This is an optimization exercise on Yosys and OpenROAD, whose aim is small area, not a production implementation. The RTL was checked by simulation tests, not by an equivalence proof against the original design. The series may have gaps, and a smaller design here may also do less where the tests do not look. No activity file was given, so power comes from the tool's default toggle rates.

Fig. 1: run 1, the worst timing path
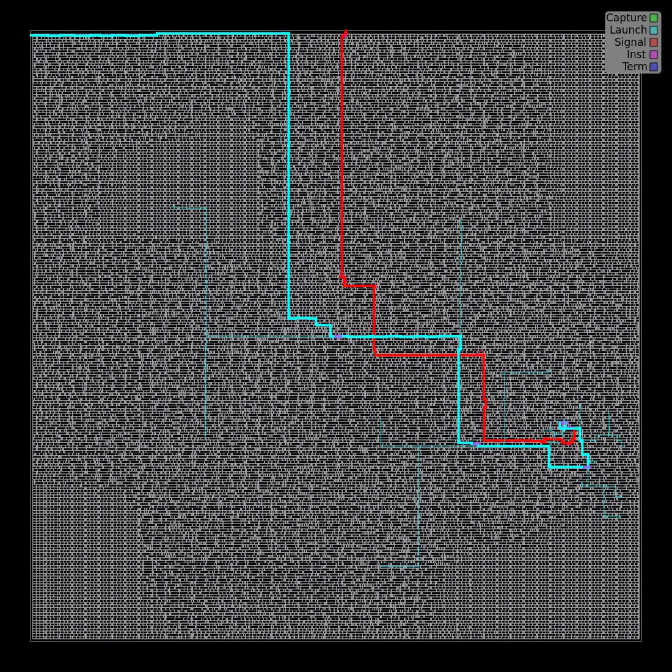
Fig. 2: run 1, routed clock nets over the placement
Scale bar: 200 um.
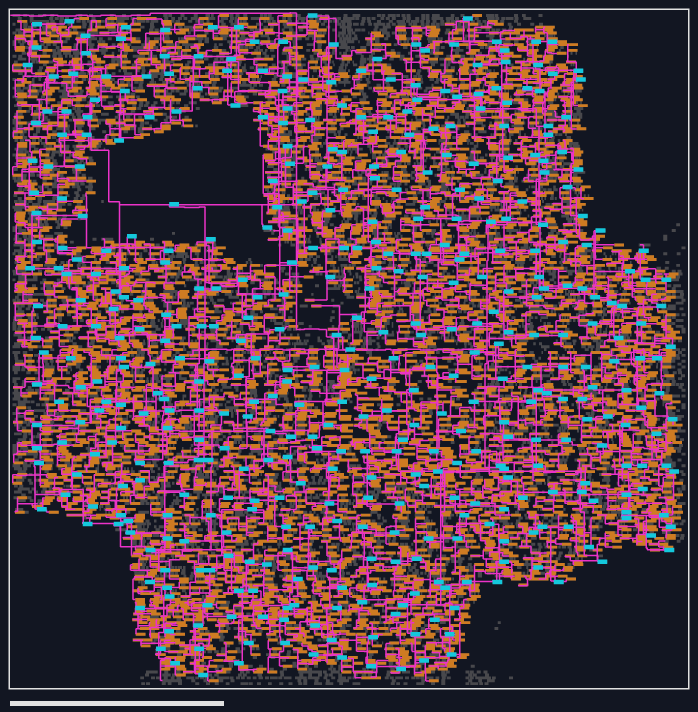
Fig. 3: run 1, port wiring
Scale bar: 200 um.
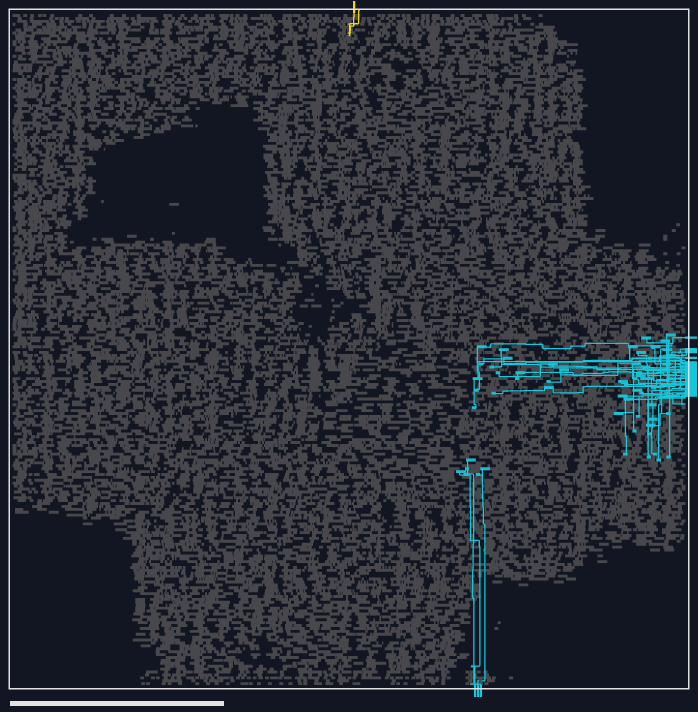
Fig. 4: run 1, cell classes on the final placement
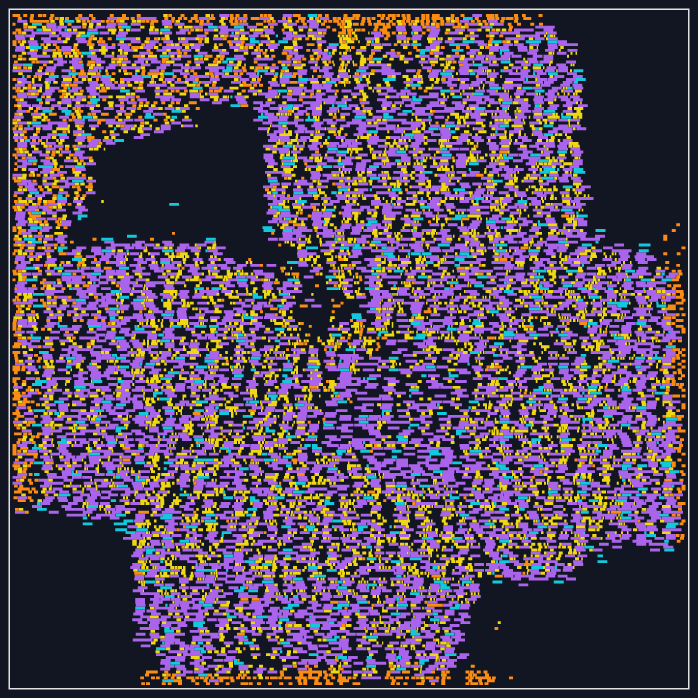
==> design/flow/run.sh <==
#!/bin/bash
# synth_recipe.tcl (not shown) runs the flow's synth.tcl, then flattens the netlist and writes it again
# the make line also repeats each setting of config.mk as NAME=value (left out here)
make -C /OpenROAD-flow-scripts/flow DESIGN_CONFIG=/design/flow/config.mk WORK_HOME=/design/flow/orfs CLKGATE_MAP_FILE= SYNTH_SCRIPT=/design/flow/synth_recipe.tcl finish
==> design/flow/config.mk <==
export PLATFORM = sky130hd
export DESIGN_NAME = slave_template
export DESIGN_NICKNAME = slave_template
export VERILOG_FILES = /design/flow/design.v
export SDC_FILE = /design/flow/constraint.sdc
export NUM_CORES = 4
export LEC_CHECK = 0
export CAP_MARGIN = 20
export CORE_MARGIN = 2
export CORE_UTILIZATION = 40
export SLEW_MARGIN = 20
==> design/flow/constraint.sdc <==
create_clock -name core_clock -period 6.0 [get_ports {clk}]
set_input_delay 1.2000 -clock core_clock [delete_from_list [all_inputs] [get_ports {clk}]]
set_output_delay 1.2000 -clock core_clock [all_outputs]
set_load 0.01 [all_outputs]
==> design/flow/design.v <==
module slave_template (
	clk,
	reset,
	slave_address,
	slave_read,
	slave_write,
	slave_readdata,
	slave_writedata,
	slave_byteenable,
	slave_irq,
	user_dataout_0,
	user_dataout_1,
	user_dataout_2,
	user_dataout_3,
	user_dataout_4,
	user_dataout_5,
	user_dataout_6,
	user_dataout_7,
	user_dataout_8,
	user_dataout_9,
	user_dataout_10,
	user_dataout_11,
	user_dataout_12,
	user_dataout_13,
	user_dataout_14,
	user_dataout_15,
	user_datain_0,
	user_datain_1,
	user_datain_2,
	user_datain_3,
	user_datain_4,
	user_datain_5,
	user_datain_6,
	user_datain_7,
	user_datain_8,
	user_datain_9,
	user_datain_10,
	user_datain_11,
	user_datain_12,
	user_datain_13,
	user_datain_14,
	user_datain_15,
	user_chipselect,
	user_byteenable,
	user_write,
	user_read
);
	parameter DATA_WIDTH = 32;           
	parameter ENABLE_SYNC_SIGNALS = 0;   
	parameter MODE_0 = 2;                
	parameter MODE_1 = 2;                
	parameter MODE_2 = 2;                
	parameter MODE_3 = 2;                
	parameter MODE_4 = 2;                
	parameter MODE_5 = 2;                
	parameter MODE_6 = 2;                
	parameter MODE_7 = 2;                
	parameter MODE_8 = 2;                
	parameter MODE_9 = 2;                
	parameter MODE_10 = 2;                
	parameter MODE_11 = 2;                
	parameter MODE_12 = 2;                
	parameter MODE_13 = 2;                
	parameter MODE_14 = 2;                
	parameter MODE_15 = 2;                
	parameter IRQ_EN = 1;				  
	input clk;
	input reset;
	input [8:0] slave_address;
	input slave_read;
	input slave_write;
	output wire [DATA_WIDTH-1:0] slave_readdata;
	input [DATA_WIDTH-1:0] slave_writedata;
	input [(DATA_WIDTH/8)-1:0] slave_byteenable;
	output wire slave_irq;
	output wire [DATA_WIDTH-1:0] user_dataout_0;
	output wire [DATA_WIDTH-1:0] user_dataout_1;
	output wire [DATA_WIDTH-1:0] user_dataout_2;
	output wire [DATA_WIDTH-1:0] user_dataout_3;
	output wire [DATA_WIDTH-1:0] user_dataout_4;
	output wire [DATA_WIDTH-1:0] user_dataout_5;
	output wire [DATA_WIDTH-1:0] user_dataout_6;
	output wire [DATA_WIDTH-1:0] user_dataout_7;
	output wire [DATA_WIDTH-1:0] user_dataout_8;
	output wire [DATA_WIDTH-1:0] user_dataout_9;
	output wire [DATA_WIDTH-1:0] user_dataout_10;
	output wire [DATA_WIDTH-1:0] user_dataout_11;
	output wire [DATA_WIDTH-1:0] user_dataout_12;
	output wire [DATA_WIDTH-1:0] user_dataout_13;
	output wire [DATA_WIDTH-1:0] user_dataout_14;
	output wire [DATA_WIDTH-1:0] user_dataout_15;
	input [DATA_WIDTH-1:0] user_datain_0;
	input [DATA_WIDTH-1:0] user_datain_1;
	input [DATA_WIDTH-1:0] user_datain_2;
	input [DATA_WIDTH-1:0] user_datain_3;
	input [DATA_WIDTH-1:0] user_datain_4;
	input [DATA_WIDTH-1:0] user_datain_5;
	input [DATA_WIDTH-1:0] user_datain_6;
	input [DATA_WIDTH-1:0] user_datain_7;
	input [DATA_WIDTH-1:0] user_datain_8;
	input [DATA_WIDTH-1:0] user_datain_9;
	input [DATA_WIDTH-1:0] user_datain_10;
	input [DATA_WIDTH-1:0] user_datain_11;
	input [DATA_WIDTH-1:0] user_datain_12;
	input [DATA_WIDTH-1:0] user_datain_13;
	input [DATA_WIDTH-1:0] user_datain_14;
	input [DATA_WIDTH-1:0] user_datain_15;
	output wire [15:0] user_chipselect;
	output wire [(DATA_WIDTH/8)-1:0] user_byteenable;
	output wire user_write;
	output wire user_read;
	wire [(DATA_WIDTH/8)-1:0] internal_byteenable;   
	reg [(DATA_WIDTH/8)-1:0] internal_byteenable_d1;
	wire [15:0] address_decode;
	reg [15:0] address_decode_d1;          
	wire [3:0] address_bank_decode;        
	reg [3:0] address_bank_decode_d1;      
    reg slave_read_d1;                     
    reg slave_read_d2;                     
    reg slave_write_d1;                    
	reg [DATA_WIDTH-1:0] user_datain_0_d1;
	reg [DATA_WIDTH-1:0] user_datain_1_d1;
	reg [DATA_WIDTH-1:0] user_datain_2_d1;
	reg [DATA_WIDTH-1:0] user_datain_3_d1;
	reg [DATA_WIDTH-1:0] user_datain_4_d1;
	reg [DATA_WIDTH-1:0] user_datain_5_d1;
	reg [DATA_WIDTH-1:0] user_datain_6_d1;
	reg [DATA_WIDTH-1:0] user_datain_7_d1;
	reg [DATA_WIDTH-1:0] user_datain_8_d1;
	reg [DATA_WIDTH-1:0] user_datain_9_d1;
	reg [DATA_WIDTH-1:0] user_datain_10_d1;
	reg [DATA_WIDTH-1:0] user_datain_11_d1;
	reg [DATA_WIDTH-1:0] user_datain_12_d1;
	reg [DATA_WIDTH-1:0] user_datain_13_d1;
	reg [DATA_WIDTH-1:0] user_datain_14_d1;
	reg [DATA_WIDTH-1:0] user_datain_15_d1;
	reg [DATA_WIDTH-1:0] mux_first_stage_a;       
	reg [DATA_WIDTH-1:0] mux_first_stage_b;       
	reg [DATA_WIDTH-1:0] mux_first_stage_c;       
	reg [DATA_WIDTH-1:0] mux_first_stage_d;       
	reg [DATA_WIDTH-1:0] int_mux_first_stage_a;       
	reg [DATA_WIDTH-1:0] int_mux_first_stage_b;       
	reg [DATA_WIDTH-1:0] int_mux_first_stage_c;       
	reg [DATA_WIDTH-1:0] int_mux_first_stage_d;       
	reg [DATA_WIDTH-1:0] read_from_user;
	reg [DATA_WIDTH-1:0] read_from_int_regs;
	wire [DATA_WIDTH-1:0] readdata_0;
	wire [DATA_WIDTH-1:0] readdata_1;
	wire [DATA_WIDTH-1:0] readdata_2;
	wire [DATA_WIDTH-1:0] readdata_3;
	wire [DATA_WIDTH-1:0] readdata_4;
	wire [DATA_WIDTH-1:0] readdata_5;
	wire [DATA_WIDTH-1:0] readdata_6;
	wire [DATA_WIDTH-1:0] readdata_7;
	wire [DATA_WIDTH-1:0] readdata_8;
	wire [DATA_WIDTH-1:0] readdata_9;
	wire [DATA_WIDTH-1:0] readdata_10;
	wire [DATA_WIDTH-1:0] readdata_11;
	wire [DATA_WIDTH-1:0] readdata_12;
	wire [DATA_WIDTH-1:0] readdata_13;
	wire [DATA_WIDTH-1:0] readdata_14;
	wire [DATA_WIDTH-1:0] readdata_15;
	wire [15:0] irq_out;
	wire [DATA_WIDTH-1:0] priority_int_src;
	wire user_datain_reg_en;
	wire user_dataout_reg_en;
	wire irq_mask_reg_en;
	wire edge_capture_reg_en;
	reg [1:0] read_sel_d1;                 
	reg [1:0] read_sel_d2;
	reg [1:0] read_sel_d3;
	reg [4:0] priority_int_src_d1;         
	reg [4:0] priority_int_src_d2;
	reg [4:0] priority_int_src_d3;
	generate
		if (DATA_WIDTH == 8)
		begin
			assign internal_byteenable = 1'b1;
		end
		else
		begin
			assign internal_byteenable = slave_byteenable;
		end
	endgenerate
	assign address_decode[0] = (slave_address[7:4] == 4'b0000) & (slave_write | slave_read);
	assign address_decode[1] = (slave_address[7:4] == 4'b0001) & (slave_write | slave_read);
	assign address_decode[2] = (slave_address[7:4] == 4'b0010) & (slave_write | slave_read);
	assign address_decode[3] = (slave_address[7:4] == 4'b0011) & (slave_write | slave_read);
	assign address_decode[4] = (slave_address[7:4] == 4'b0100) & (slave_write | slave_read);
	assign address_decode[5] = (slave_address[7:4] == 4'b0101) & (slave_write | slave_read);
	assign address_decode[6] = (slave_address[7:4] == 4'b0110) & (slave_write | slave_read);
	assign address_decode[7] = (slave_address[7:4] == 4'b0111) & (slave_write | slave_read);
	assign address_decode[8] = (slave_address[7:4] == 4'b1000) & (slave_write | slave_read);
	assign address_decode[9] = (slave_address[7:4] == 4'b1001) & (slave_write | slave_read);
	assign address_decode[10] = (slave_address[7:4] == 4'b1010) & (slave_write | slave_read);
	assign address_decode[11] = (slave_address[7:4] == 4'b1011) & (slave_write | slave_read);
	assign address_decode[12] = (slave_address[7:4] == 4'b1100) & (slave_write | slave_read);
	assign address_decode[13] = (slave_address[7:4] == 4'b1101) & (slave_write | slave_read);
	assign address_decode[14] = (slave_address[7:4] == 4'b1110) & (slave_write | slave_read);
	assign address_decode[15] = (slave_address[7:4] == 4'b1111) & (slave_write | slave_read);
	assign address_bank_decode[0] = (address_decode_d1[3:0] != 0)? 1'b1 : 1'b0;
	assign address_bank_decode[1] = (address_decode_d1[7:4] != 0)? 1'b1 : 1'b0;
	assign address_bank_decode[2] = (address_decode_d1[11:8] != 0)? 1'b1 : 1'b0;
	assign address_bank_decode[3] = (address_decode_d1[15:12] != 0)? 1'b1 : 1'b0;
	assign user_datain_reg_en  = (slave_address[1:0] == 2'b00);
	assign user_dataout_reg_en = (slave_address[1:0] == 2'b01);
	assign irq_mask_reg_en     = (slave_address[1:0] == 2'b10);
	assign edge_capture_reg_en = (slave_address[1:0] == 2'b11);
	always @ (posedge clk or posedge reset)
	begin
		if (reset == 1)
		begin
			slave_read_d1 <= 0;
			slave_read_d2 <= 0;
			slave_write_d1 <= 0;
			address_decode_d1 <= 0;
			address_bank_decode_d1 <= 0;
			internal_byteenable_d1 <= 0;
			user_datain_0_d1 <= 0;
			user_datain_1_d1 <= 0;
			user_datain_2_d1 <= 0;
			user_datain_3_d1 <= 0;
			user_datain_4_d1 <= 0;
			user_datain_5_d1 <= 0;
			user_datain_6_d1 <= 0;
			user_datain_7_d1 <= 0;
			user_datain_8_d1 <= 0;
			user_datain_9_d1 <= 0;
			user_datain_10_d1 <= 0;
			user_datain_11_d1 <= 0;
			user_datain_12_d1 <= 0;
			user_datain_13_d1 <= 0;
			user_datain_14_d1 <= 0;
			user_datain_15_d1 <= 0;
		end
		else
		begin
			slave_read_d1 <= slave_read;
			slave_read_d2 <= slave_read_d1;
			slave_write_d1 <= slave_write;
			internal_byteenable_d1 <= internal_byteenable;
			if((slave_read == 1) | (slave_write == 1))
			begin
				address_decode_d1 <= address_decode;
			end
			if(slave_read_d1 == 1)
			begin
				address_bank_decode_d1 <= address_bank_decode;
			end
			if((address_decode[0] == 1) & (slave_read == 1))
			begin
				user_datain_0_d1 <= user_datain_0;
			end
			if((address_decode[1] == 1) & (slave_read == 1))
			begin
				user_datain_1_d1 <= user_datain_1;
			end
			if((address_decode[2] == 1) & (slave_read == 1))
			begin
				user_datain_2_d1 <= user_datain_2;
			end
			if((address_decode[3] == 1) & (slave_read == 1))
			begin
				user_datain_3_d1 <= user_datain_3;
			end
			if((address_decode[4] == 1) & (slave_read == 1))
			begin
				user_datain_4_d1 <= user_datain_4;
			end
			if((address_decode[5] == 1) & (slave_read == 1))
			begin
				user_datain_5_d1 <= user_datain_5;
			end
			if((address_decode[6] == 1) & (slave_read == 1))
			begin
				user_datain_6_d1 <= user_datain_6;
			end
			if((address_decode[7] == 1) & (slave_read == 1))
			begin
				user_datain_7_d1 <= user_datain_7;
			end
			if((address_decode[8] == 1) & (slave_read == 1))
			begin
				user_datain_8_d1 <= user_datain_8;
			end
			if((address_decode[9] == 1) & (slave_read == 1))
			begin
				user_datain_9_d1 <= user_datain_9;
			end
			if((address_decode[10] == 1) & (slave_read == 1))
			begin
				user_datain_10_d1 <= user_datain_10;
			end
			if((address_decode[11] == 1) & (slave_read == 1))
			begin
				user_datain_11_d1 <= user_datain_11;
			end
			if((address_decode[12] == 1) & (slave_read == 1))
			begin
				user_datain_12_d1 <= user_datain_12;
			end
			if((address_decode[13] == 1) & (slave_read == 1))
			begin
				user_datain_13_d1 <= user_datain_13;
			end
			if((address_decode[14] == 1) & (slave_read == 1))
			begin
				user_datain_14_d1 <= user_datain_14;
			end
			if((address_decode[15] == 1) & (slave_read == 1))
			begin
				user_datain_15_d1 <= user_datain_15;
			end
		end
	end
	generate
	  if ((IRQ_EN == 1) && ((MODE_0 == 1) || (MODE_0 == 2)))
	  begin
	    interrupt_logic interrupt_0 (clk, reset, user_datain_0, slave_write, slave_writedata, address_decode[0], irq_mask_reg_en, edge_capture_reg_en, readdata_0, irq_out[0]);
		  defparam interrupt_0.DATA_WIDTH = DATA_WIDTH;
	  end
	  else
	  begin
	    assign readdata_0 = 0;
	    assign irq_out[0] = 1'b0;
      end
	  if ((IRQ_EN == 1) && ((MODE_1 == 1) || (MODE_1 == 2)))
	  begin
	    interrupt_logic interrupt_1 (clk, reset, user_datain_1, slave_write, slave_writedata, address_decode[1],  irq_mask_reg_en, edge_capture_reg_en, readdata_1, irq_out[1]);
		  defparam interrupt_1.DATA_WIDTH = DATA_WIDTH;
	  end
	  else
	  begin
	    assign readdata_1 = 0;
	    assign irq_out[1] = 1'b0;
      end
	  if ((IRQ_EN == 1) && ((MODE_2 == 1) || (MODE_2 == 2)))
	  begin
	    interrupt_logic interrupt_2 (clk, reset, user_datain_2, slave_write, slave_writedata, address_decode[2], irq_mask_reg_en, edge_capture_reg_en, readdata_2, irq_out[2]);
		  defparam interrupt_2.DATA_WIDTH = DATA_WIDTH;
	  end
	  else
	  begin
	    assign readdata_2 = 0;
	    assign irq_out[2] = 1'b0;
      end
	  if ((IRQ_EN == 1) && ((MODE_3 == 1) || (MODE_3 == 2)))
	  begin
	    interrupt_logic interrupt_3 (clk, reset, user_datain_3, slave_write, slave_writedata, address_decode[3], irq_mask_reg_en, edge_capture_reg_en, readdata_3, irq_out[3]);
		  defparam interrupt_3.DATA_WIDTH = DATA_WIDTH;
	  end
	  else
	  begin
	    assign readdata_3 = 0;
	    assign irq_out[3] = 1'b0;
      end
	  if ((IRQ_EN == 1) && ((MODE_4 == 1) || (MODE_4 == 2)))
	  begin
	    interrupt_logic interrupt_4 (clk, reset, user_datain_4, slave_write, slave_writedata, address_decode[4], irq_mask_reg_en, edge_capture_reg_en, readdata_4, irq_out[4]);
		  defparam interrupt_4.DATA_WIDTH = DATA_WIDTH;
	  end
	  else
	  begin
	    assign readdata_4 = 0;
	    assign irq_out[4] = 1'b0;
      end
	  if ((IRQ_EN == 1) && ((MODE_5 == 1) || (MODE_5 == 2)))
	  begin
	    interrupt_logic interrupt_5 (clk, reset, user_datain_5, slave_write, slave_writedata, address_decode[5], irq_mask_reg_en, edge_capture_reg_en, readdata_5, irq_out[5]);
		  defparam interrupt_5.DATA_WIDTH = DATA_WIDTH;
	  end
	  else
	  begin
	    assign readdata_5 = 0;
	    assign irq_out[5] = 1'b0;
      end
	  if ((IRQ_EN == 1) && ((MODE_6 == 1) || (MODE_6 == 2)))
	  begin
	    interrupt_logic interrupt_6 (clk, reset, user_datain_6, slave_write, slave_writedata, address_decode[6], irq_mask_reg_en, edge_capture_reg_en, readdata_6, irq_out[6]);
		  defparam interrupt_6.DATA_WIDTH = DATA_WIDTH;
	  end
	  else
	  begin
	    assign readdata_6 = 0;
	    assign irq_out[6] = 1'b0;
      end
	  if ((IRQ_EN == 1) && ((MODE_7 == 1) || (MODE_7 == 2)))
	  begin
	    interrupt_logic interrupt_7 (clk, reset, user_datain_7, slave_write, slave_writedata, address_decode[7], irq_mask_reg_en, edge_capture_reg_en, readdata_7, irq_out[7]);
		  defparam interrupt_7.DATA_WIDTH = DATA_WIDTH;
	  end
	  else
	  begin
	    assign readdata_7 = 0;
	    assign irq_out[7] = 1'b0;
      end
	  if ((IRQ_EN == 1) && ((MODE_8 == 1) || (MODE_8 == 2)))
	  begin
	    interrupt_logic interrupt_8 (clk, reset, user_datain_8, slave_write, slave_writedata, address_decode[8], irq_mask_reg_en, edge_capture_reg_en, readdata_8, irq_out[8]);
		  defparam interrupt_8.DATA_WIDTH = DATA_WIDTH;
	  end
	  else
	  begin
	    assign readdata_8 = 0;
	    assign irq_out[8] = 1'b0;
      end
	  if ((IRQ_EN == 1) && ((MODE_9 == 1) || (MODE_9 == 2)))
	  begin
	    interrupt_logic interrupt_9 (clk, reset, user_datain_9, slave_write, slave_writedata, address_decode[9], irq_mask_reg_en, edge_capture_reg_en, readdata_9, irq_out[9]);
		  defparam interrupt_9.DATA_WIDTH = DATA_WIDTH;
	  end
	  else
	  begin
	    assign readdata_9 = 0;
	    assign irq_out[9] = 1'b0;
      end
	  if ((IRQ_EN == 1) && ((MODE_10 == 1) || (MODE_10 == 2)))
	  begin
	    interrupt_logic interrupt_10 (clk, reset, user_datain_10, slave_write, slave_writedata, address_decode[10], irq_mask_reg_en, edge_capture_reg_en, readdata_10, irq_out[10]);
		  defparam interrupt_10.DATA_WIDTH = DATA_WIDTH;
	  end
	  else
	  begin
	    assign readdata_10 = 0;
	    assign irq_out[10] = 1'b0;
      end
	  if ((IRQ_EN == 1) && ((MODE_11 == 1) || (MODE_11 == 2)))
	  begin
	    interrupt_logic interrupt_11 (clk, reset, user_datain_11, slave_write, slave_writedata, address_decode[11], irq_mask_reg_en, edge_capture_reg_en, readdata_11, irq_out[11]);
		  defparam interrupt_11.DATA_WIDTH = DATA_WIDTH;
	  end
	  else
	  begin
	    assign readdata_11 = 0;
	    assign irq_out[11] = 1'b0;
      end
	  if ((IRQ_EN == 1) && ((MODE_12 == 1) || (MODE_12 == 2)))
	  begin
	    interrupt_logic interrupt_12 (clk, reset, user_datain_12, slave_write, slave_writedata, address_decode[12], irq_mask_reg_en, edge_capture_reg_en, readdata_12, irq_out[12]);
		  defparam interrupt_12.DATA_WIDTH = DATA_WIDTH;
	  end
	  else
	  begin
	    assign readdata_12 = 0;
	    assign irq_out[12] = 1'b0;
      end
	  if ((IRQ_EN == 1) && ((MODE_13 == 1) || (MODE_13 == 2)))
	  begin
	    interrupt_logic interrupt_13 (clk, reset, user_datain_13, slave_write, slave_writedata, address_decode[13], irq_mask_reg_en, edge_capture_reg_en, readdata_13, irq_out[13]);
		  defparam interrupt_13.DATA_WIDTH = DATA_WIDTH;
	  end
	  else
	  begin
	    assign readdata_13 = 0;
	    assign irq_out[13] = 1'b0;
      end
	  if ((IRQ_EN == 1) && ((MODE_14 == 1) || (MODE_14 == 2)))
	  begin
	    interrupt_logic interrupt_14 (clk, reset, user_datain_14, slave_write, slave_writedata, address_decode[14], irq_mask_reg_en, edge_capture_reg_en, readdata_14, irq_out[14]);
		  defparam interrupt_14.DATA_WIDTH = DATA_WIDTH;
	  end
	  else
	  begin
	    assign readdata_14 = 0;
	    assign irq_out[14] = 1'b0;
      end
	  if ((IRQ_EN == 1) && ((MODE_15 == 1) || (MODE_15 == 2)))
	  begin
	    interrupt_logic interrupt_15 (clk, reset, user_datain_15, slave_write, slave_writedata, address_decode[15], irq_mask_reg_en, edge_capture_reg_en, readdata_15, irq_out[15]);
		  defparam interrupt_15.DATA_WIDTH = DATA_WIDTH;
	  end
	  else
	  begin
	    assign readdata_15 = 0;
	    assign irq_out[15] = 1'b0;
      end
	endgenerate
	register_with_bytelanes register_0 (clk,reset,slave_writedata,slave_write&address_decode[0]&user_dataout_reg_en,internal_byteenable,user_dataout_0);
		defparam register_0.DATA_WIDTH = DATA_WIDTH;
	register_with_bytelanes register_1 (clk,reset,slave_writedata,slave_write&address_decode[1]&user_dataout_reg_en,internal_byteenable,user_dataout_1);
		defparam register_1.DATA_WIDTH = DATA_WIDTH;
	register_with_bytelanes register_2 (clk,reset,slave_writedata,slave_write&address_decode[2]&user_dataout_reg_en,internal_byteenable,user_dataout_2);
		defparam register_2.DATA_WIDTH = DATA_WIDTH;
	register_with_bytelanes register_3 (clk,reset,slave_writedata,slave_write&address_decode[3]&user_dataout_reg_en,internal_byteenable,user_dataout_3);
		defparam register_3.DATA_WIDTH = DATA_WIDTH;
	register_with_bytelanes register_4 (clk,reset,slave_writedata,slave_write&address_decode[4]&user_dataout_reg_en,internal_byteenable,user_dataout_4);
		defparam register_4.DATA_WIDTH = DATA_WIDTH;
	register_with_bytelanes register_5 (clk,reset,slave_writedata,slave_write&address_decode[5]&user_dataout_reg_en,internal_byteenable,user_dataout_5);
		defparam register_5.DATA_WIDTH = DATA_WIDTH;
	register_with_bytelanes register_6 (clk,reset,slave_writedata,slave_write&address_decode[6]&user_dataout_reg_en,internal_byteenable,user_dataout_6);
		defparam register_6.DATA_WIDTH = DATA_WIDTH;
	register_with_bytelanes register_7 (clk,reset,slave_writedata,slave_write&address_decode[7]&user_dataout_reg_en,internal_byteenable,user_dataout_7);
		defparam register_7.DATA_WIDTH = DATA_WIDTH;
	register_with_bytelanes register_8 (clk,reset,slave_writedata,slave_write&address_decode[8]&user_dataout_reg_en,internal_byteenable,user_dataout_8);
		defparam register_8.DATA_WIDTH = DATA_WIDTH;
	register_with_bytelanes register_9 (clk,reset,slave_writedata,slave_write&address_decode[9]&user_dataout_reg_en,internal_byteenable,user_dataout_9);
		defparam register_9.DATA_WIDTH = DATA_WIDTH;
	register_with_bytelanes register_10 (clk,reset,slave_writedata,slave_write&address_decode[10]&user_dataout_reg_en,internal_byteenable,user_dataout_10);
		defparam register_10.DATA_WIDTH = DATA_WIDTH;
	register_with_bytelanes register_11 (clk,reset,slave_writedata,slave_write&address_decode[11]&user_dataout_reg_en,internal_byteenable,user_dataout_11);
		defparam register_11.DATA_WIDTH = DATA_WIDTH;
	register_with_bytelanes register_12 (clk,reset,slave_writedata,slave_write&address_decode[12]&user_dataout_reg_en,internal_byteenable,user_dataout_12);
		defparam register_12.DATA_WIDTH = DATA_WIDTH;
	register_with_bytelanes register_13 (clk,reset,slave_writedata,slave_write&address_decode[13]&user_dataout_reg_en,internal_byteenable,user_dataout_13);
		defparam register_13.DATA_WIDTH = DATA_WIDTH;
	register_with_bytelanes register_14 (clk,reset,slave_writedata,slave_write&address_decode[14]&user_dataout_reg_en,internal_byteenable,user_dataout_14);
		defparam register_14.DATA_WIDTH = DATA_WIDTH;
	register_with_bytelanes register_15 (clk,reset,slave_writedata,slave_write&address_decode[15]&user_dataout_reg_en,internal_byteenable,user_dataout_15);
		defparam register_15.DATA_WIDTH = DATA_WIDTH;
	always @ (posedge clk)
	begin
			if (slave_read_d1 == 1)   
			begin
				case (address_decode_d1[3:0])
					4'b0001: mux_first_stage_a <= (MODE_0 == 3)? user_dataout_0 : user_datain_0_d1;
					4'b0010: mux_first_stage_a <= (MODE_1 == 3)? user_dataout_1 : user_datain_1_d1;
					4'b0100: mux_first_stage_a <= (MODE_2 == 3)? user_dataout_2 : user_datain_2_d1;
					4'b1000: mux_first_stage_a <= (MODE_3 == 3)? user_dataout_3 : user_datain_3_d1;
				endcase
				case (address_decode_d1[7:4])
					4'b0001: mux_first_stage_b <= (MODE_4 == 3)? user_dataout_4 : user_datain_4_d1;
					4'b0010: mux_first_stage_b <= (MODE_5 == 3)? user_dataout_5 : user_datain_5_d1;
					4'b0100: mux_first_stage_b <= (MODE_6 == 3)? user_dataout_6 : user_datain_6_d1;
					4'b1000: mux_first_stage_b <= (MODE_7 == 3)? user_dataout_7 : user_datain_7_d1;
				endcase
				case (address_decode_d1[11:8])
					4'b0001: mux_first_stage_c <= (MODE_8 == 3)? user_dataout_8 : user_datain_8_d1;
					4'b0010: mux_first_stage_c <= (MODE_9 == 3)? user_dataout_9 : user_datain_9_d1;
					4'b0100: mux_first_stage_c <= (MODE_10 == 3)? user_dataout_10 : user_datain_10_d1;
					4'b1000: mux_first_stage_c <= (MODE_11 == 3)? user_dataout_11 : user_datain_11_d1;
				endcase
				case (address_decode_d1[15:12])
					4'b0001: mux_first_stage_d <= (MODE_12 == 3)? user_dataout_12 : user_datain_12_d1;
					4'b0010: mux_first_stage_d <= (MODE_13 == 3)? user_dataout_13 : user_datain_13_d1;
					4'b0100: mux_first_stage_d <= (MODE_14 == 3)? user_dataout_14 : user_datain_14_d1;
					4'b1000: mux_first_stage_d <= (MODE_15 == 3)? user_dataout_15 : user_datain_15_d1;
				endcase
			end
	end
	always @ (posedge clk or posedge reset)
	begin
		if (reset == 1)
		begin
			read_from_user <= 0;
		end
		else
		begin
			if (slave_read_d2 == 1)   
			begin
				case (address_bank_decode_d1[3:0])
					4'b0001: read_from_user <= mux_first_stage_a;
					4'b0010: read_from_user <= mux_first_stage_b;
					4'b0100: read_from_user <= mux_first_stage_c;
					4'b1000: read_from_user <= mux_first_stage_d;
				endcase
			end
		end
	end
	always @ (posedge clk)
	begin
			if (slave_read_d1 == 1)   
			begin
				case (address_decode_d1[3:0])
					4'b0001: int_mux_first_stage_a <= readdata_0;
					4'b0010: int_mux_first_stage_a <= readdata_1;
					4'b0100: int_mux_first_stage_a <= readdata_2;
					4'b1000: int_mux_first_stage_a <= readdata_3;
				endcase
				case (address_decode_d1[7:4])
					4'b0001: int_mux_first_stage_b <= readdata_4;
					4'b0010: int_mux_first_stage_b <= readdata_5;
					4'b0100: int_mux_first_stage_b <= readdata_6;
					4'b1000: int_mux_first_stage_b <= readdata_7;
				endcase
				case (address_decode_d1[11:8])
					4'b0001: int_mux_first_stage_c <= readdata_8;
					4'b0010: int_mux_first_stage_c <= readdata_9;
					4'b0100: int_mux_first_stage_c <= readdata_10;
					4'b1000: int_mux_first_stage_c <= readdata_11;
				endcase
				case (address_decode_d1[15:12])
					4'b0001: int_mux_first_stage_d <= readdata_12;
					4'b0010: int_mux_first_stage_d <= readdata_13;
					4'b0100: int_mux_first_stage_d <= readdata_14;
					4'b1000: int_mux_first_stage_d <= readdata_15;
				endcase
			end
	end
	always @ (posedge clk or posedge reset)
	begin
		if (reset == 1)
		begin
			read_from_int_regs <= 0;
		end
		else
		begin
			if (slave_read_d2 == 1)   
			begin
				case (address_bank_decode_d1[3:0])
					4'b0001: read_from_int_regs <= int_mux_first_stage_a;
					4'b0010: read_from_int_regs <= int_mux_first_stage_b;
					4'b0100: read_from_int_regs <= int_mux_first_stage_c;
					4'b1000: read_from_int_regs <= int_mux_first_stage_d;
				endcase
			end
		end
	end
    assign priority_int_src = (irq_out[0] == 1) ? 1 :
						  (irq_out[1] == 1) ? 2 :
						  (irq_out[2] == 1) ? 3 :
						  (irq_out[3] == 1) ? 4 :
						  (irq_out[4] == 1) ? 5 :
						  (irq_out[5] == 1) ? 6 :
						  (irq_out[6] == 1) ? 7 :
						  (irq_out[7] == 1) ? 8 :
						  (irq_out[8] == 1) ? 9 :
						  (irq_out[9] == 1) ? 10 :
						  (irq_out[10] == 1) ? 11 :
						  (irq_out[11] == 1) ? 12 :
						  (irq_out[12] == 1) ? 13 :
						  (irq_out[13] == 1) ? 14 :
						  (irq_out[14] == 1) ? 15 :
						  (irq_out[15] == 1) ? 16 : 0;	
	assign user_write = slave_write_d1;   
	assign user_read = slave_read;
	assign user_chipselect = (slave_write_d1 == 1)? address_decode_d1 : address_decode;   
	assign user_byteenable = (slave_write_d1 == 1)? internal_byteenable_d1 : internal_byteenable;   
	always @ (posedge clk or posedge reset)
	begin
		if (reset == 1)
		begin
			read_sel_d1 <= 0;
			read_sel_d2 <= 0;
			read_sel_d3 <= 0;
			priority_int_src_d1 <= 0;
			priority_int_src_d2 <= 0;
			priority_int_src_d3 <= 0;
		end
		else
		begin
			read_sel_d1 <= {(slave_address == 9'h100), user_datain_reg_en};
			read_sel_d2 <= read_sel_d1;
			read_sel_d3 <= read_sel_d2;
			priority_int_src_d1 <= priority_int_src[4:0];
			priority_int_src_d2 <= priority_int_src_d1;
			priority_int_src_d3 <= priority_int_src_d2;
		end
	end
	assign slave_readdata = (read_sel_d3[1] == 1)? {{(DATA_WIDTH-5){1'b0}}, priority_int_src_d3} : (read_sel_d3[0] == 1)? read_from_user : read_from_int_regs;
	assign slave_irq = | (irq_out);
endmodule
module register_with_bytelanes (
	clk,
	reset,
	data_in,
	write,
	byte_enables,
	data_out
);
	parameter DATA_WIDTH = 32;
	input clk;
	input reset;
	input [DATA_WIDTH-1:0] data_in;
	input write;
	input [(DATA_WIDTH/8)-1:0] byte_enables;
	output reg [DATA_WIDTH-1:0] data_out;
	generate
	genvar LANE;
		for(LANE = 0; LANE < (DATA_WIDTH/8); LANE = LANE+1)
		begin: register_bytelane_generation	
			always @ (posedge clk or posedge reset)
			begin
				if(reset == 1)
				begin
					data_out[(LANE*8)+7:(LANE*8)] <= 0;
				end
				else
				begin
					if((byte_enables[LANE] == 1) & (write == 1))
					begin
						data_out[(LANE*8)+7:(LANE*8)] <= data_in[(LANE*8)+7:(LANE*8)];   
					end
				end
			end
		end
	endgenerate
endmodule
module interrupt_logic (
  clk,
  reset,
  data_in,
  write,
  write_data,
  address_decode,
  irq_mask_reg_en,
  edge_capture_reg_en,
  read_data,
  irq_out
);
parameter DATA_WIDTH = 32;
input clk;
input reset;
input [DATA_WIDTH-1:0] data_in;
input write;
input [DATA_WIDTH-1:0] write_data;
input address_decode;
input irq_mask_reg_en;
input edge_capture_reg_en;
output reg [DATA_WIDTH-1:0] read_data;
output wire irq_out;
reg [DATA_WIDTH-1:0] data_in_d1;
reg [DATA_WIDTH-1:0] data_in_d2;
reg [DATA_WIDTH-1:0] data_in_d3;
wire [DATA_WIDTH-1:0] edge_detect;
reg [DATA_WIDTH-1:0] edge_capture;
reg [DATA_WIDTH-1:0] irq_mask;
wire edge_capture_wr_strobe;
wire irq_mask_wr_strobe;
wire [DATA_WIDTH-1:0] readdata_mux;
always @ (posedge clk or posedge reset)
begin
  if (reset == 1)
  begin
    irq_mask <= 0;
  end
  else if (irq_mask_wr_strobe)
  begin
    irq_mask <= write_data;    
  end
end
always @ (posedge clk or posedge reset)
begin
  if (reset == 1)
  begin
    data_in_d1 <= 0;
    data_in_d2 <= 0;
  end
  else
  begin
    data_in_d1 <= data_in;
    data_in_d2 <= data_in_d1;
  end
end
always @ (posedge clk or posedge reset)
begin
  if (reset == 1)
  begin
    data_in_d3 <= 0;
  end
  else
  begin
    data_in_d3 <= data_in_d2;    
  end
end
assign edge_detect = data_in_d2 & ~data_in_d3; 
generate
genvar BIT;
for(BIT = 0; BIT < DATA_WIDTH; BIT = BIT + 1)
begin: edge_capture_generation	
  always @ (posedge clk or posedge reset)
  begin
    if (reset == 1)
    begin
      edge_capture[BIT] <= 0;
    end
    else 
	begin
	  if (edge_capture_wr_strobe && write_data[BIT])
        edge_capture[BIT] <= 0;
	  else if (edge_detect[BIT])
	    edge_capture[BIT] <= 1;
    end
  end
end
endgenerate
always @ (posedge clk or posedge reset)
begin
  if (reset == 1)
  begin
    read_data <= 0;
  end
  else
  begin
    read_data <= readdata_mux;    
  end
end
assign readdata_mux = ({DATA_WIDTH{(irq_mask_reg_en == 1'b1)}} & irq_mask) | ({DATA_WIDTH{(edge_capture_reg_en == 1'b1)}} & edge_capture);
assign irq_mask_wr_strobe = (write == 1'b1) && (address_decode == 1'b1) && (irq_mask_reg_en == 1'b1);
assign edge_capture_wr_strobe = (write == 1'b1) && (address_decode == 1'b1) && (edge_capture_reg_en == 1'b1);
assign irq_out = |(edge_capture & irq_mask);
endmodule
==> metrics.md, run 1 <==
| Metric | Value |
|---|---|
| Netlist cell types | 52 |
| Combinational share of power | 0.111 |
| Seq/Total Area, Yosys | 0.710 |
| Worst EP arrival | 4.44 ns |
| CP peak stage delay | 0.52 ns |
| Die Span X | 635 um |
| IO buf count | 1127 |
| CTS H-tree depth | 5 |
| Main combinational cell family by area after synthesis | multiplexers |
| Top_reg_cell synth | dfrtp_1 |
| Routed WL | 617000 um |
| CTS resizes | 1 |
| I/O pin total | 1128 |
| RSZ-0062 raised after global routing | no |
| Skew final | 0.0607 ns |
| Share of the synthesized area in the top cell type | 0.661 |
| Relative slew slack | 0.150 |
| CP max stage cell | nand4_1 |
| Post-CTS setup buffer count | 0 |
| Hold WC Path Type | reg -> reg |
| Max Cap Violations | 0 |
| DRC errors left | 0 |
| Largest net degree at the start of global routing | 212 |
| Post-synthesis mux area share | 0.143 |
| Vias in the first global route | 103000 |
| Most frequent CP cell | nand4_1 |
| Initial Utilization | 0.402 |
| CP bufs+invs | 1 |
| Area of the core | 396000 um2 |
| Sw Pwr | 19.2 mW |
| Sw Ratio | 0.264 |
| Synthesized flop and latch total | 4464 |
| PnR worst setup slack | 0.361 ns |
| Final Hold Slack | 0.315 ns |
| Int Pwr | 53.6 mW |
| Reg power frac | 0.479 |
| Crit path cell chain | a22oi_1 -> nand4_1 -> nor3_1 -> nand4_1 -> nor2_1 -> nand3_1 -> or2_2 -> clkdlybuf4s50_1 |
| Row count | 231 |
| Die ar. | 403000 um2 |
| Vias | 100000 |
| Wirelength per Cell | 34.6 um |
| 1st-iter DRT viols | 13200 |
| Startpoint Class | flip-flop |
| F_max | 0.177 GHz |
| EDFF count, synth | 256 |
| Final Cycle Share | 0.940 |
| Maximum clock insertion buffer count | 4 |
| Setup WS pre-CTS | 1.09 ns |
| Outcome | finished clean |
| Slew @ Worst Pin | 1.27 ns |
| First-pass DRT Iterations | 12 |
| Synth Net Count | 11500 |
| First-pass GRT wire length | 843000 um |
| Post-synth top area cell | dfrtp_1 |
| Later-pin clock latency in the skew report | 1.03 ns |
| Max-slew violation count | 0 |
| Critical path class | reg -> out |
| Most frequent cells after synthesis | dfrtp_1, mux2_2, a21oi_1 |
| Post-synthesis compound-gate area fraction | 0.0743 |
| Commonest non-fill, non-tap cell in the layout | dfrtp_1 |
| Post-synthesis adder-cell area fraction | 0 |
| Synth Area in XOR/XNOR | 0.0000550 |
| Synth Cell Area | 159000 um2 |
| Top-count cell post-synth | dfrtp_1 |
| Root Buffer | clkbuf_16 |
| Clk pwr share | 0.410 |
| CTS sink cnt | 4464 |
| Gr usage total | 0.302 |
| Area Growth Syn to Fin | 21.4% |
| Tot Pwr | 72.8 mW |
| Antenna Nets Post-Route | 0 |
| Clock-pin slew on the worst setup and hold paths | 0.07 ns |
| DP Wirelength | 444000 um |
| Final Wtd Congestion | 0.969 |
| Antenna violations before repair | 92 |
| Most frequent cells in the layout | dfrtp_1, mux2_2, a21oi_1 |
| Final hold viol count | 0 |
| Async SR Flop Fraction | 0.943 |
| Final setup violation count | 0 |
| Yosys warnings | 3 |
| Grt total ovfl | 0 |
| Chip Height | 635 um |
| Cells after synthesis | 10900 |
| Final #Nets | 12700 |
| DR vias/cell | 5.62 |
| VDD IR max | 0.277 mV |
| WP data required | 4.80 ns |
| Worst Setup End Kind | output port |
| Pwr/cell area | 377 nW/um2 |
| Post-CTS Hold Buffers | 0 |
| Static leakage | 87.7 nW |
| Synth area leaders | dfrtp_1, mux2_2, edfxtp_1 |
| CTS Buf Count | 454 |
| Simple-gate portion of the synthesized area | 0.0449 |
| Mean Syn Cell Area | 14.6 um2 |
| Fraction of layout cells with a size suffix above 1 | 0.214 |
About Fig. 1:
post-layout min period: 5.64 ns
Layout Cells excl Fill: 17800
Fin Setup TNS: 0 ns
utilization after layout: 0.488

About Fig. 2:
[clock-net drivers] cyan | count: 454
[flip-flops] orange | count: 4464
[clock wires] magenta | length: 52.1 mm
routed clock nets: 455

About Fig. 3:
[`user_read`] yellow | bits: 1 | direction: output | end cells: 0 | wire: 64.0 um
[`user_datain_5`] cyan | bits: 32 | direction: input | end cells: 64 | wire: 4230 um

About Fig. 4:
[clock drivers and dummy loads] cyan | cells: 840 | share of their area: 8.5%
[registers] purple | cells: 4464 | share of their area: 61%
[remaining logic cells] yellow | cells: 5847 | share of their area: 24%
[remaining buffers and delay cells] orange | cells: 1388 | share of their area: 7.3%

[run 1: path summary, 6_finish.rpt]
path	startpoint	endpoint	slack, ns	depth (start not counted)
worst max-delay path	genblk8.interrupt_6.edge_capture[22]	slave_irq	0.36	8
worst min-delay path	genblk8.interrupt_6.data_in_d1[1]	genblk8.interrupt_6.data_in_d2[1]	0.31	0
max in group asynchronous	reset	genblk14.interrupt_12.data_in_d1[10]	3.45	5
worst max register to register	address_decode_d1[11]	mux_first_stage_c[21]	2.12	6
worst min register to register	genblk8.interrupt_6.data_in_d1[1]	genblk8.interrupt_6.data_in_d2[1]	0.31	0
min in group asynchronous	reset	genblk7.interrupt_5.data_in_d2[8]	1.13	3
[run 1: cell type report]
type	instances	area [um2]
diodes	44	110
clock buffers	649	13300
clock inverters	191	2550
fillers	33900	203000
inverters	516	1940
multi-input cells	5331	42100
flip-flops and latches	4464	113000
well taps	5242	6560
repair buffers	1388	13700
[run 1: per-layer routing]
| metal | global-route usage | vias to the layer above | wire (um) |
|---|---|---|---|
| met5 | 0 | - | 194 |
| met4 | 0.180 | 28 | 41900 |
| met3 | 0.0754 | 1080 | 54900 |
| met2 | 0.454 | 4760 | 276000 |
| met1 | 0.395 | 53500 | 243000 |
| li1 | - | 40800 | - |
[run 1: worst register-to-register path, stage by stage (launching register included)]
cell	delay (ns)
dfrtp_1	0.78
nor4b_2	0.32
buf_4	0.47
or3_1	0.63
buf_4	0.52
nor2_1	0.12
a21oi_1	0.71
[run 1: power groups by stage]
| stage | Clock, mW | Combinational (mW) | Sequential [mW] |
|---|---|---|---|
| floorplan | 0 | 3.69 | 35.1 |
| detailed placement | 0 | 7.99 | 35.3 |
| global route | 31.5 | 8.45 | 35.0 |
| global placement | 0 | 7.86 | 35.2 |
| CTS | 30.2 | 8.03 | 34.8 |
| finish | 29.9 | 8.09 | 34.9 |
[run 1: through the flow]
stage | util | area (um2) | cells
6_report | 0.488 | 193000 | 17800
5_1_grt | 0.488 | 193000 | 17800
4_1_cts | 0.488 | 193000 | 17800
3_5_place_dp | 0.448 | 177000 | 16900
3_3_place_gp | 0.447 | 177000 | 16900
2_1_floorplan | - | 159000 | 10900
--- run 2 (changed files replaced; the others as in run 1) ---
==> design/flow/design.v <==
module slave_template (
	clk,
	reset,
	slave_address,
	slave_read,
	slave_write,
	slave_readdata,
	slave_writedata,
	slave_byteenable,
	slave_irq,
	user_dataout_0,
	user_dataout_1,
	user_dataout_2,
	user_dataout_3,
	user_dataout_4,
	user_dataout_5,
	user_dataout_6,
	user_dataout_7,
	user_dataout_8,
	user_dataout_9,
	user_dataout_10,
	user_dataout_11,
	user_dataout_12,
	user_dataout_13,
	user_dataout_14,
	user_dataout_15,
	user_datain_0,
	user_datain_1,
	user_datain_2,
	user_datain_3,
	user_datain_4,
	user_datain_5,
	user_datain_6,
	user_datain_7,
	user_datain_8,
	user_datain_9,
	user_datain_10,
	user_datain_11,
	user_datain_12,
	user_datain_13,
	user_datain_14,
	user_datain_15,
	user_chipselect,
	user_byteenable,
	user_write,
	user_read
);
	input clk;
	input reset;
	input [8:0] slave_address;
	input slave_read;
	input slave_write;
	output wire [31:0] slave_readdata;
	input [31:0] slave_writedata;
	input [3:0] slave_byteenable;
	output wire slave_irq;
	output wire [31:0] user_dataout_0;
	output wire [31:0] user_dataout_1;
	output wire [31:0] user_dataout_2;
	output wire [31:0] user_dataout_3;
	output wire [31:0] user_dataout_4;
	output wire [31:0] user_dataout_5;
	output wire [31:0] user_dataout_6;
	output wire [31:0] user_dataout_7;
	output wire [31:0] user_dataout_8;
	output wire [31:0] user_dataout_9;
	output wire [31:0] user_dataout_10;
	output wire [31:0] user_dataout_11;
	output wire [31:0] user_dataout_12;
	output wire [31:0] user_dataout_13;
	output wire [31:0] user_dataout_14;
	output wire [31:0] user_dataout_15;
	input [31:0] user_datain_0;
	input [31:0] user_datain_1;
	input [31:0] user_datain_2;
	input [31:0] user_datain_3;
	input [31:0] user_datain_4;
	input [31:0] user_datain_5;
	input [31:0] user_datain_6;
	input [31:0] user_datain_7;
	input [31:0] user_datain_8;
	input [31:0] user_datain_9;
	input [31:0] user_datain_10;
	input [31:0] user_datain_11;
	input [31:0] user_datain_12;
	input [31:0] user_datain_13;
	input [31:0] user_datain_14;
	input [31:0] user_datain_15;
	output wire [15:0] user_chipselect;
	output wire [3:0] user_byteenable;
	output wire user_write;
	output wire user_read;
	wire [3:0] word = slave_address[7:4];
	wire [1:0] rsel = slave_address[1:0];
	wire src_sel = (slave_address == 9'h100);
	wire dout_wr = slave_write & (rsel == 2'd1);
	wire mask_wr = slave_write & (rsel == 2'd2);
	wire clr_wr  = slave_write & (rsel == 2'd3);
	reg slave_write_d1;
	reg [3:0] word_d1;
	reg [3:0] byteenable_d1;
	always @(posedge clk or posedge reset)
		if (reset) slave_write_d1 <= 1'b0;
		else slave_write_d1 <= slave_write;
	always @(posedge clk) begin
		word_d1 <= word;
		byteenable_d1 <= slave_byteenable;
	end
	wire [15:0] dec_now = (slave_read | slave_write) ? (16'd1 << word) : 16'd0;
	wire [15:0] dec_d1 = 16'd1 << word_d1;
	assign user_chipselect = slave_write_d1 ? dec_d1 : dec_now;
	assign user_byteenable = slave_write_d1 ? byteenable_d1 : slave_byteenable;
	assign user_write = slave_write_d1;
	assign user_read = slave_read;
	wire [31:0] din [0:15];
	reg [511:0] dout;
	wire [31:0] mask [0:15];
	wire [31:0] ecap [0:15];
	wire [15:0] irq;
	assign din[0] = user_datain_0;
	assign user_dataout_0 = dout[31:0];
	assign din[1] = user_datain_1;
	assign user_dataout_1 = dout[63:32];
	assign din[2] = user_datain_2;
	assign user_dataout_2 = dout[95:64];
	assign din[3] = user_datain_3;
	assign user_dataout_3 = dout[127:96];
	assign din[4] = user_datain_4;
	assign user_dataout_4 = dout[159:128];
	assign din[5] = user_datain_5;
	assign user_dataout_5 = dout[191:160];
	assign din[6] = user_datain_6;
	assign user_dataout_6 = dout[223:192];
	assign din[7] = user_datain_7;
	assign user_dataout_7 = dout[255:224];
	assign din[8] = user_datain_8;
	assign user_dataout_8 = dout[287:256];
	assign din[9] = user_datain_9;
	assign user_dataout_9 = dout[319:288];
	assign din[10] = user_datain_10;
	assign user_dataout_10 = dout[351:320];
	assign din[11] = user_datain_11;
	assign user_dataout_11 = dout[383:352];
	assign din[12] = user_datain_12;
	assign user_dataout_12 = dout[415:384];
	assign din[13] = user_datain_13;
	assign user_dataout_13 = dout[447:416];
	assign din[14] = user_datain_14;
	assign user_dataout_14 = dout[479:448];
	assign din[15] = user_datain_15;
	assign user_dataout_15 = dout[511:480];
	genvar K, B;
	generate
		for (K = 0; K < 16; K = K + 1) begin : g_word
			for (B = 0; B < 4; B = B + 1) begin : g_lane
				always @(posedge clk or posedge reset)
					if (reset) dout[K*32+B*8+7:K*32+B*8] <= 8'd0;
					else if (dout_wr && word == K && slave_byteenable[B]) dout[K*32+B*8+7:K*32+B*8] <= slave_writedata[B*8+7:B*8];
			end
			interrupt_logic u_irq (
				.clk(clk), .reset(reset), .data_in(din[K]), .write_data(slave_writedata),
				.mask_wr(mask_wr && word == K), .clr_wr(clr_wr && word == K),
				.irq_mask(mask[K]), .edge_capture(ecap[K]), .irq_out(irq[K]));
		end
	endgenerate
	assign slave_irq = |irq;
	reg [4:0] src;
	integer j;
	always @(*) begin
		src = 5'd0;
		for (j = 15; j >= 0; j = j - 1)
			if (irq[j]) src = j + 1;
	end
	reg [31:0] rd_now;
	always @(*) begin
		if (src_sel) rd_now = {27'd0, src};
		else case (rsel)
			2'd0: rd_now = din[word];
			2'd1: rd_now = 32'd0;
			2'd2: rd_now = mask[word];
			default: rd_now = ecap[word];
		endcase
	end
	reg [31:0] rd_d1, rd_d2, rd_d3;
	always @(posedge clk) begin
		rd_d1 <= rd_now;
		rd_d2 <= rd_d1;
		rd_d3 <= rd_d2;
	end
	assign slave_readdata = rd_d3;
endmodule
module interrupt_logic (
	input clk,
	input reset,
	input [31:0] data_in,
	input [31:0] write_data,
	input mask_wr,
	input clr_wr,
	output reg [31:0] irq_mask,
	output reg [31:0] edge_capture,
	output wire irq_out
);
	reg [31:0] data_in_d1, data_in_d2, data_in_d3;
	always @(posedge clk or posedge reset)
		if (reset) begin
			data_in_d1 <= 32'd0;
			data_in_d2 <= 32'd0;
			data_in_d3 <= 32'd0;
		end else begin
			data_in_d1 <= data_in;
			data_in_d2 <= data_in_d1;
			data_in_d3 <= data_in_d2;
		end
	always @(posedge clk or posedge reset)
		if (reset) irq_mask <= 32'd0;
		else if (mask_wr) irq_mask <= write_data;
	always @(posedge clk or posedge reset)
		if (reset) edge_capture <= 32'd0;
		else edge_capture <= (edge_capture | (data_in_d2 & ~data_in_d3)) & ~({32{clr_wr}} & write_data);
	assign irq_out = |(edge_capture & irq_mask);
endmodule
Fig. 5: run 2, cell classes on the final placement
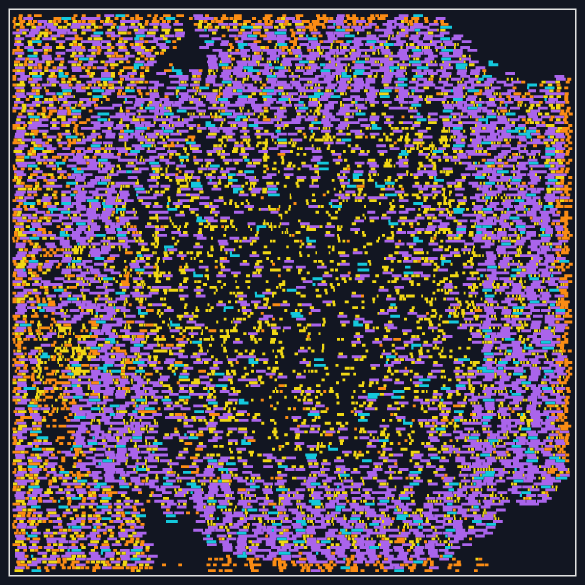
[registers] purple | cells: 3177 | share of their area: 58%
[remaining buffers and delay cells] orange | cells: 1449 | share of their area: 11%
[remaining logic cells] yellow | cells: 4267 | share of their area: 23%
[clock drivers and dummy loads] cyan | cells: 614 | share of their area: 8.8%

Fig. 6: run 2, routed clock nets over the placement
Scale bar: 200 um.
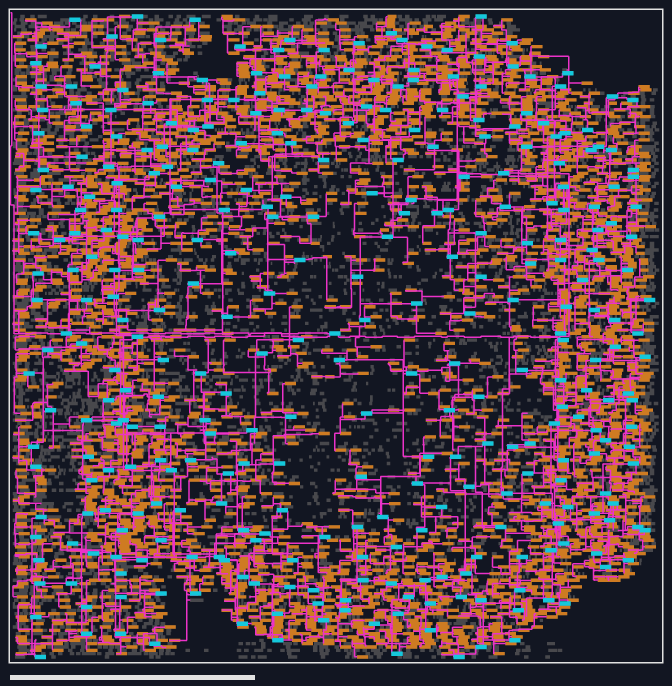
[clock-net drivers] cyan | count: 337
[clock wires] magenta | length: 39.3 mm
[flip-flops] orange | count: 3177
routed clock nets: 338
flops lie: spread over the die

==> run 2 against run 1 <==
Effect of this change:
- now fails the layout checks on negative setup slack
- register-to-register slack improved by 0.53 ns
- worst setup slack got worse by 0.39 ns
- core utilization rose by 2.1 points
- synthesized cell count decreased by 28%
- clock-buffer cell count is 183 lower
- cell area shrank 27%
- synthesized area shrank 30%
- cell count is 25% lower
- hold slack improved by 0.0062 ns
- highest routed layer unchanged
==> metrics.md, run 2 <==
| Metric | Value |
|---|---|
| Outcome | failed layout checks |
| SO Viols | negative setup slack |
| Hold path start | rd_d2[29] |
| Later-pin clock latency in the skew report | 1.01 ns |
| Root Buffer | clkbuf_16 |
| PnR worst setup slack | -0.0301 ns |
| 1st-iter DRT viols | 13200 |
| FF-to-FF path depth | 10 |
| DRC errors left | 0 |
| CTS sink cnt | 3177 |
| First-pass GRT wire length | 828000 um |
| Worst setup path startpoint | g_word[6].u_irq.edge_capture[31] |
| Synth Net Count | 8473 |
| Worst EP arrival | 4.83 ns |
| Cells after synthesis | 7912 |
| Worst Setup End Kind | output port |
| Share of the synthesized area in the top cell type | 0.691 |
| DR vias/cell | 6.36 |
| VDD IR max | 0.246 mV |
| Async SR Flop Fraction | 0.967 |
| Final Wtd Congestion | 1.10 |
| Reg-to-reg critical path endpoint | rd_d1[1] |
| Wirelength per Cell | 47.9 um |
| Fraction of layout cells with a size suffix above 1 | 0.213 |
| Commonest non-fill, non-tap cell in the layout | dfrtp_1 |
| I/O pin total | 1128 |
| Post-synth top area cell | dfrtp_1 |
| Synth area leaders | dfrtp_1, mux2_2, a21oi_1 |
| Initial Utilization | 0.402 |
| Die ar. | 283000 um2 |
| R2R setup slack | 2.65 ns |
| F_max | 0.166 GHz |
| Fin area | 141000 um2 |
| CTS H-tree depth | 5 |
| WP data required | 4.80 ns |
| Area Growth Syn to Fin | 26.4% |
| Placed Area | 129000 um2 |
| Max-slew violation count | 0 |
| Pwr/cell area | 369 nW/um2 |
| Maximum clock insertion buffer count | 4 |
| CP peak stage delay | 0.64 ns |
| Most frequent cells in the layout | dfrtp_1, clkdlybuf4s50_1, a21oi_1 |
| CP max stage cell | a22oi_1 |
| Max Cap Violations | 0 |
| Top_reg_cell synth | dfrtp_1 |
| Yosys warnings | 2 |
| Hold EP | rd_d3[29] |
| Antenna violations before repair | 147 |
| Mean Syn Cell Area | 14.1 um2 |
| Slew @ Worst Pin | 1.38 ns |
| Skew final | 0.0538 ns |
| Seq/Total Area, Yosys | 0.709 |
| Placed insts | 12600 |
| Gr busiest metal | met2 |
| Relative slew slack | 0.0816 |
| Final setup violation count | 1 |
| Final #Nets | 9793 |
| Vias | 84500 |
| CP bufs+invs | 3 |
| Met3 Usage GRT | 0.161 |
| Die Span X | 532 um |
| Hold WC Path Type | reg -> reg |
Fig. 7: run 2, met3 routing
Scale bar: 200 um.
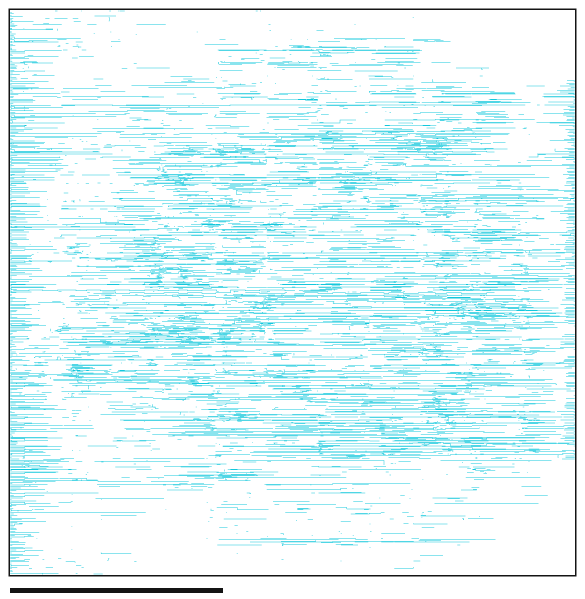
main direction: horizontal
wire length on this layer: 72.2 mm

Fig. 8: run 2, the worst timing path
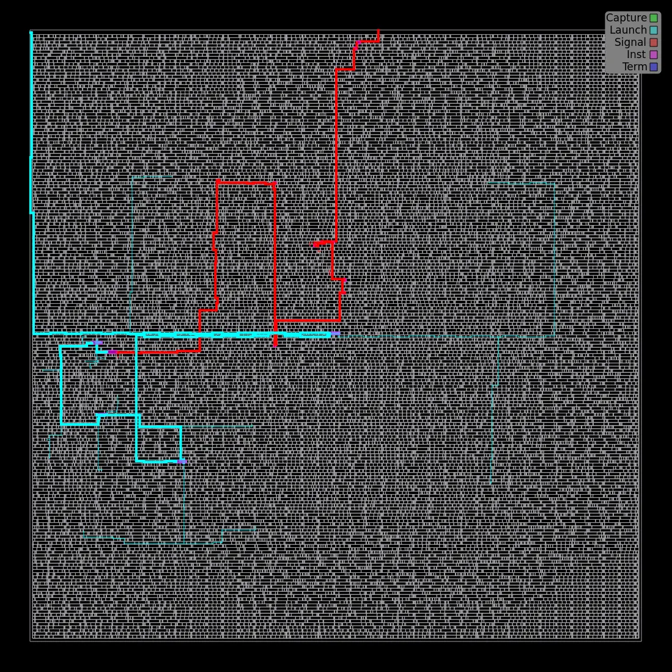
post-layout min period: 6.03 ns
Layout Cells excl Fill: 13300
utilization after layout: 0.509

[run 2: cell types whose count changed in the layout (fill, tap and decap cells not counted), moves of 105 or more]
cell	before	now
a222oi_1	320	95
a22o_1	4	109
a22oi_1	248	520
clkbuf_16	459	341
dfrtp_1	4206	3073
edfxtp_1	256	0
mux2_2	1481	1034
mux2i_1	544	4
nand2_1	498	130
nor2b_1	514	5
[run 2: kinds of logic after synthesis]
| group | count (synthesis) | synth area share |
|---|---|---|
| flip-flops | 3177 | 0.709 |
| AO/OA/AOI/OAI | 2112 | 0.122 |
| multiplexers | 1039 | 0.105 |
| buffers and inverters | 985 | 0.0358 |
| AND/OR/NAND/NOR | 599 | 0.0276 |
[run 2: routing by layer]
metal  wire (um)  share of wire
met1      229000           0.36
met3       72200           0.11
met5         753         0.0012
met2      274000           0.43
met4       61000          0.096
[run 2: layout make-up]
cell class / count / share of cell area
antenna: 74 / 0.00132
clock buffer: 466 / 0.0686
clock inverter: 148 / 0.0161
inverter: 517 / 0.0138
multi-input combinational: 3750 / 0.204
sequential: 3177 / 0.561
tap: 3705 / 0.0329
timing repair buffer: 1449 / 0.102
[run 2: what timing repair did]
item / CTS / global route
setup endpoints to repair: 0 / 1
resized for setup: 0 / 5
hold buffers: 0 / 0
[run 2: metrics by stage]
stage | setup WS, ns | utilization
6_report | -0.0301 | 0.509
5_1_grt | 0.0481 | 0.508
4_1_cts | 0.0537 | 0.508
3_5_place_dp | 0.876 | 0.465
3_3_place_gp | 0.0998 | 0.464
2_1_floorplan | -37.97 | -
[run 2: power breakdown]
group	switching, mW	internal (mW)
Sequential	1.56	22.8
Clock	9.33	13.1
Combinational	3.15	2.02
[run 2: worst max path at each step]
stage           endpoint  slack, ns  depth (start not counted)
6_report       slave_irq      -0.03                          9
3_3_place_gp   dout[238]        0.1                          7
5_1_grt        slave_irq       0.05                         11
4_1_cts        slave_irq       0.05                          9
2_1_floorplan    dout[0]     -37.97                          1
3_5_place_dp   rd_d1[30]       0.88                         10
Fig. 9: run 2, port wiring
Scale bar: 200 um.
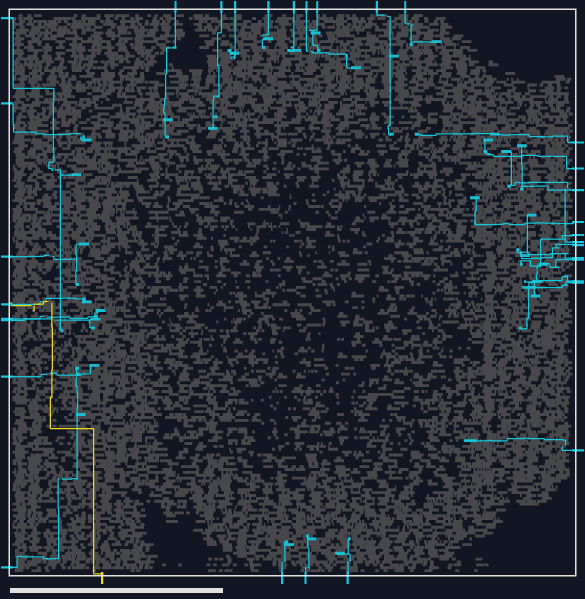

==> run 2 -> run 3 <==
--- a/design/flow/design.v
+++ b/design/flow/design.v
@@ -173,11 +173,12 @@
 	end
+	wire [15:0] wsel = 16'd1 << word;
+	wire [15:0] sel_din  = wsel & {16{~src_sel & (rsel == 2'd0)}};
+	wire [15:0] sel_mask = wsel & {16{rsel == 2'd2}};
+	wire [15:0] sel_ecap = wsel & {16{rsel == 2'd3}};
 	reg [31:0] rd_now;
+	integer m;
 	always @(*) begin
-		if (src_sel) rd_now = {27'd0, src};
-		else case (rsel)
-			2'd0: rd_now = din[word];
-			2'd1: rd_now = 32'd0;
-			2'd2: rd_now = mask[word];
-			default: rd_now = ecap[word];
-		endcase
+		rd_now = {27'd0, src & {5{src_sel}}};
+		for (m = 0; m < 16; m = m + 1)
+			rd_now = rd_now | (din[m] & {32{sel_din[m]}}) | (mask[m] & {32{sel_mask[m]}}) | (ecap[m] & {32{sel_ecap[m]}});
 	end
@@ -200,3 +201,3 @@
 	output reg [31:0] edge_capture,
-	output wire irq_out
+	output reg irq_out
 );
@@ -213,9 +214,14 @@
 		end
+	wire [31:0] irq_mask_nx = mask_wr ? write_data : irq_mask;
+	wire [31:0] edge_capture_nx = (edge_capture | (data_in_d2 & ~data_in_d3)) & ~({32{clr_wr}} & write_data);
 	always @(posedge clk or posedge reset)
-		if (reset) irq_mask <= 32'd0;
-		else if (mask_wr) irq_mask <= write_data;
-	always @(posedge clk or posedge reset)
-		if (reset) edge_capture <= 32'd0;
-		else edge_capture <= (edge_capture | (data_in_d2 & ~data_in_d3)) & ~({32{clr_wr}} & write_data);
-	assign irq_out = |(edge_capture & irq_mask);
+		if (reset) begin
+			irq_mask <= 32'd0;
+			edge_capture <= 32'd0;   
+			irq_out <= 1'b0;
+		end else begin
+			irq_mask <= irq_mask_nx;
+			edge_capture <= edge_capture_nx;
+			irq_out <= |(edge_capture_nx & irq_mask_nx);   
+		end
 endmodule
==> design/flow/flow/run.sh (new file) <==
#!/bin/bash
# Standard ORFS layout (standard.sh) with three changes:
#  - ports buffered with buf_1 instead of the default delay buffer,
#  - clock tree built from clkbuf_16 leaf clusters of up to 30 sinks, no dummy loads.
export BUFFER_PORTS_ARGS="-buffer_cell sky130_fd_sc_hd__buf_1"
export CTS_ARGS="-sink_clustering_enable -repair_clock_nets -dont_use_dummy_load -buf_list sky130_fd_sc_hd__clkbuf_16 -sink_clustering_size 30 -sink_clustering_max_diameter 80"
bash standard.sh > standard.log 2>&1
==> design/flow/standard.sh (new file) <==
#!/bin/bash
# synth_recipe.tcl (not shown) runs the flow's synth.tcl, then flattens the netlist and writes it again
# the make line also repeats each setting of config.mk as NAME=value (left out here)
make -C /OpenROAD-flow-scripts/flow DESIGN_CONFIG=/design/flow/config.mk WORK_HOME=/design/flow/orfs CLKGATE_MAP_FILE= SYNTH_SCRIPT=/design/flow/synth_recipe.tcl "${@:-finish}"
removed: design/flow/run.sh
Fig. 10: run 3, port wiring
Scale bar: 200 um.
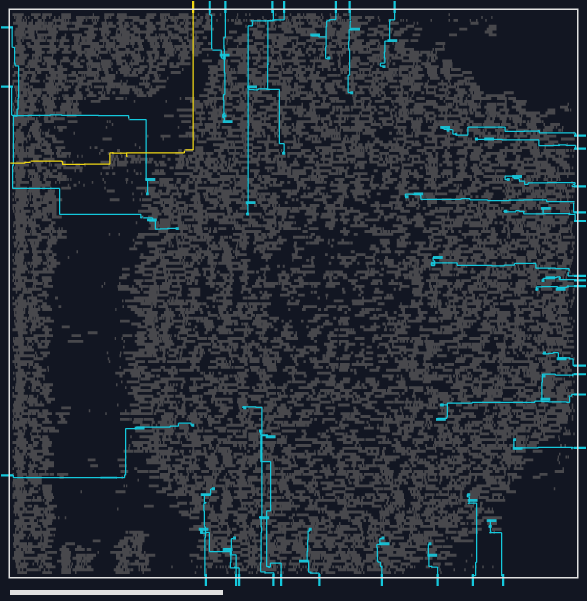
[`user_datain_5`] cyan | bits: 32 | direction: input | end cells: 64 | wire: 3760 um
[`user_read`] yellow | bits: 1 | direction: output | end cells: 0 | wire: 322 um

Fig. 11: run 3, cell classes on the final placement
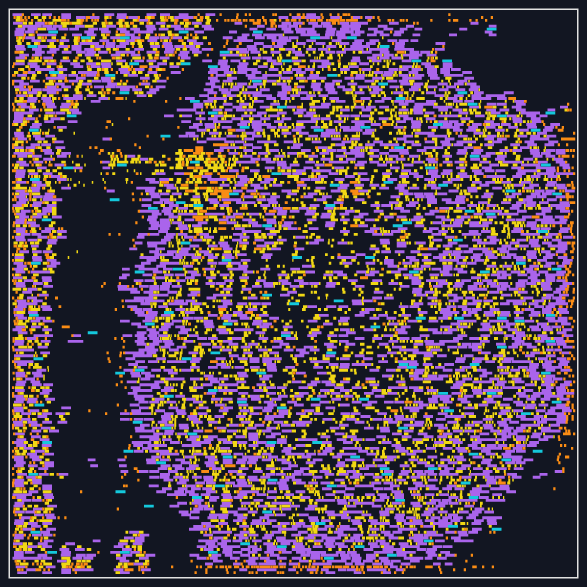
[registers] purple | cells: 3193 | share of their area: 65%
[remaining buffers and delay cells] orange | cells: 1498 | share of their area: 6.5%
[clock-net drivers] cyan | cells: 159 | share of their area: 3.2%
[remaining logic cells] yellow | cells: 4399 | share of their area: 26%

==> run 3 against run 2 <==
Effect of this change:
- now clean on timing, DRC and antenna
- critical path depth shrank 1
- via count shrank 0.64%
- fmax grew 26%
- synthesized area grew 0.67%
- clock-buffer cell count shrank 307
- largest cell class unchanged
==> metrics.md, run 3 <==
| Metric | Value |
|---|---|
| Outcome | finished clean |
| Wirelength per Cell | 46.0 um |
| Row count | 194 |
| Max-slew violation count | 0 |
| Reg-to-reg critical path endpoint | rd_d1[3] |
| 1st-iter DRT viols | 13400 |
| Initial Utilization | 0.402 |
| Fraction of layout cells with a size suffix above 1 | 0.180 |
| Startpoint Class | input pin |
| Most frequent cells after synthesis | dfrtp_1, mux2_2, a21oi_1 |
| Hold path start | g_word[3].u_irq.data_in_d1[13] |
| Antenna Nets Post-Route | 0 |
| Synthesized flop and latch total | 3193 |
| Skew final | 0.137 ns |
| Pwr/cell area | 318 nW/um2 |
| DR vias/cell | 6.44 |
| Root Buffer | clkbuf_16 |
| I/O pin total | 1128 |
| Fin Setup TNS | 0 ns |
| DR WL met2 | 250000 um |
| R2R setup slack | 3.08 ns |
| Synth Net Count | 8600 |
| Yosys warnings | 2 |
| Final Wtd Congestion | 1.08 |
| Area of the core | 279000 um2 |
| IO buf count | 1127 |
| CTS sink cnt | 3193 |
| Later-pin clock latency in the skew report | 0.96 ns |
| Hold EP | g_word[3].u_irq.data_in_d2[13] |
| Post-CTS setup buffer count | 0 |
| Maximum clock insertion buffer count | 4 |
| VDD IR max | 0.244 mV |
| Die Span X | 533 um |
| Placed insts | 12800 |
| First-pass GRT wire length | 781000 um |
| Post-synth top area cell | dfrtp_1 |
| Uppermost routed layer | met5 |
| Relative slew slack | 0.0835 |
| Clock-pin slew on the worst setup and hold paths | 0.11 ns |
| Antenna violations before repair | 143 |
| Gr usage total | 0.414 |
| Synth Cell Area | 112000 um2 |
| Share of the synthesized area in the top cell type | 0.690 |
| Met3 WL | 83400 um |
| Commonest non-fill, non-tap cell in the layout | dfrtp_1 |
| Mean Syn Cell Area | 13.9 um2 |
| CTS tree | done |
| Top_reg_cell synth | dfrtp_1 |
| Final #Nets | 9812 |
| Slew @ Worst Pin | 1.37 ns |
| Setup WS pre-CTS | 0.602 ns |
| Largest net degree at the start of global routing | 152 |
| DRC errors left | 0 |
| EDFF count, synth | 0 |
| F_max | 0.209 GHz |
| Critical path class | in -> reg |
| Hold WC Path Type | reg -> reg |
| Die ar. | 285000 um2 |
| CP endpoint | g_word[0].u_irq.irq_out |
| CTS H-tree depth | 4 |
| Netlist cell types | 49 |
| Final hold viol count | 0 |
| Routed WL | 600000 um |
| CTS resizes | 0 |
| Async SR Flop Fraction | 0.967 |
| Final Cycle Share | 0.797 |
| Vias | 84000 |
| Top-count cell post-synth | dfrtp_1 |
| Largest fanout on the critical path | 22 |
| Vias in the first global route | 82100 |
| Post-CTS Hold Buffers | 0 |
| First-pass DRT Iterations | 10 |
| Final setup violation count | 0 |
| Worst EP arrival | 5.56 ns |
| Max Cap Violations | 0 |
| Critical R2R Launch | g_word[14].u_irq.irq_out |
| Grt total ovfl | 0 |
| Static leakage | 56.4 nW |
| Worst setup path startpoint | slave_address[6] |
| Cells after synthesis | 8039 |
| Most frequent cells in the layout | dfrtp_1, buf_1, mux2_2 |
| FF-to-FF path depth | 5 |
| WP data required | 6.78 ns |
| Worst Setup End Kind | flip-flop |
| Seq/Total Area, Yosys | 0.708 |
| RSZ-0062 raised after global routing | no |
| Worst hold path stage count | 0 |
| Chip Height | 533 um |
| Area Growth Syn to Fin | 13.7% |
| CTS Buf Count | 159 |
| WL met1 | 207000 um |
| Synth area leaders | dfrtp_1, mux2_2, a22oi_1 |
| DP Wirelength | 446000 um |
Fig. 12: run 3, the worst timing path
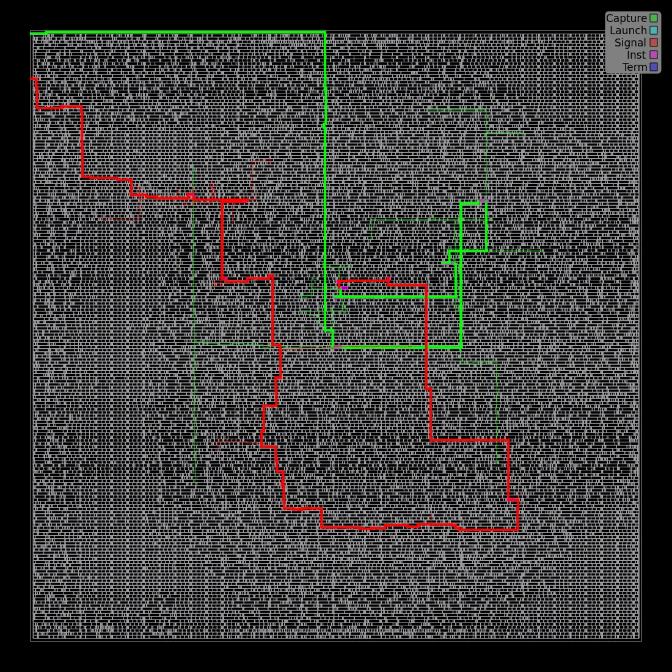
PnR worst setup slack: 1.22 ns
utilization after layout: 0.457
Layout Cells excl Fill: 13000
post-layout min period: 4.78 ns

Fig. 13: run 3, routed clock nets over the placement
Scale bar: 200 um.
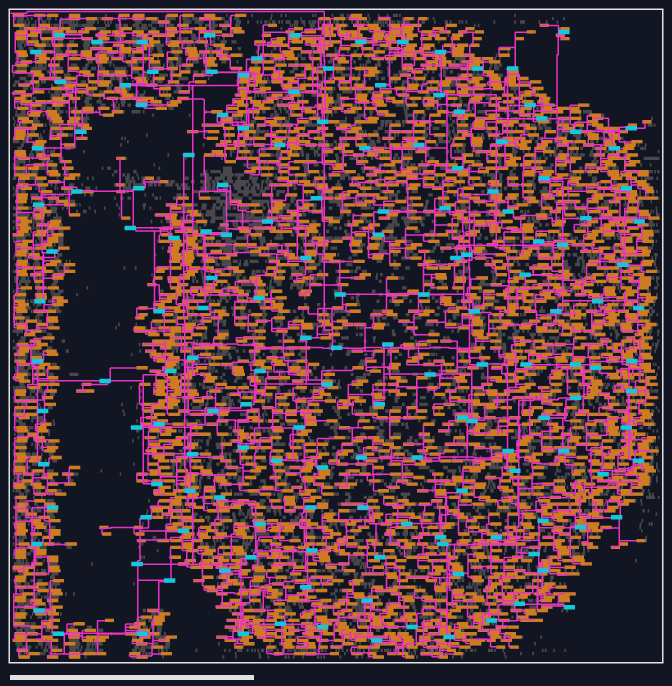
[clock-net drivers] cyan | count: 159
[clock wires] magenta | length: 34.8 mm
[flip-flops] orange | count: 3193
flops lie: spread over the die
routed clock nets: 160

[run 3: cell count changes in the layout (fill, tap and decap cells not counted), moves of 70 or more]
cell / previous run / this run
o221ai_1: 90 / 0
a222oi_1: 95 / 13
buf_1: 0 / 1094
a22o_1: 109 / 32
and2_1: 3 / 109
a221oi_1: 95 / 8
a21oi_1: 1078 / 864
clkbuf_16: 341 / 159
nand2_1: 130 / 335
clkdlybuf4s50_1: 1091 / 0
a32o_1: 2 / 80
a22oi_1: 520 / 856
a21o_1: 0 / 80
nor2_1: 96 / 26
[run 3: kinds of logic (layout without fill, tap and decap cells)]
family,after synthesis,count (layout),share of synthesized area
AND/OR/NAND/NOR,865,865,0.0395
multiplexers,1028,1028,0.103
AO/OA/AOI/OAI,1989,1989,0.116
buffers and inverters,964,2174,0.0329
other,0,62,0
flip-flops,3193,3193,0.708
[run 3: worst max-delay path, stage by stage]
cell and delay, ns:
buf_1 0.37, or4_1 0.92, nor2_4 0.37, buf_4 0.48, a21oi_1 0.17, a22oi_1 1.08, nand4_1 0.31, or4_1 0.56
[run 3: stage by stage]
stage               power [mW]  instance area, um2  hold slack [ns]
floorplan                 26.1              112000            0.310
finish                    40.6              128000            0.277
global route              41.4              127000            0.274
detailed placement        28.9              123000            0.312
CTS                       40.3              127000            0.269
global placement          28.8              123000            0.310
[run 3: layout make-up]
| type | instances | area [um2] |
|---|---|---|
| fillers | 25600 | 152000 |
| flip-flops and latches | 3193 | 79400 |
| multi-input cells | 3882 | 29400 |
| repair buffers | 1498 | 7960 |
| well taps | 3724 | 4660 |
| clock buffers | 159 | 3980 |
| inverters | 517 | 1940 |
| diodes | 62 | 155 |
[run 3: per-layer routing]
layer,GRT usage,vias up
met2,0.590,7254
li1,-,30800
met1,0.499,43800
met4,0.322,120
met5,0.000167,-
met3,0.169,1998
[run 3: power by group]
group / switching, mW / internal, mW / total (mW)
sequential: 1.08 / 22.9 / 24.0
combinational: 3.38 / 1.38 / 4.76
clock: 7.06 / 4.76 / 11.8
Fig. 14: run 3, met3 routing
Scale bar: 200 um.
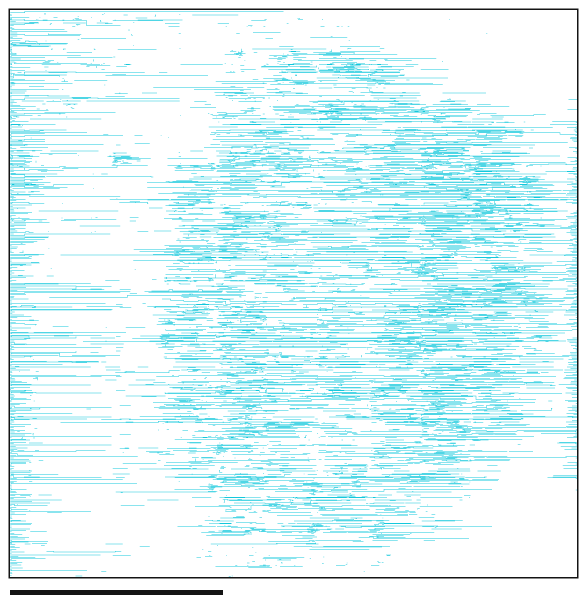

==> run 3 -> run 4 <==
--- a/design/flow/config.mk
+++ b/design/flow/config.mk
@@ -7,5 +7,6 @@
 export LEC_CHECK = 0
-export CAP_MARGIN = 20
+export CAP_MARGIN = 30
 export CORE_MARGIN = 2
-export CORE_UTILIZATION = 40
-export SLEW_MARGIN = 20
+export CORE_UTILIZATION = 55
+export SETUP_SLACK_MARGIN = 0.3
+export SLEW_MARGIN = 30
Fig. 15: run 4, met3 routing
Scale bar: 100 um.
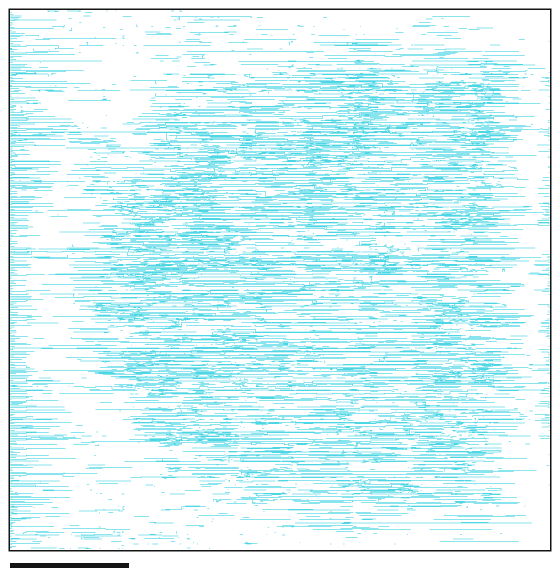
wire length on this layer: 81.3 mm
share of all routed wire: 14%
nets with wire on the layer: 2339
main direction: horizontal

Fig. 16: run 4, routed clock nets over the placement
Scale bar: 100 um.
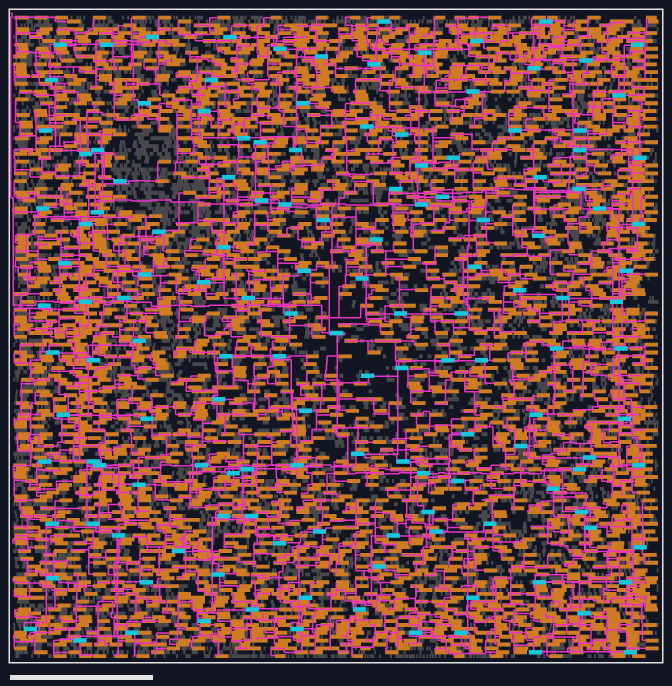
[flip-flops] orange | count: 3193
[clock-net drivers] cyan | count: 143
[clock wires] magenta | length: 31.8 mm
routed clock nets: 144

Fig. 17: run 4, port wiring
Scale bar: 100 um.
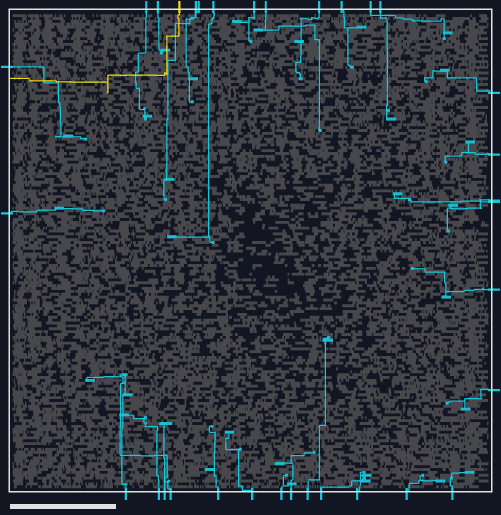
[`user_read`] yellow | bits: 1 | direction: output | end cells: 0 | wire: 245 um
[`user_datain_5`] cyan | bits: 32 | direction: input | end cells: 64 | wire: 3240 um

Fig. 18: run 4, the worst timing path
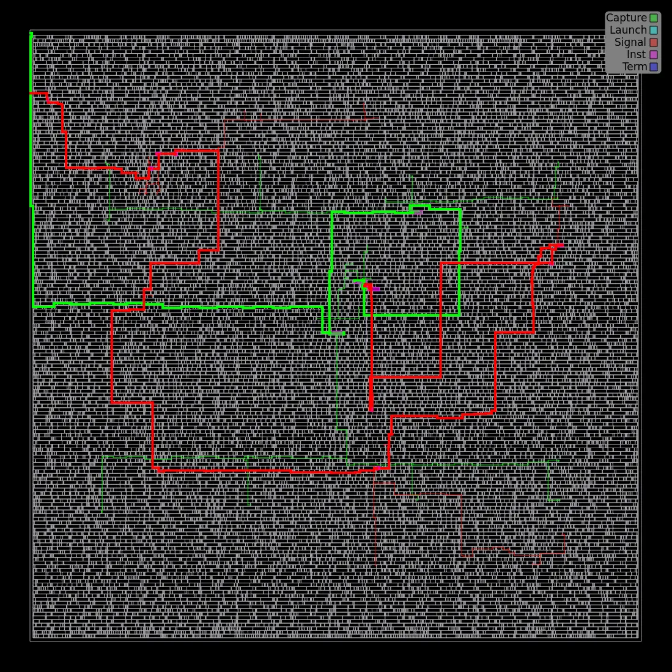
PnR worst setup slack: 0.858 ns
utilization after layout: 0.622
post-layout min period: 5.14 ns

==> run 4 against run 3 <==
Effect of this change:
- via count rose by 1.4%
- hold slack improved by 0.045 ns
- cell area fell by 1.2%
- non-clock buffer count rose by 5
- core utilization rose by 17 points
==> metrics.md, run 4 <==
| Metric | Value |
|---|---|
| Synthesized flop and latch total | 3193 |
| Slew @ Worst Pin | 1.26 ns |
| Fraction of layout cells with a size suffix above 1 | 0.181 |
| Row count | 165 |
| I/O pin total | 1128 |
| RSZ-0062 raised after global routing | no |
| Post-synth top area cell | dfrtp_1 |
| Vias | 85200 |
| Vias in the first global route | 82800 |
| Crit path cell chain | buf_1 -> buf_4 -> nor4b_1 -> nand2_2 -> buf_4 -> mux2_2 -> a22oi_1 -> nand4_1 -> or4_1 |
| Most frequent cells after synthesis | dfrtp_1, mux2_2, a21oi_1 |
| Top_reg_cell synth | dfrtp_1 |
| Area of the core | 202000 um2 |
| Routed WL | 568000 um |
| Netlist cell types | 49 |
| Largest net degree at the start of global routing | 158 |
| Hold WC Path Type | reg -> reg |
| Die Span X | 455 um |
| Final hold viol count | 0 |
| Commonest non-fill, non-tap cell in the layout | dfrtp_1 |
| Reg-to-reg critical path endpoint | g_word[2].u_irq.irq_out |
| Post-CTS setup buffer count | 0 |
| Grt total ovfl | 0 |
| CTS sink cnt | 3193 |
| Worst Setup End Kind | flip-flop |
| Most frequent cells in the layout | dfrtp_1, buf_1, mux2_2 |
| Final Cycle Share | 0.857 |
| Hold path start | rd_d2[1] |
| CTS Buf Count | 143 |
| Chip Height | 455 um |
| Static leakage | 56.2 nW |
| Final #Nets | 9801 |
| Initial Utilization | 0.554 |
| DP Wirelength | 424000 um |
| Yosys warnings | 2 |
| Synth Cell Area | 112000 um2 |
| Root Buffer | clkbuf_16 |
| Outcome | finished clean |
| First-pass GRT wire length | 753000 um |
| Clock-pin slew on the worst setup and hold paths | 0.11 ns |
| Placed insts | 11800 |
| CP delay by family, top | simple AND/OR/NAND/NOR gates |
| Antenna Nets Post-Route | 0 |
| Relative slew slack | 0.160 |
| CP max stage cell | a22oi_1 |
| Critical path class | in -> reg |
| EDFF count, synth | 0 |
| Largest fanout on the critical path | 18 |
| Critical R2R Launch | g_word[2].u_irq.edge_capture[19] |
| Die ar. | 207000 um2 |
| Fin Setup TNS | 0 ns |
| Most frequent CP cell | buf_4 |
| Hold EP | rd_d3[1] |
| VDD IR max | 0.319 mV |
| Worst EP arrival | 5.85 ns |
| Final setup violation count | 0 |
| Post-CTS Hold Buffers | 0 |
| Seq/Total Area, Yosys | 0.708 |
| DRC errors left | 0 |
| FF-to-FF path depth | 5 |
| Async SR Flop Fraction | 0.967 |
| 1st-iter DRT viols | 14500 |
| Pwr/cell area | 316 nW/um2 |
| Area Growth Syn to Fin | 12.3% |
| Setup WS pre-CTS | 0.429 ns |
| Max-slew violation count | 0 |
| CP peak stage delay | 0.94 ns |
| CTS H-tree depth | 4 |
| Startpoint Class | input pin |
| WP data required | 6.71 ns |
| Layout Cells excl Fill | 12000 |
| Max Cap Violations | 0 |
| F_max | 0.194 GHz |
| Synth Net Count | 8600 |
| Antenna violations before repair | 92 |
| Synth area leaders | dfrtp_1, mux2_2, a22oi_1 |
| Mean Syn Cell Area | 13.9 um2 |
| CTS tree | done |
| Cells after synthesis | 8039 |
| First-pass DRT Iterations | 9 |
| Skew final | 0.0574 ns |
| Maximum clock insertion buffer count | 3 |
| DR vias/cell | 7.10 |
| Top-count cell post-synth | dfrtp_1 |
| Wirelength per Cell | 47.3 um |
| IO buf count | 1127 |
| Share of the synthesized area in the top cell type | 0.690 |
| Final Wtd Congestion | 1.13 |
| Later-pin clock latency in the skew report | 0.88 ns |
| R2R setup slack | 2.88 ns |
| CTS resizes | 0 |
| Gr usage total | 0.546 |
| Worst hold path stage count | 0 |
| CP bufs+invs | 3 |
run 4: cell counts after synthesis:
Identical to the previous run, type by type.
run 4: through the flow:
| stage | hold slack [ns] | area [um2] | total power [mW] | utilization |
|---|---|---|---|---|
| 5_1_grt | 0.329 | 126000 | 40.5 | 0.622 |
| 2_1_floorplan | 0.310 | 112000 | 26.1 | - |
| 6_report | 0.323 | 126000 | 39.7 | 0.622 |
| 3_3_place_gp | 0.310 | 122000 | 28.6 | 0.601 |
| 4_1_cts | 0.322 | 125000 | 39.3 | 0.620 |
| 3_5_place_dp | 0.312 | 122000 | 28.7 | 0.602 |
run 4: where the power goes:
| group | total, mW | leakage (nW) | switching, mW | internal (mW) |
|---|---|---|---|---|
| Clock | 11.1 | 1.76 | 6.79 | 4.30 |
| Sequential | 24.0 | 37.2 | 1.10 | 22.9 |
| Combinational | 4.64 | 17.3 | 3.31 | 1.33 |
| Total | 39.7 | 56.2 | 11.2 | 28.6 |
run 4: metal layers:
| metal | up-vias | global-route usage | part of all wire |
|---|---|---|---|
| li1 | 30800 | - | - |
| met1 | 43900 | 0.654 | 0.34 |
| met2 | 7908 | 0.749 | 0.41 |
| met3 | 2447 | 0.244 | 0.14 |
| met4 | 44 | 0.467 | 0.11 |
| met5 | - | 0.00459 | 0.00079 |
run 4: kinds of logic after synthesis:
logic type | count (synthesis) | synth area share
DFF | 3193 | 0.708
AOI/OAI and AO/OA | 1989 | 0.116
buffers and inverters | 964 | 0.0329
and+or+nand+nor | 865 | 0.0395
muxes | 1028 | 0.103
run 4: how the worst max path moves through the flow:
| stage | start | endpoint | slack, ns | cells after the start |
|---|---|---|---|---|
| floorplan | reset | dout[0] | -38.20 | 1 |
| global placement | slave_address[5] | g_word[1].u_irq.irq_out | 0.40 | 9 |
| detailed placement | slave_address[5] | g_word[1].u_irq.irq_out | 0.43 | 9 |
| CTS | slave_address[5] | g_word[1].u_irq.irq_out | 1.29 | 9 |
| global route | slave_address[5] | g_word[1].u_irq.irq_out | 1.07 | 9 |
| finish | slave_address[5] | g_word[1].u_irq.irq_out | 0.86 | 9 |
run 4: area by class of cell:
class | count | area (um2)
Antenna cell | 88 | 220
Clock buffer | 143 | 3580
Inverter | 517 | 1940
Fill cell | 16000 | 76400
Multi-Input combinational cell | 3882 | 29500
Timing Repair Buffer | 1503 | 7950
Tap cell | 2672 | 3340
Sequential cell | 3193 | 79400
==> run 4 -> run 5 <==
==> design/flow/flow/run.sh (replaced) <==
#!/bin/bash
# Layout flow: the standard synthesis, an area re-mapping of the logic between the
# registers, then the standard ORFS layout with:
#  - ports buffered with buf_1 instead of the default delay buffer,
#  - clock tree built from clkbuf_16 leaf clusters of up to 30 sinks, no dummy loads.
# Each tool's output goes to a log in this folder.
set -euo pipefail
export BUFFER_PORTS_ARGS="-buffer_cell sky130_fd_sc_hd__buf_1"
export CTS_ARGS="-sink_clustering_enable -repair_clock_nets -dont_use_dummy_load -buf_list sky130_fd_sc_hd__clkbuf_16 -sink_clustering_size 30 -sink_clustering_max_diameter 80"
YOSYS=$(command -v yosys || echo "$FLOW_HOME/../tools/install/yosys/bin/yosys")
R=orfs/results/$FLOW_PLATFORM/slave_template/base

bash standard.sh synth > synth.log 2>&1
cp $R/1_2_yosys.v standard_synth.v
REMAP_IN=standard_synth.v REMAP_OUT=remapped.v "$YOSYS" -c flow/remap.tcl > remap.log 2>&1
cp remapped.v $R/1_2_yosys.v
rm -f $R/1_synth.odb $R/1_synth.sdc
bash standard.sh > standard.log 2>&1
==> design/flow/flow/remap.abc (new file) <==
strash; dch; map -a; strash; dch; map -a; topo
==> design/flow/flow/remap.tcl (new file) <==
# Area-oriented re-mapping of the combinational logic of the standard synthesis netlist.
# Registers are kept as they are (same instances, names and cell types); only the logic
# between them is re-mapped with ABC's area mapper.
set lib $::env(FLOW_HOME)/platforms/sky130hd/lib/sky130_fd_sc_hd__tt_025C_1v80.lib
set in  $::env(REMAP_IN)
set out $::env(REMAP_OUT)
yosys read_liberty -ignore_miss_func $lib
yosys read_verilog $in
yosys hierarchy -top $::env(FLOW_TOP)
# every sequential cell the netlist uses stays a black box
set seq {}
foreach c [exec grep -oE {sky130_fd_sc_hd__(df|edf|sdf|dl)[a-z0-9_]*} $in] { if {[lsearch $seq $c] < 0} { lappend seq $c } }
puts "sequential cell types kept: $seq"
yosys blackbox {*}$seq
yosys flatten
yosys rename -hide w:_*_.*
yosys opt_clean -purge
yosys tee -o remap_pre.stat stat -liberty $lib
yosys abc -liberty $lib -dont_use sky130_fd_sc_hd__probe_p_8 -dont_use sky130_fd_sc_hd__probec_p_8 -dont_use sky130_fd_sc_hd__lpflow_* -script flow/remap.abc
yosys splitnets
yosys opt_clean -purge
yosys hilomap -singleton -hicell sky130_fd_sc_hd__conb_1 HI -locell sky130_fd_sc_hd__conb_1 LO
yosys insbuf -buf sky130_fd_sc_hd__buf_4 A X
yosys hierarchy -top $::env(FLOW_TOP)
yosys tee -o remap_post.stat stat -liberty $lib
yosys write_verilog -noattr -nohex -nodec $out
--- a/design/flow/config.mk
+++ b/design/flow/config.mk
@@ -10,3 +10,3 @@
 export CORE_UTILIZATION = 55
-export SETUP_SLACK_MARGIN = 0.3
+export SETUP_SLACK_MARGIN = 0.8
 export SLEW_MARGIN = 30
==> run 5 against run 4 <==
Effect of this change:
- first-iteration DRC count increased by 13%
- core utilization increased by 0.91 points
- total power decreased by 0.12%
- fmax decreased by 7.6%
- highest routed layer unchanged
==> metrics.md, run 5 <==
| Metric | Value |
|---|---|
| DP Wirelength | 425000 um |
| Die ar. | 198000 um2 |
| Row count | 162 |
| CTS Buf Count | 141 |
| Pwr/cell area | 323 nW/um2 |
| Static leakage | 51.1 nW |
| Slew @ Worst Pin | 1.27 ns |
| Initial Utilization | 0.551 |
| Startpoint Class | input pin |
| First-pass GRT wire length | 756000 um |
| Chip Height | 445 um |
| CTS H-tree depth | 4 |
| Max-slew violation count | 0 |
| WP data required | 6.70 ns |
| Die Span X | 445 um |
| Most frequent cells in the layout | dfrtp_1, nand2_1, buf_1 |
| Fraction of layout cells with a size suffix above 1 | 0.0673 |
| IO buf count | 1127 |
| Antenna Nets Post-Route | 0 |
| Synth Net Count | 9196 |
| DR vias/cell | 7.06 |
| Yosys warnings | 2 |
| Largest net degree at the start of global routing | 173 |
| Gr usage total | 0.579 |
| RSZ-0062 raised after global routing | yes |
| Worst EP arrival | 6.26 ns |
| Mean Syn Cell Area | 12.4 um2 |
| DRC errors left | 0 |
| Max Cap Violations | 0 |
| Later-pin clock latency in the skew report | 0.91 ns |
| Routed WL | 574000 um |
| Vias | 91500 |
| Crit path cell chain | buf_1 -> clkinv_1 -> nor2_2 -> clkinv_2 -> buf_4 -> nor2_4 -> nand2_2 -> buf_6 -> nand2_1 -> o21ai_0 -> a22oi_2 -> nand3_1 -> a221oi_1 -> nand3_1 -> a221oi_1 -> nand4_1 |
| Cells after synthesis | 8635 |
| Maximum clock insertion buffer count | 3 |
| Worst Setup End Kind | flip-flop |
| Commonest non-fill, non-tap cell in the layout | dfrtp_1 |
| Largest fanout on the critical path | 50 |
| Final Cycle Share | 0.928 |
| Root Buffer | clkbuf_16 |
| Area of the core | 194000 um2 |
| CP max stage cell | a22oi_2 |
| CTS sink cnt | 3193 |
| Post-layout min period | 5.57 ns |
| Fin Setup TNS | 0 ns |
| VDD IR max | 0.331 mV |
| F_max | 0.180 GHz |
| Final Wtd Congestion | 1.19 |
| Area Growth Syn to Fin | 14.5% |
| Wirelength per Cell | 44.3 um |
| First-pass DRT Iterations | 13 |
| Grt total ovfl | 0 |
| Outcome | finished clean |
| Relative slew slack | 0.152 |
| Worst hold path stage count | 0 |
| Critical path class | in -> reg |
| FF-to-FF path depth | 8 |
| Post-CTS setup buffer count | 0 |
| CP peak stage delay | 0.50 ns |
| I/O pin total | 1128 |
| Skew final | 0.0710 ns |
| Vias in the first global route | 84500 |
| Clock-pin slew on the worst setup and hold paths | 0.11 ns |
| CTS tree | done |
| Filler cell count | 15700 |
| Final #Nets | 10900 |
| Antenna violations before repair | 124 |
| Hold WC Path Type | reg -> reg |
| Final setup violation count | 0 |
| Final hold viol count | 0 |
| 1st-iter DRT viols | 16400 |
| Synth Cell Area | 107000 um2 |
## run 5: layout make-up
type / count / area, um2 / share of cell area
Tap cell: 2542 / 3180 / 0.0259
Timing Repair Buffer: 1516 / 7970 / 0.0649
Multi-Input combinational cell: 4809 / 26000 / 0.212
Sequential cell: 3193 / 79400 / 0.647
Clock buffer: 141 / 3530 / 0.0287
Inverter: 632 / 2400 / 0.0196
Antenna cell: 125 / 313 / 0.00255
## run 5: worst paths after layout
kind	from	end	slack (ns)
worst max-delay path	slave_address[1]	g_word[9].u_irq.irq_out	0.43
max in group asynchronous	reset	g_word[1].u_irq.irq_mask[8]	3.55
worst min register to register	g_word[2].u_irq.data_in_d1[11]	g_word[2].u_irq.data_in_d2[11]	0.33
worst max register to register	g_word[9].u_irq.edge_capture[8]	g_word[9].u_irq.irq_out	2.44
min in group asynchronous	reset	g_word[3].u_irq.data_in_d1[17]	0.47
worst min-delay path	g_word[2].u_irq.data_in_d1[11]	g_word[2].u_irq.data_in_d2[11]	0.33
## run 5: per-layer routing
metal / up-vias / routed length, um / global-route usage
met1: 45800 / 184000 / 0.667
met5: - / 2120 / 0.0579
met2: 8995 / 228000 / 0.760
met3: 2799 / 92100 / 0.313
li1: 33800 / - / -
met4: 64 / 67900 / 0.532
## run 5: power breakdown
| group | internal [mW] | switching [mW] |
|---|---|---|
| logic | 1.07 | 3.54 |
| registers | 22.9 | 1.16 |
| clock network | 4.24 | 6.75 |
## run 5: critical path: cells and delay by family
kind	cells	cell delay, ns
buffers and inverters	5	1.33
AOI/OAI and AO/OA	4	1.62
and+or+nand+nor	7	2.02
## run 5: timing repair
action / CTS / global route
pin swaps: 0 / 0
hold endpoints to repair: 0 / 0
setup endpoints to repair: 1 / 2
resized for setup: 2 / 3
gates cloned: 0 / 0
hold buffers: 0 / 0
## run 5: per-stage QoR
step	cells	instance area (um2)	setup WS (ns)	total power, mW	hold WS, ns
floorplan	8635	107000	-1.82	25.7	0.310
global route	12900	123000	0.662	40.4	0.335
global placement	12700	119000	-0.354	28.6	0.310
finish	13000	123000	0.434	39.7	0.328
detailed placement	12700	119000	-0.463	28.6	0.312
CTS	12800	122000	0.890	39.1	0.327
Fig. 19: run 5, the worst timing path
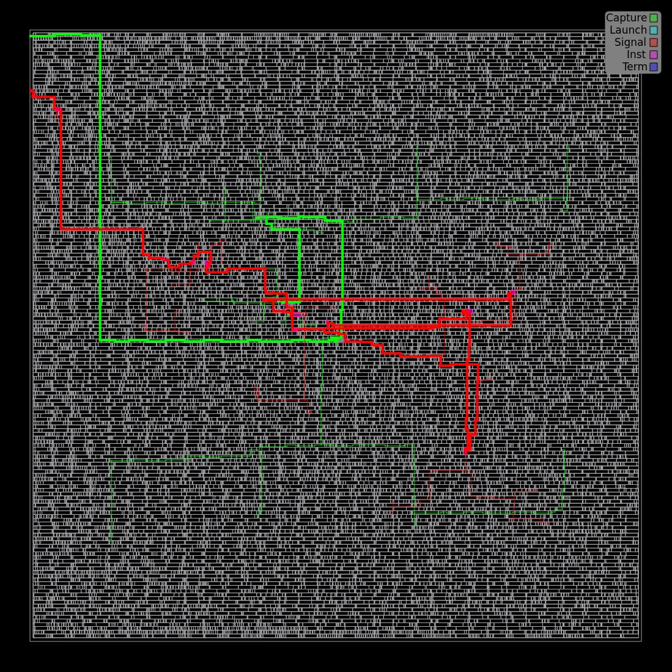
Layout Cells excl Fill: 13000
utilization after layout: 0.632

Fig. 20: run 5, port wiring
Scale bar: 100 um.
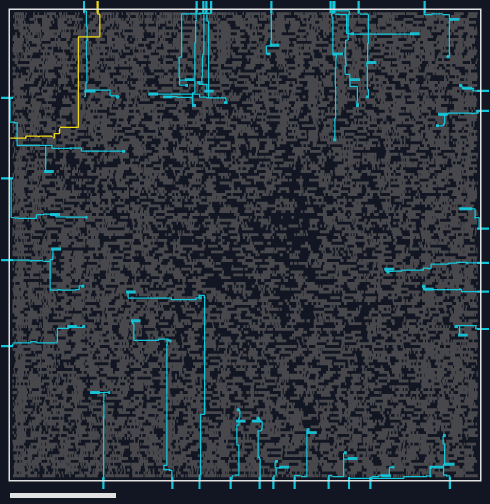
[`user_read`] yellow | bits: 1 | direction: output | end cells: 0 | wire: 209 um
[`user_datain_5`] cyan | bits: 32 | direction: input | end cells: 64 | wire: 3050 um

Fig. 21: run 5, routed clock nets over the placement
Scale bar: 100 um.
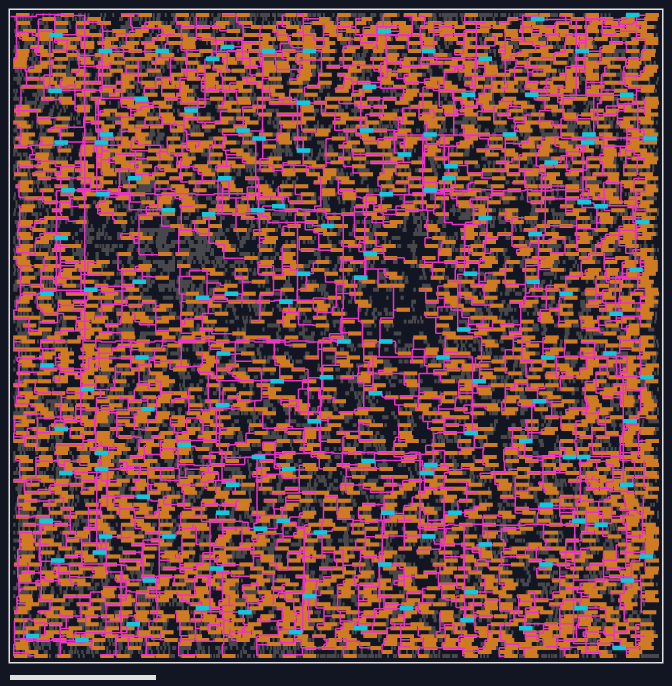
[clock wires] magenta | length: 31.0 mm
[clock-net drivers] cyan | count: 141
[flip-flops] orange | count: 3193
flops lie: spread over the die
routed clock nets: 142

Fig. 22: run 5, cell classes on the final placement
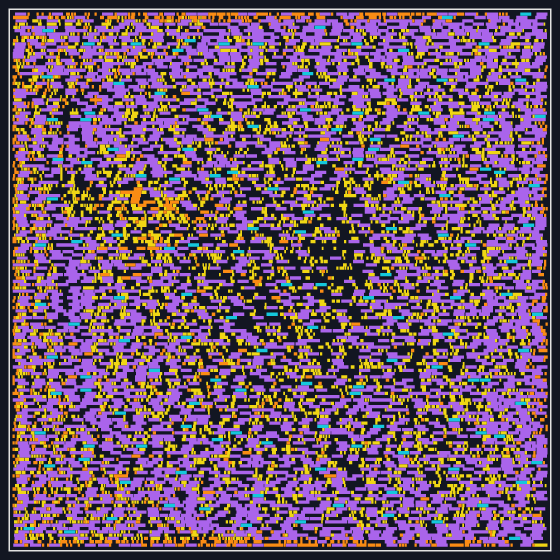
[clock-net drivers] cyan | cells: 141 | share of their area: 3.0%
[remaining buffers and delay cells] orange | cells: 1516 | share of their area: 6.7%
[remaining logic cells] yellow | cells: 5441 | share of their area: 24%
[registers] purple | cells: 3193 | share of their area: 67%

Fig. 23: run 5, met3 routing
Scale bar: 100 um.
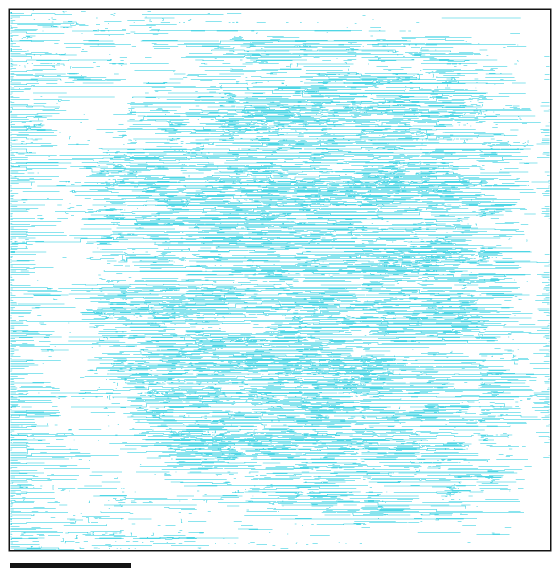

==> run 5 -> run 6 <==
--- a/design/flow/design.v
+++ b/design/flow/design.v
@@ -201,3 +201,3 @@
 	output reg [31:0] edge_capture,
-	output reg irq_out
+	output wire irq_out
 );
@@ -214,14 +214,9 @@
 		end
-	wire [31:0] irq_mask_nx = mask_wr ? write_data : irq_mask;
-	wire [31:0] edge_capture_nx = (edge_capture | (data_in_d2 & ~data_in_d3)) & ~({32{clr_wr}} & write_data);
-	always @(posedge clk or posedge reset)
-		if (reset) begin
-			irq_mask <= 32'd0;
-			edge_capture <= 32'd0;   
-			irq_out <= 1'b0;
-		end else begin
-			irq_mask <= irq_mask_nx;
-			edge_capture <= edge_capture_nx;
-			irq_out <= |(edge_capture_nx & irq_mask_nx);   
-		end
+	always @(posedge clk or posedge reset)
+		if (reset) irq_mask <= 32'd0;
+		else if (mask_wr) irq_mask <= write_data;
+	always @(posedge clk or posedge reset)
+		if (reset) edge_capture <= 32'd0;
+		else edge_capture <= (edge_capture | (data_in_d2 & ~data_in_d3)) & ~({32{clr_wr}} & write_data);
+	assign irq_out = |(edge_capture & irq_mask);
 endmodule
--- a/design/flow/flow/run.sh
+++ b/design/flow/flow/run.sh
@@ -4,3 +4,3 @@
 #  - ports buffered with buf_1 instead of the default delay buffer,
-#  - clock tree built from clkbuf_16 leaf clusters of up to 30 sinks, no dummy loads.
+#  - clock tree built from clkbuf_8 leaf clusters of up to 16 sinks, no dummy loads.
 # Each tool's output goes to a log in this folder.
@@ -8,3 +8,3 @@
 export BUFFER_PORTS_ARGS="-buffer_cell sky130_fd_sc_hd__buf_1"
-export CTS_ARGS="-sink_clustering_enable -repair_clock_nets -dont_use_dummy_load -buf_list sky130_fd_sc_hd__clkbuf_16 -sink_clustering_size 30 -sink_clustering_max_diameter 80"
+export CTS_ARGS="-sink_clustering_enable -repair_clock_nets -dont_use_dummy_load -buf_list sky130_fd_sc_hd__clkbuf_8 -sink_clustering_size 16 -sink_clustering_max_diameter 60"
 YOSYS=$(command -v yosys || echo "$FLOW_HOME/../tools/install/yosys/bin/yosys")
Fig. 24: run 6, met3 routing
Scale bar: 100 um.
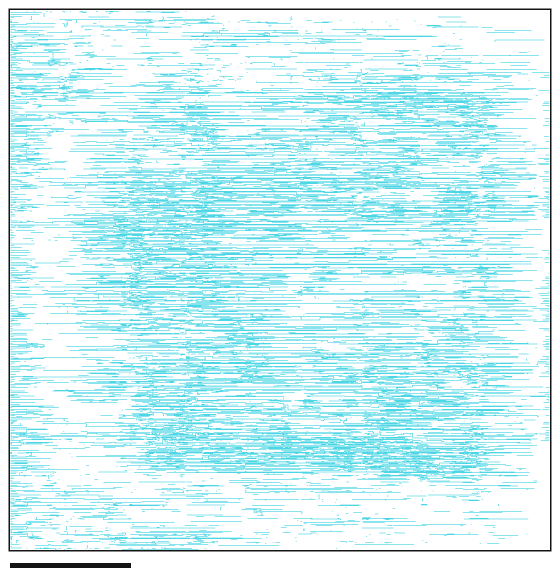
nets with wire on the layer: 2498
share of all routed wire: 16%
longest straight run: 234 um

Fig. 25: run 6, port wiring
Scale bar: 100 um.
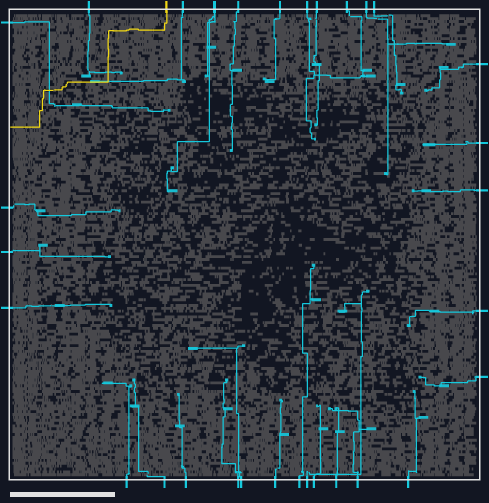
[`user_datain_5`] cyan | bits: 32 | direction: input | end cells: 64 | wire: 4100 um
[`user_read`] yellow | bits: 1 | direction: output | end cells: 0 | wire: 260 um

Fig. 26: run 6, routed clock nets over the placement
Scale bar: 100 um.
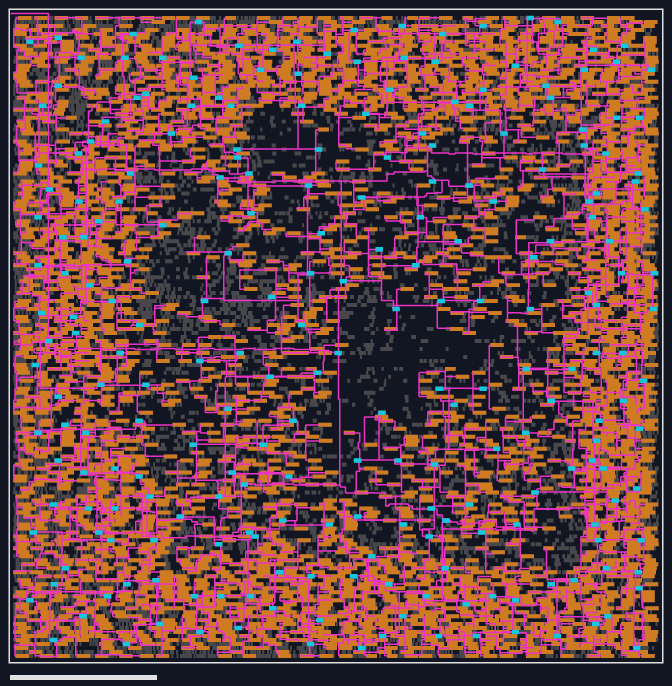
[clock wires] magenta | length: 31.9 mm
[flip-flops] orange | count: 3177
[clock-net drivers] cyan | count: 237
routed clock nets: 238

Fig. 27: run 6, cell classes on the final placement
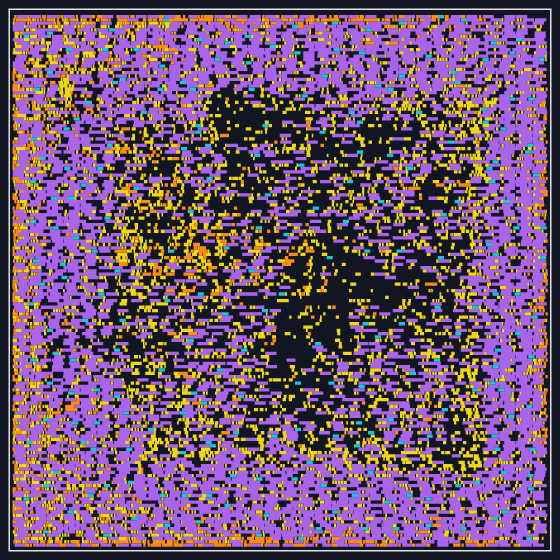
[remaining buffers and delay cells] orange | cells: 1446 | share of their area: 6.2%
[clock-net drivers] cyan | cells: 237 | share of their area: 2.8%
[registers] purple | cells: 3177 | share of their area: 67%
[remaining logic cells] yellow | cells: 5459 | share of their area: 24%

==> run 6 against run 5 <==
Effect of this change:
- synthesized area down 0.35%
- clock power down 7%
- non-clock buffer count down 70
- critical path type is now reg -> out
==> metrics.md, run 6 <==
| Metric | Value |
|---|---|
| Worst Setup End Kind | output port |
| Grt total ovfl | 0 |
| Skew final | 0.0866 ns |
| Critical path class | reg -> out |
| First-pass DRT Iterations | 11 |
| Largest net degree at the start of global routing | 181 |
| Max Cap Violations | 0 |
| Final hold viol count | 0 |
| Final Wtd Congestion | 1.10 |
| Outcome | finished clean |
| Row count | 161 |
| Max-slew violation count | 0 |
| DR vias/cell | 7.13 |
| Vias | 92200 |
| Clock-pin slew on the worst setup and hold paths | 0.09 ns |
| Area of the multi-input gates | 26400 um2 |
| Reg-to-reg critical path endpoint | rd_d1[4] |
| Commonest non-fill, non-tap cell in the layout | dfrtp_1 |
| Utilization after layout | 0.632 |
| DP Wirelength | 409000 um |
| Yosys warnings | 2 |
| Hold path start | user_datain_9[6] |
| Final setup violation count | 0 |
| Final Hold Slack | 0.193 ns |
| Final #Nets | 10900 |
| Slew @ Worst Pin | 1.18 ns |
| Root Buffer | clkbuf_8 |
| Mean Syn Cell Area | 12.4 um2 |
| Setup WS pre-CTS | 0.701 ns |
| Static leakage | 50.5 nW |
| FF-to-FF path depth | 9 |
| Maximum clock insertion buffer count | 3 |
| I/O pin total | 1128 |
| Hold WC Path Type | in -> reg |
| Antenna Nets Post-Route | 0 |
| F_max | 0.184 GHz |
| Startpoint Class | flip-flop |
| CTS tree | done |
| First-pass GRT wire length | 755000 um |
| Largest fanout on the critical path | 3 |
| Fin area | 122000 um2 |
| VDD IR max | 0.246 mV |
| Initial Utilization | 0.554 |
| CTS Buf Count | 237 |
| Fraction of layout cells with a size suffix above 1 | 0.0739 |
| R2R setup slack | 2.03 ns |
| FF/Latch Area | 79000 um2 |
| Antenna violations before repair | 119 |
| Routed WL | 572000 um |
| Worst hold path stage count | 1 |
| Gr usage total | 0.578 |
| Uppermost routed layer | met5 |
| IO buf count | 1127 |
| Later-pin clock latency in the skew report | 1.14 ns |
| WL met1 | 186000 um |
| Relative slew slack | 0.214 |
| Fin Setup TNS | 0 ns |
| WP data required | 4.80 ns |
| Cells after synthesis | 8637 |
| Area of the core | 193000 um2 |
| Pwr/cell area | 320 nW/um2 |
| Vias in the first global route | 86600 |
| Post-CTS Hold Buffers | 0 |
| Placed Area | 118000 um2 |
| Critical R2R Launch | g_word[0].u_irq.irq_mask[23] |
| Area Growth Syn to Fin | 14.1% |
| Synth Net Count | 9198 |
| DR WL met2 | 226000 um |
| Met3 WL | 91900 um |
| CTS sink cnt | 3177 |
| Die Span X | 445 um |
| Filler cell count | 14900 |
| CTS H-tree depth | 4 |
| DRC errors left | 0 |
| Worst EP arrival | 4.24 ns |
| Hold EP | g_word[9].u_irq.data_in_d1[6] |
| Chip Height | 445 um |
| Die ar. | 198000 um2 |
| 1st-iter DRT viols | 16700 |
## run 6: cell count changes in the layout (fill, tap and decap cells not counted), moves of 33 or more
cell,change
diode_2,-40
clkbuf_16,-141
clkbuf_8,+237
a22oi_2,+46
nand2_1,-83
buf_4,-59
nand3_1,+72
a22oi_1,-33
## run 6: final cells by class
type | instances | share of cell area
Antenna cell | 85 | 0.00175
Clock buffer | 237 | 0.0268
Inverter | 649 | 0.0203
Multi-Input combinational cell | 4810 | 0.217
Sequential cell | 3177 | 0.648
Tap cell | 2526 | 0.0259
Timing Repair Buffer | 1446 | 0.0601
## run 6: power breakdown
part	internal, mW	switching (mW)	total (mW)
clock network	3.50	6.75	10.2
logic	1.07	3.26	4.32
registers	22.9	1.56	24.4
## run 6: worst max-delay path by stage
| stage | start | to | slack (ns) | cells after the start |
|---|---|---|---|---|
| 2_1_floorplan | reset | dout[0] | -1.79 | 1 |
| 3_3_place_gp | g_word[11].u_irq.edge_capture[7] | slave_irq | -0.11 | 9 |
| 3_5_place_dp | g_word[11].u_irq.edge_capture[7] | slave_irq | 0.70 | 9 |
| 4_1_cts | g_word[12].u_irq.irq_mask[14] | slave_irq | 0.80 | 10 |
| 5_1_grt | g_word[11].u_irq.edge_capture[7] | slave_irq | 0.70 | 9 |
| 6_report | g_word[1].u_irq.edge_capture[12] | slave_irq | 0.56 | 9 |
## run 6: metal layers
metal	global-route usage	up-vias
met2	0.766	9475
met1	0.686	45700
met4	0.511	86
met5	0.0259	-
li1	-	33900
met3	0.292	3076
## run 6: timing repair
action | 4_1_cts | 5_1_grt
resized for setup | 64 | 24
endpoints found under the setup margin | 1 | 1
pin swaps | 15 | 16
setup buffers | 2 | 1
## run 6: critical path, cell delays in order (launching register included)
cell and delay, ns:
dfrtp_1 0.48, a22oi_2 0.75, nand4_1 0.53, nor3_4 0.30
buf_4 0.19, nand4_1 0.21, nor3_1 0.25, nand3_1 0.11
buf_4 0.18, buf_1 0.14
## run 6: through the flow
step	std cells	total power, mW
floorplan	8637	25.7
global route	12900	39.8
CTS	12800	38.4
finish	12900	39.0
global placement	12600	28.5
detailed placement	12600	28.6
==> run 6 -> run 7 <==
==> design/flow/flow/remap.abc (replaced) <==
strash; dch; map -a; strash; dch; map -a; strash; dch; map -a; topo
--- a/design/flow/config.mk
+++ b/design/flow/config.mk
@@ -9,3 +9,3 @@
 export CORE_MARGIN = 2
-export CORE_UTILIZATION = 55
+export CORE_UTILIZATION = 60
 export SETUP_SLACK_MARGIN = 0.8
==> run 7 against run 6 <==
Effect of this change:
- still clean on timing, DRC and antenna
- core utilization grew 5.7 points
- clock-buffer cell count shrank 5
- combinational power grew 0.9%
- critical path depth is the same
- clock power is essentially flat
- cell count shrank 1.1%
- total power shrank 0.45%
- die area shrank 8.3%
- first-iteration DRC count grew 8.0%
- worst setup slack lost 0.041 ns
- hold slack lost 0.036 ns
- critical path type unchanged
- critical endpoint unchanged
- largest power group unchanged
==> metrics.md, run 7 <==
| Metric | Value |
|---|---|
| Synth Cell Area | 107000 um2 |
| Later-pin clock latency in the skew report | 1.15 ns |
| Slew @ Worst Pin | 1.21 ns |
| Grt total ovfl | 0 |
| Largest net degree at the start of global routing | 203 |
| Sw Ratio | 0.297 |
| Fin area | 122000 um2 |
| Startpoint Class | flip-flop |
| Filler cell count | 12100 |
| Hold WC Path Type | in -> reg |
| Root Buffer | clkbuf_8 |
| Combinational share of power | 0.112 |
| Tot Pwr | 38.8 mW |
| Critical path class | reg -> out |
| Wirelength per Cell | 45.4 um |
| Outcome | finished clean |
| DP Wirelength | 415000 um |
| Skew final | 0.109 ns |
| Die Span X | 426 um |
| Final Wtd Congestion | 1.15 |
| CTS Buf Count | 232 |
| Vias | 96400 |
| Synth Net Count | 9181 |
| Row count | 154 |
| Reg power frac | 0.626 |
| Relative slew slack | 0.189 |
| Hold path start | user_datain_5[28] |
| Commonest non-fill, non-tap cell in the layout | dfrtp_1 |
| Worst setup path startpoint | g_word[6].u_irq.edge_capture[12] |
| Initial Utilization | 0.605 |
| Clock-pin slew on the worst setup and hold paths | 0.10 ns |
| Clk pwr share | 0.262 |
| Largest fanout on the critical path | 3 |
| Area of the core | 176000 um2 |
| First-pass GRT wire length | 768000 um |
| Final Hold Slack | 0.157 ns |
| Fraction of layout cells with a size suffix above 1 | 0.0754 |
| Antenna Nets Post-Route | 0 |
| Vias in the first global route | 91000 |
| Worst Setup End Kind | output port |
| WP data required | 4.80 ns |
| Maximum clock insertion buffer count | 3 |
| DRC errors left | 0 |
| Die ar. | 181000 um2 |
| Antenna violations before repair | 133 |
| F_max | 0.182 GHz |
| Critical R2R Launch | g_word[13].u_irq.irq_mask[10] |
| Setup WS pre-CTS | 0.792 ns |
| 1st-iter DRT viols | 18000 |
| Routed WL | 581000 um |
| Final #Nets | 10900 |
| Yosys warnings | 2 |
| Pwr/cell area | 319 nW/um2 |
| FF/Latch Area | 79000 um2 |
| DR vias/cell | 7.54 |
| VDD IR max | 0.244 mV |
| CTS sink cnt | 3177 |
| Sw Pwr | 11.5 mW |
| First-pass DRT Iterations | 13 |
| Most frequent cells in the layout | dfrtp_1, nand2_1, buf_1 |
| Worst EP arrival | 4.28 ns |
| Int Pwr | 27.3 mW |
| CTS H-tree depth | 4 |
| Mean Syn Cell Area | 12.4 um2 |
| Placed Area | 118000 um2 |
| RSZ-0062 raised after global routing | yes |
| Max-slew violation count | 0 |
| Cells after synthesis | 8620 |
| IO buf count | 1127 |
| Area Growth Syn to Fin | 14.0% |
| Area of the multi-input gates | 26300 um2 |
| Chip Height | 426 um |
| Static leakage | 50.7 nW |
| Final setup violation count | 0 |
| I/O pin total | 1128 |
| CTS tree | done |
| Max Cap Violations | 0 |
| Final Cycle Share | 0.914 |
| Gr usage total | 0.640 |
| Final hold viol count | 0 |
## run 7: metal layers
| metal | GRT usage | wire (um) | vias up |
|---|---|---|---|
| met3 | 0.376 | 100000 | 4165 |
| met1 | 0.717 | 176000 | 46900 |
| met5 | 0.0571 | 1760 | - |
| met4 | 0.616 | 76600 | 76 |
| li1 | - | - | 33900 |
| met2 | 0.828 | 226000 | 11400 |
## run 7: critical path, stage by stage (launching register included)
cell and delay, ns:
dfrtp_1 0.48, and2_2 0.31, a221oi_1 0.28, nand4_1 0.52, or4_4 0.70, nor3_1 0.23, clkinv_1 0.15, nor2_1 0.15
nand2_2 0.17, buf_6 0.17
## run 7: timing repair
action                                  4_1_cts  5_1_grt
endpoints found under the setup margin        1        1
setup buffers                                 0        6
gates resized for setup                      32       47
pin swaps                                     3       15
hold buffers                                  0        0
## run 7: path summary, 6_finish.rpt
kind                                                       end  slack, ns  depth (start not counted)
worst max-delay path                                 slave_irq       0.52                          9
worst min-delay path            g_word[5].u_irq.data_in_d1[28]       0.16                          1
worst max register to register                        rd_d1[1]       2.23                         13
worst min register to register   g_word[0].u_irq.data_in_d2[3]       0.29                          0
max in group asynchronous          g_word[9].u_irq.irq_mask[3]       3.84                          5
min in group asynchronous        g_word[8].u_irq.data_in_d3[6]       0.24                          2
## run 7: power by group through the flow
stage          Combinational [mW]  Clock, mW  Sequential [mW]
2_1_floorplan                1.53          0             24.0
4_1_cts                      3.95       9.95             24.1
5_1_grt                      4.37       10.8             24.3
3_5_place_dp                 3.91          0             24.5
6_report                     4.36       10.2             24.3
3_3_place_gp                 3.78          0             24.4
## run 7: final cells by class
| cell class | count | area share |
|---|---|---|
| flip-flops and latches | 3177 | 0.649 |
| multi-input cells | 4814 | 0.216 |
| repair buffers | 1453 | 0.0617 |
| well taps | 2340 | 0.0241 |
| clock buffers | 232 | 0.0262 |
| inverters | 628 | 0.0196 |
| diodes | 145 | 0.00298 |
## run 7: through the flow
step	TNS (ns)	util	instances
floorplan	-5487.89	-	8620
global placement	0	0.666	12400
detailed placement	0	0.666	12400
CTS	0	0.685	12600
global route	0	0.688	12700
finish	0	0.689	12800
Fig. 28: run 7, cell classes on the final placement
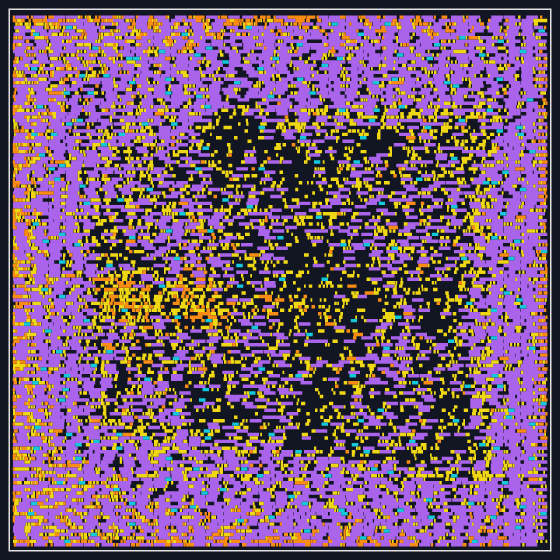
[remaining buffers and delay cells] orange | cells: 1453 | share of their area: 6.3%
[registers] purple | cells: 3177 | share of their area: 67%
[remaining logic cells] yellow | cells: 5442 | share of their area: 24%
[clock-net drivers] cyan | cells: 232 | share of their area: 2.7%

Fig. 29: run 7, met3 routing
Scale bar: 100 um.
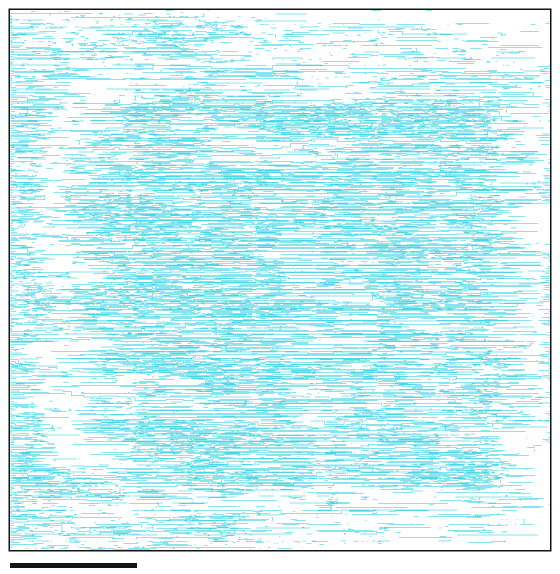
share of all routed wire: 17%
nets with wire on the layer: 2898
wire length on this layer: 100 mm

Fig. 30: run 7, the worst timing path
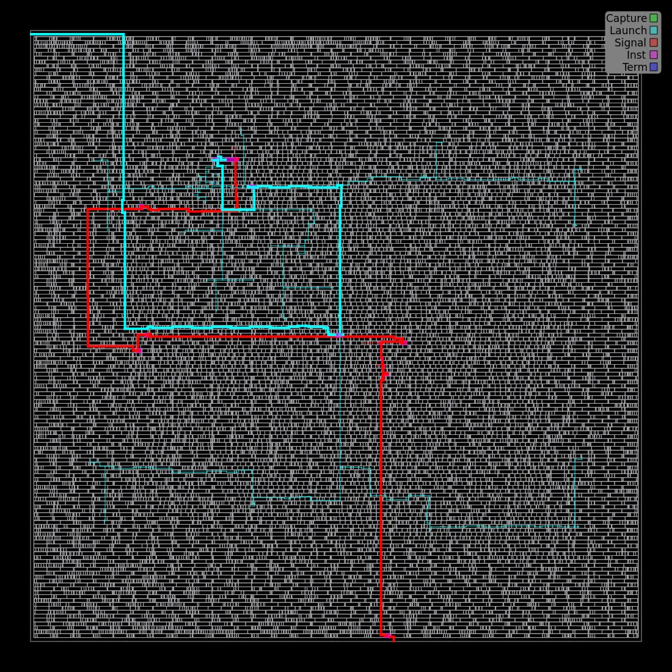
post-layout min period: 5.48 ns
utilization after layout: 0.689
Layout Cells excl Fill: 12800
PnR worst setup slack: 0.518 ns

Fig. 31: run 7, port wiring
Scale bar: 100 um.
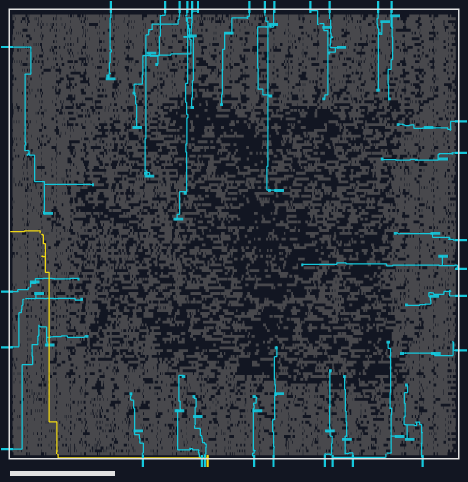
[`user_datain_5`] cyan | bits: 32 | direction: input | end cells: 64 | wire: 3800 um
[`user_read`] yellow | bits: 1 | direction: output | end cells: 0 | wire: 405 um

static timing again, ports no longer ideal:
The flow's constraints put no driver on any port. The routed layouts listed below were extracted and timed again, unchanged, in two steps. Step 1 sets driving cells, clkbuf_16 on the clock port and buf_2 on the other inputs (assumed; they add their load-dependent delay and slew). Step 2 also shifts input and output timing later by t, the mid clock arrival at the registers, as if the neighbouring blocks saw the same clock. Three values: ideal, step 1, step 2; two values: the first two.
run | shift t [ns] | setup slack, ns | latest minus earliest clock arrival (ns)
run 1 | 1.124 | 0.361 / 0.236 / 0.980 | 0.068 / 0.068
run 2 | 1.112 | -0.030 / -0.152 / 0.654 | 0.062 / 0.063
run 3 | 0.993 | 1.221 / 1.161 / 0.216 | 0.139 / 0.139
run 4 | 0.957 | 0.858 / 0.937 / -0.019 | 0.075 / 0.075
run 5 | 0.983 | 0.434 / 0.516 / -0.467 | 0.080 / 0.080
run 6 | 1.195 | 0.559 / 0.452 / 0.168 | 0.110 / 0.109
run 7 | 1.200 | 0.518 / 0.416 / 0.216 | 0.132 / 0.131
With both steps, setup timing fails in run 4 and run 5, where it was met with ideal ports. The setup slack of run 3, which loses most, moves by -0.060 ns with the drivers and by -1.005 ns with both steps.
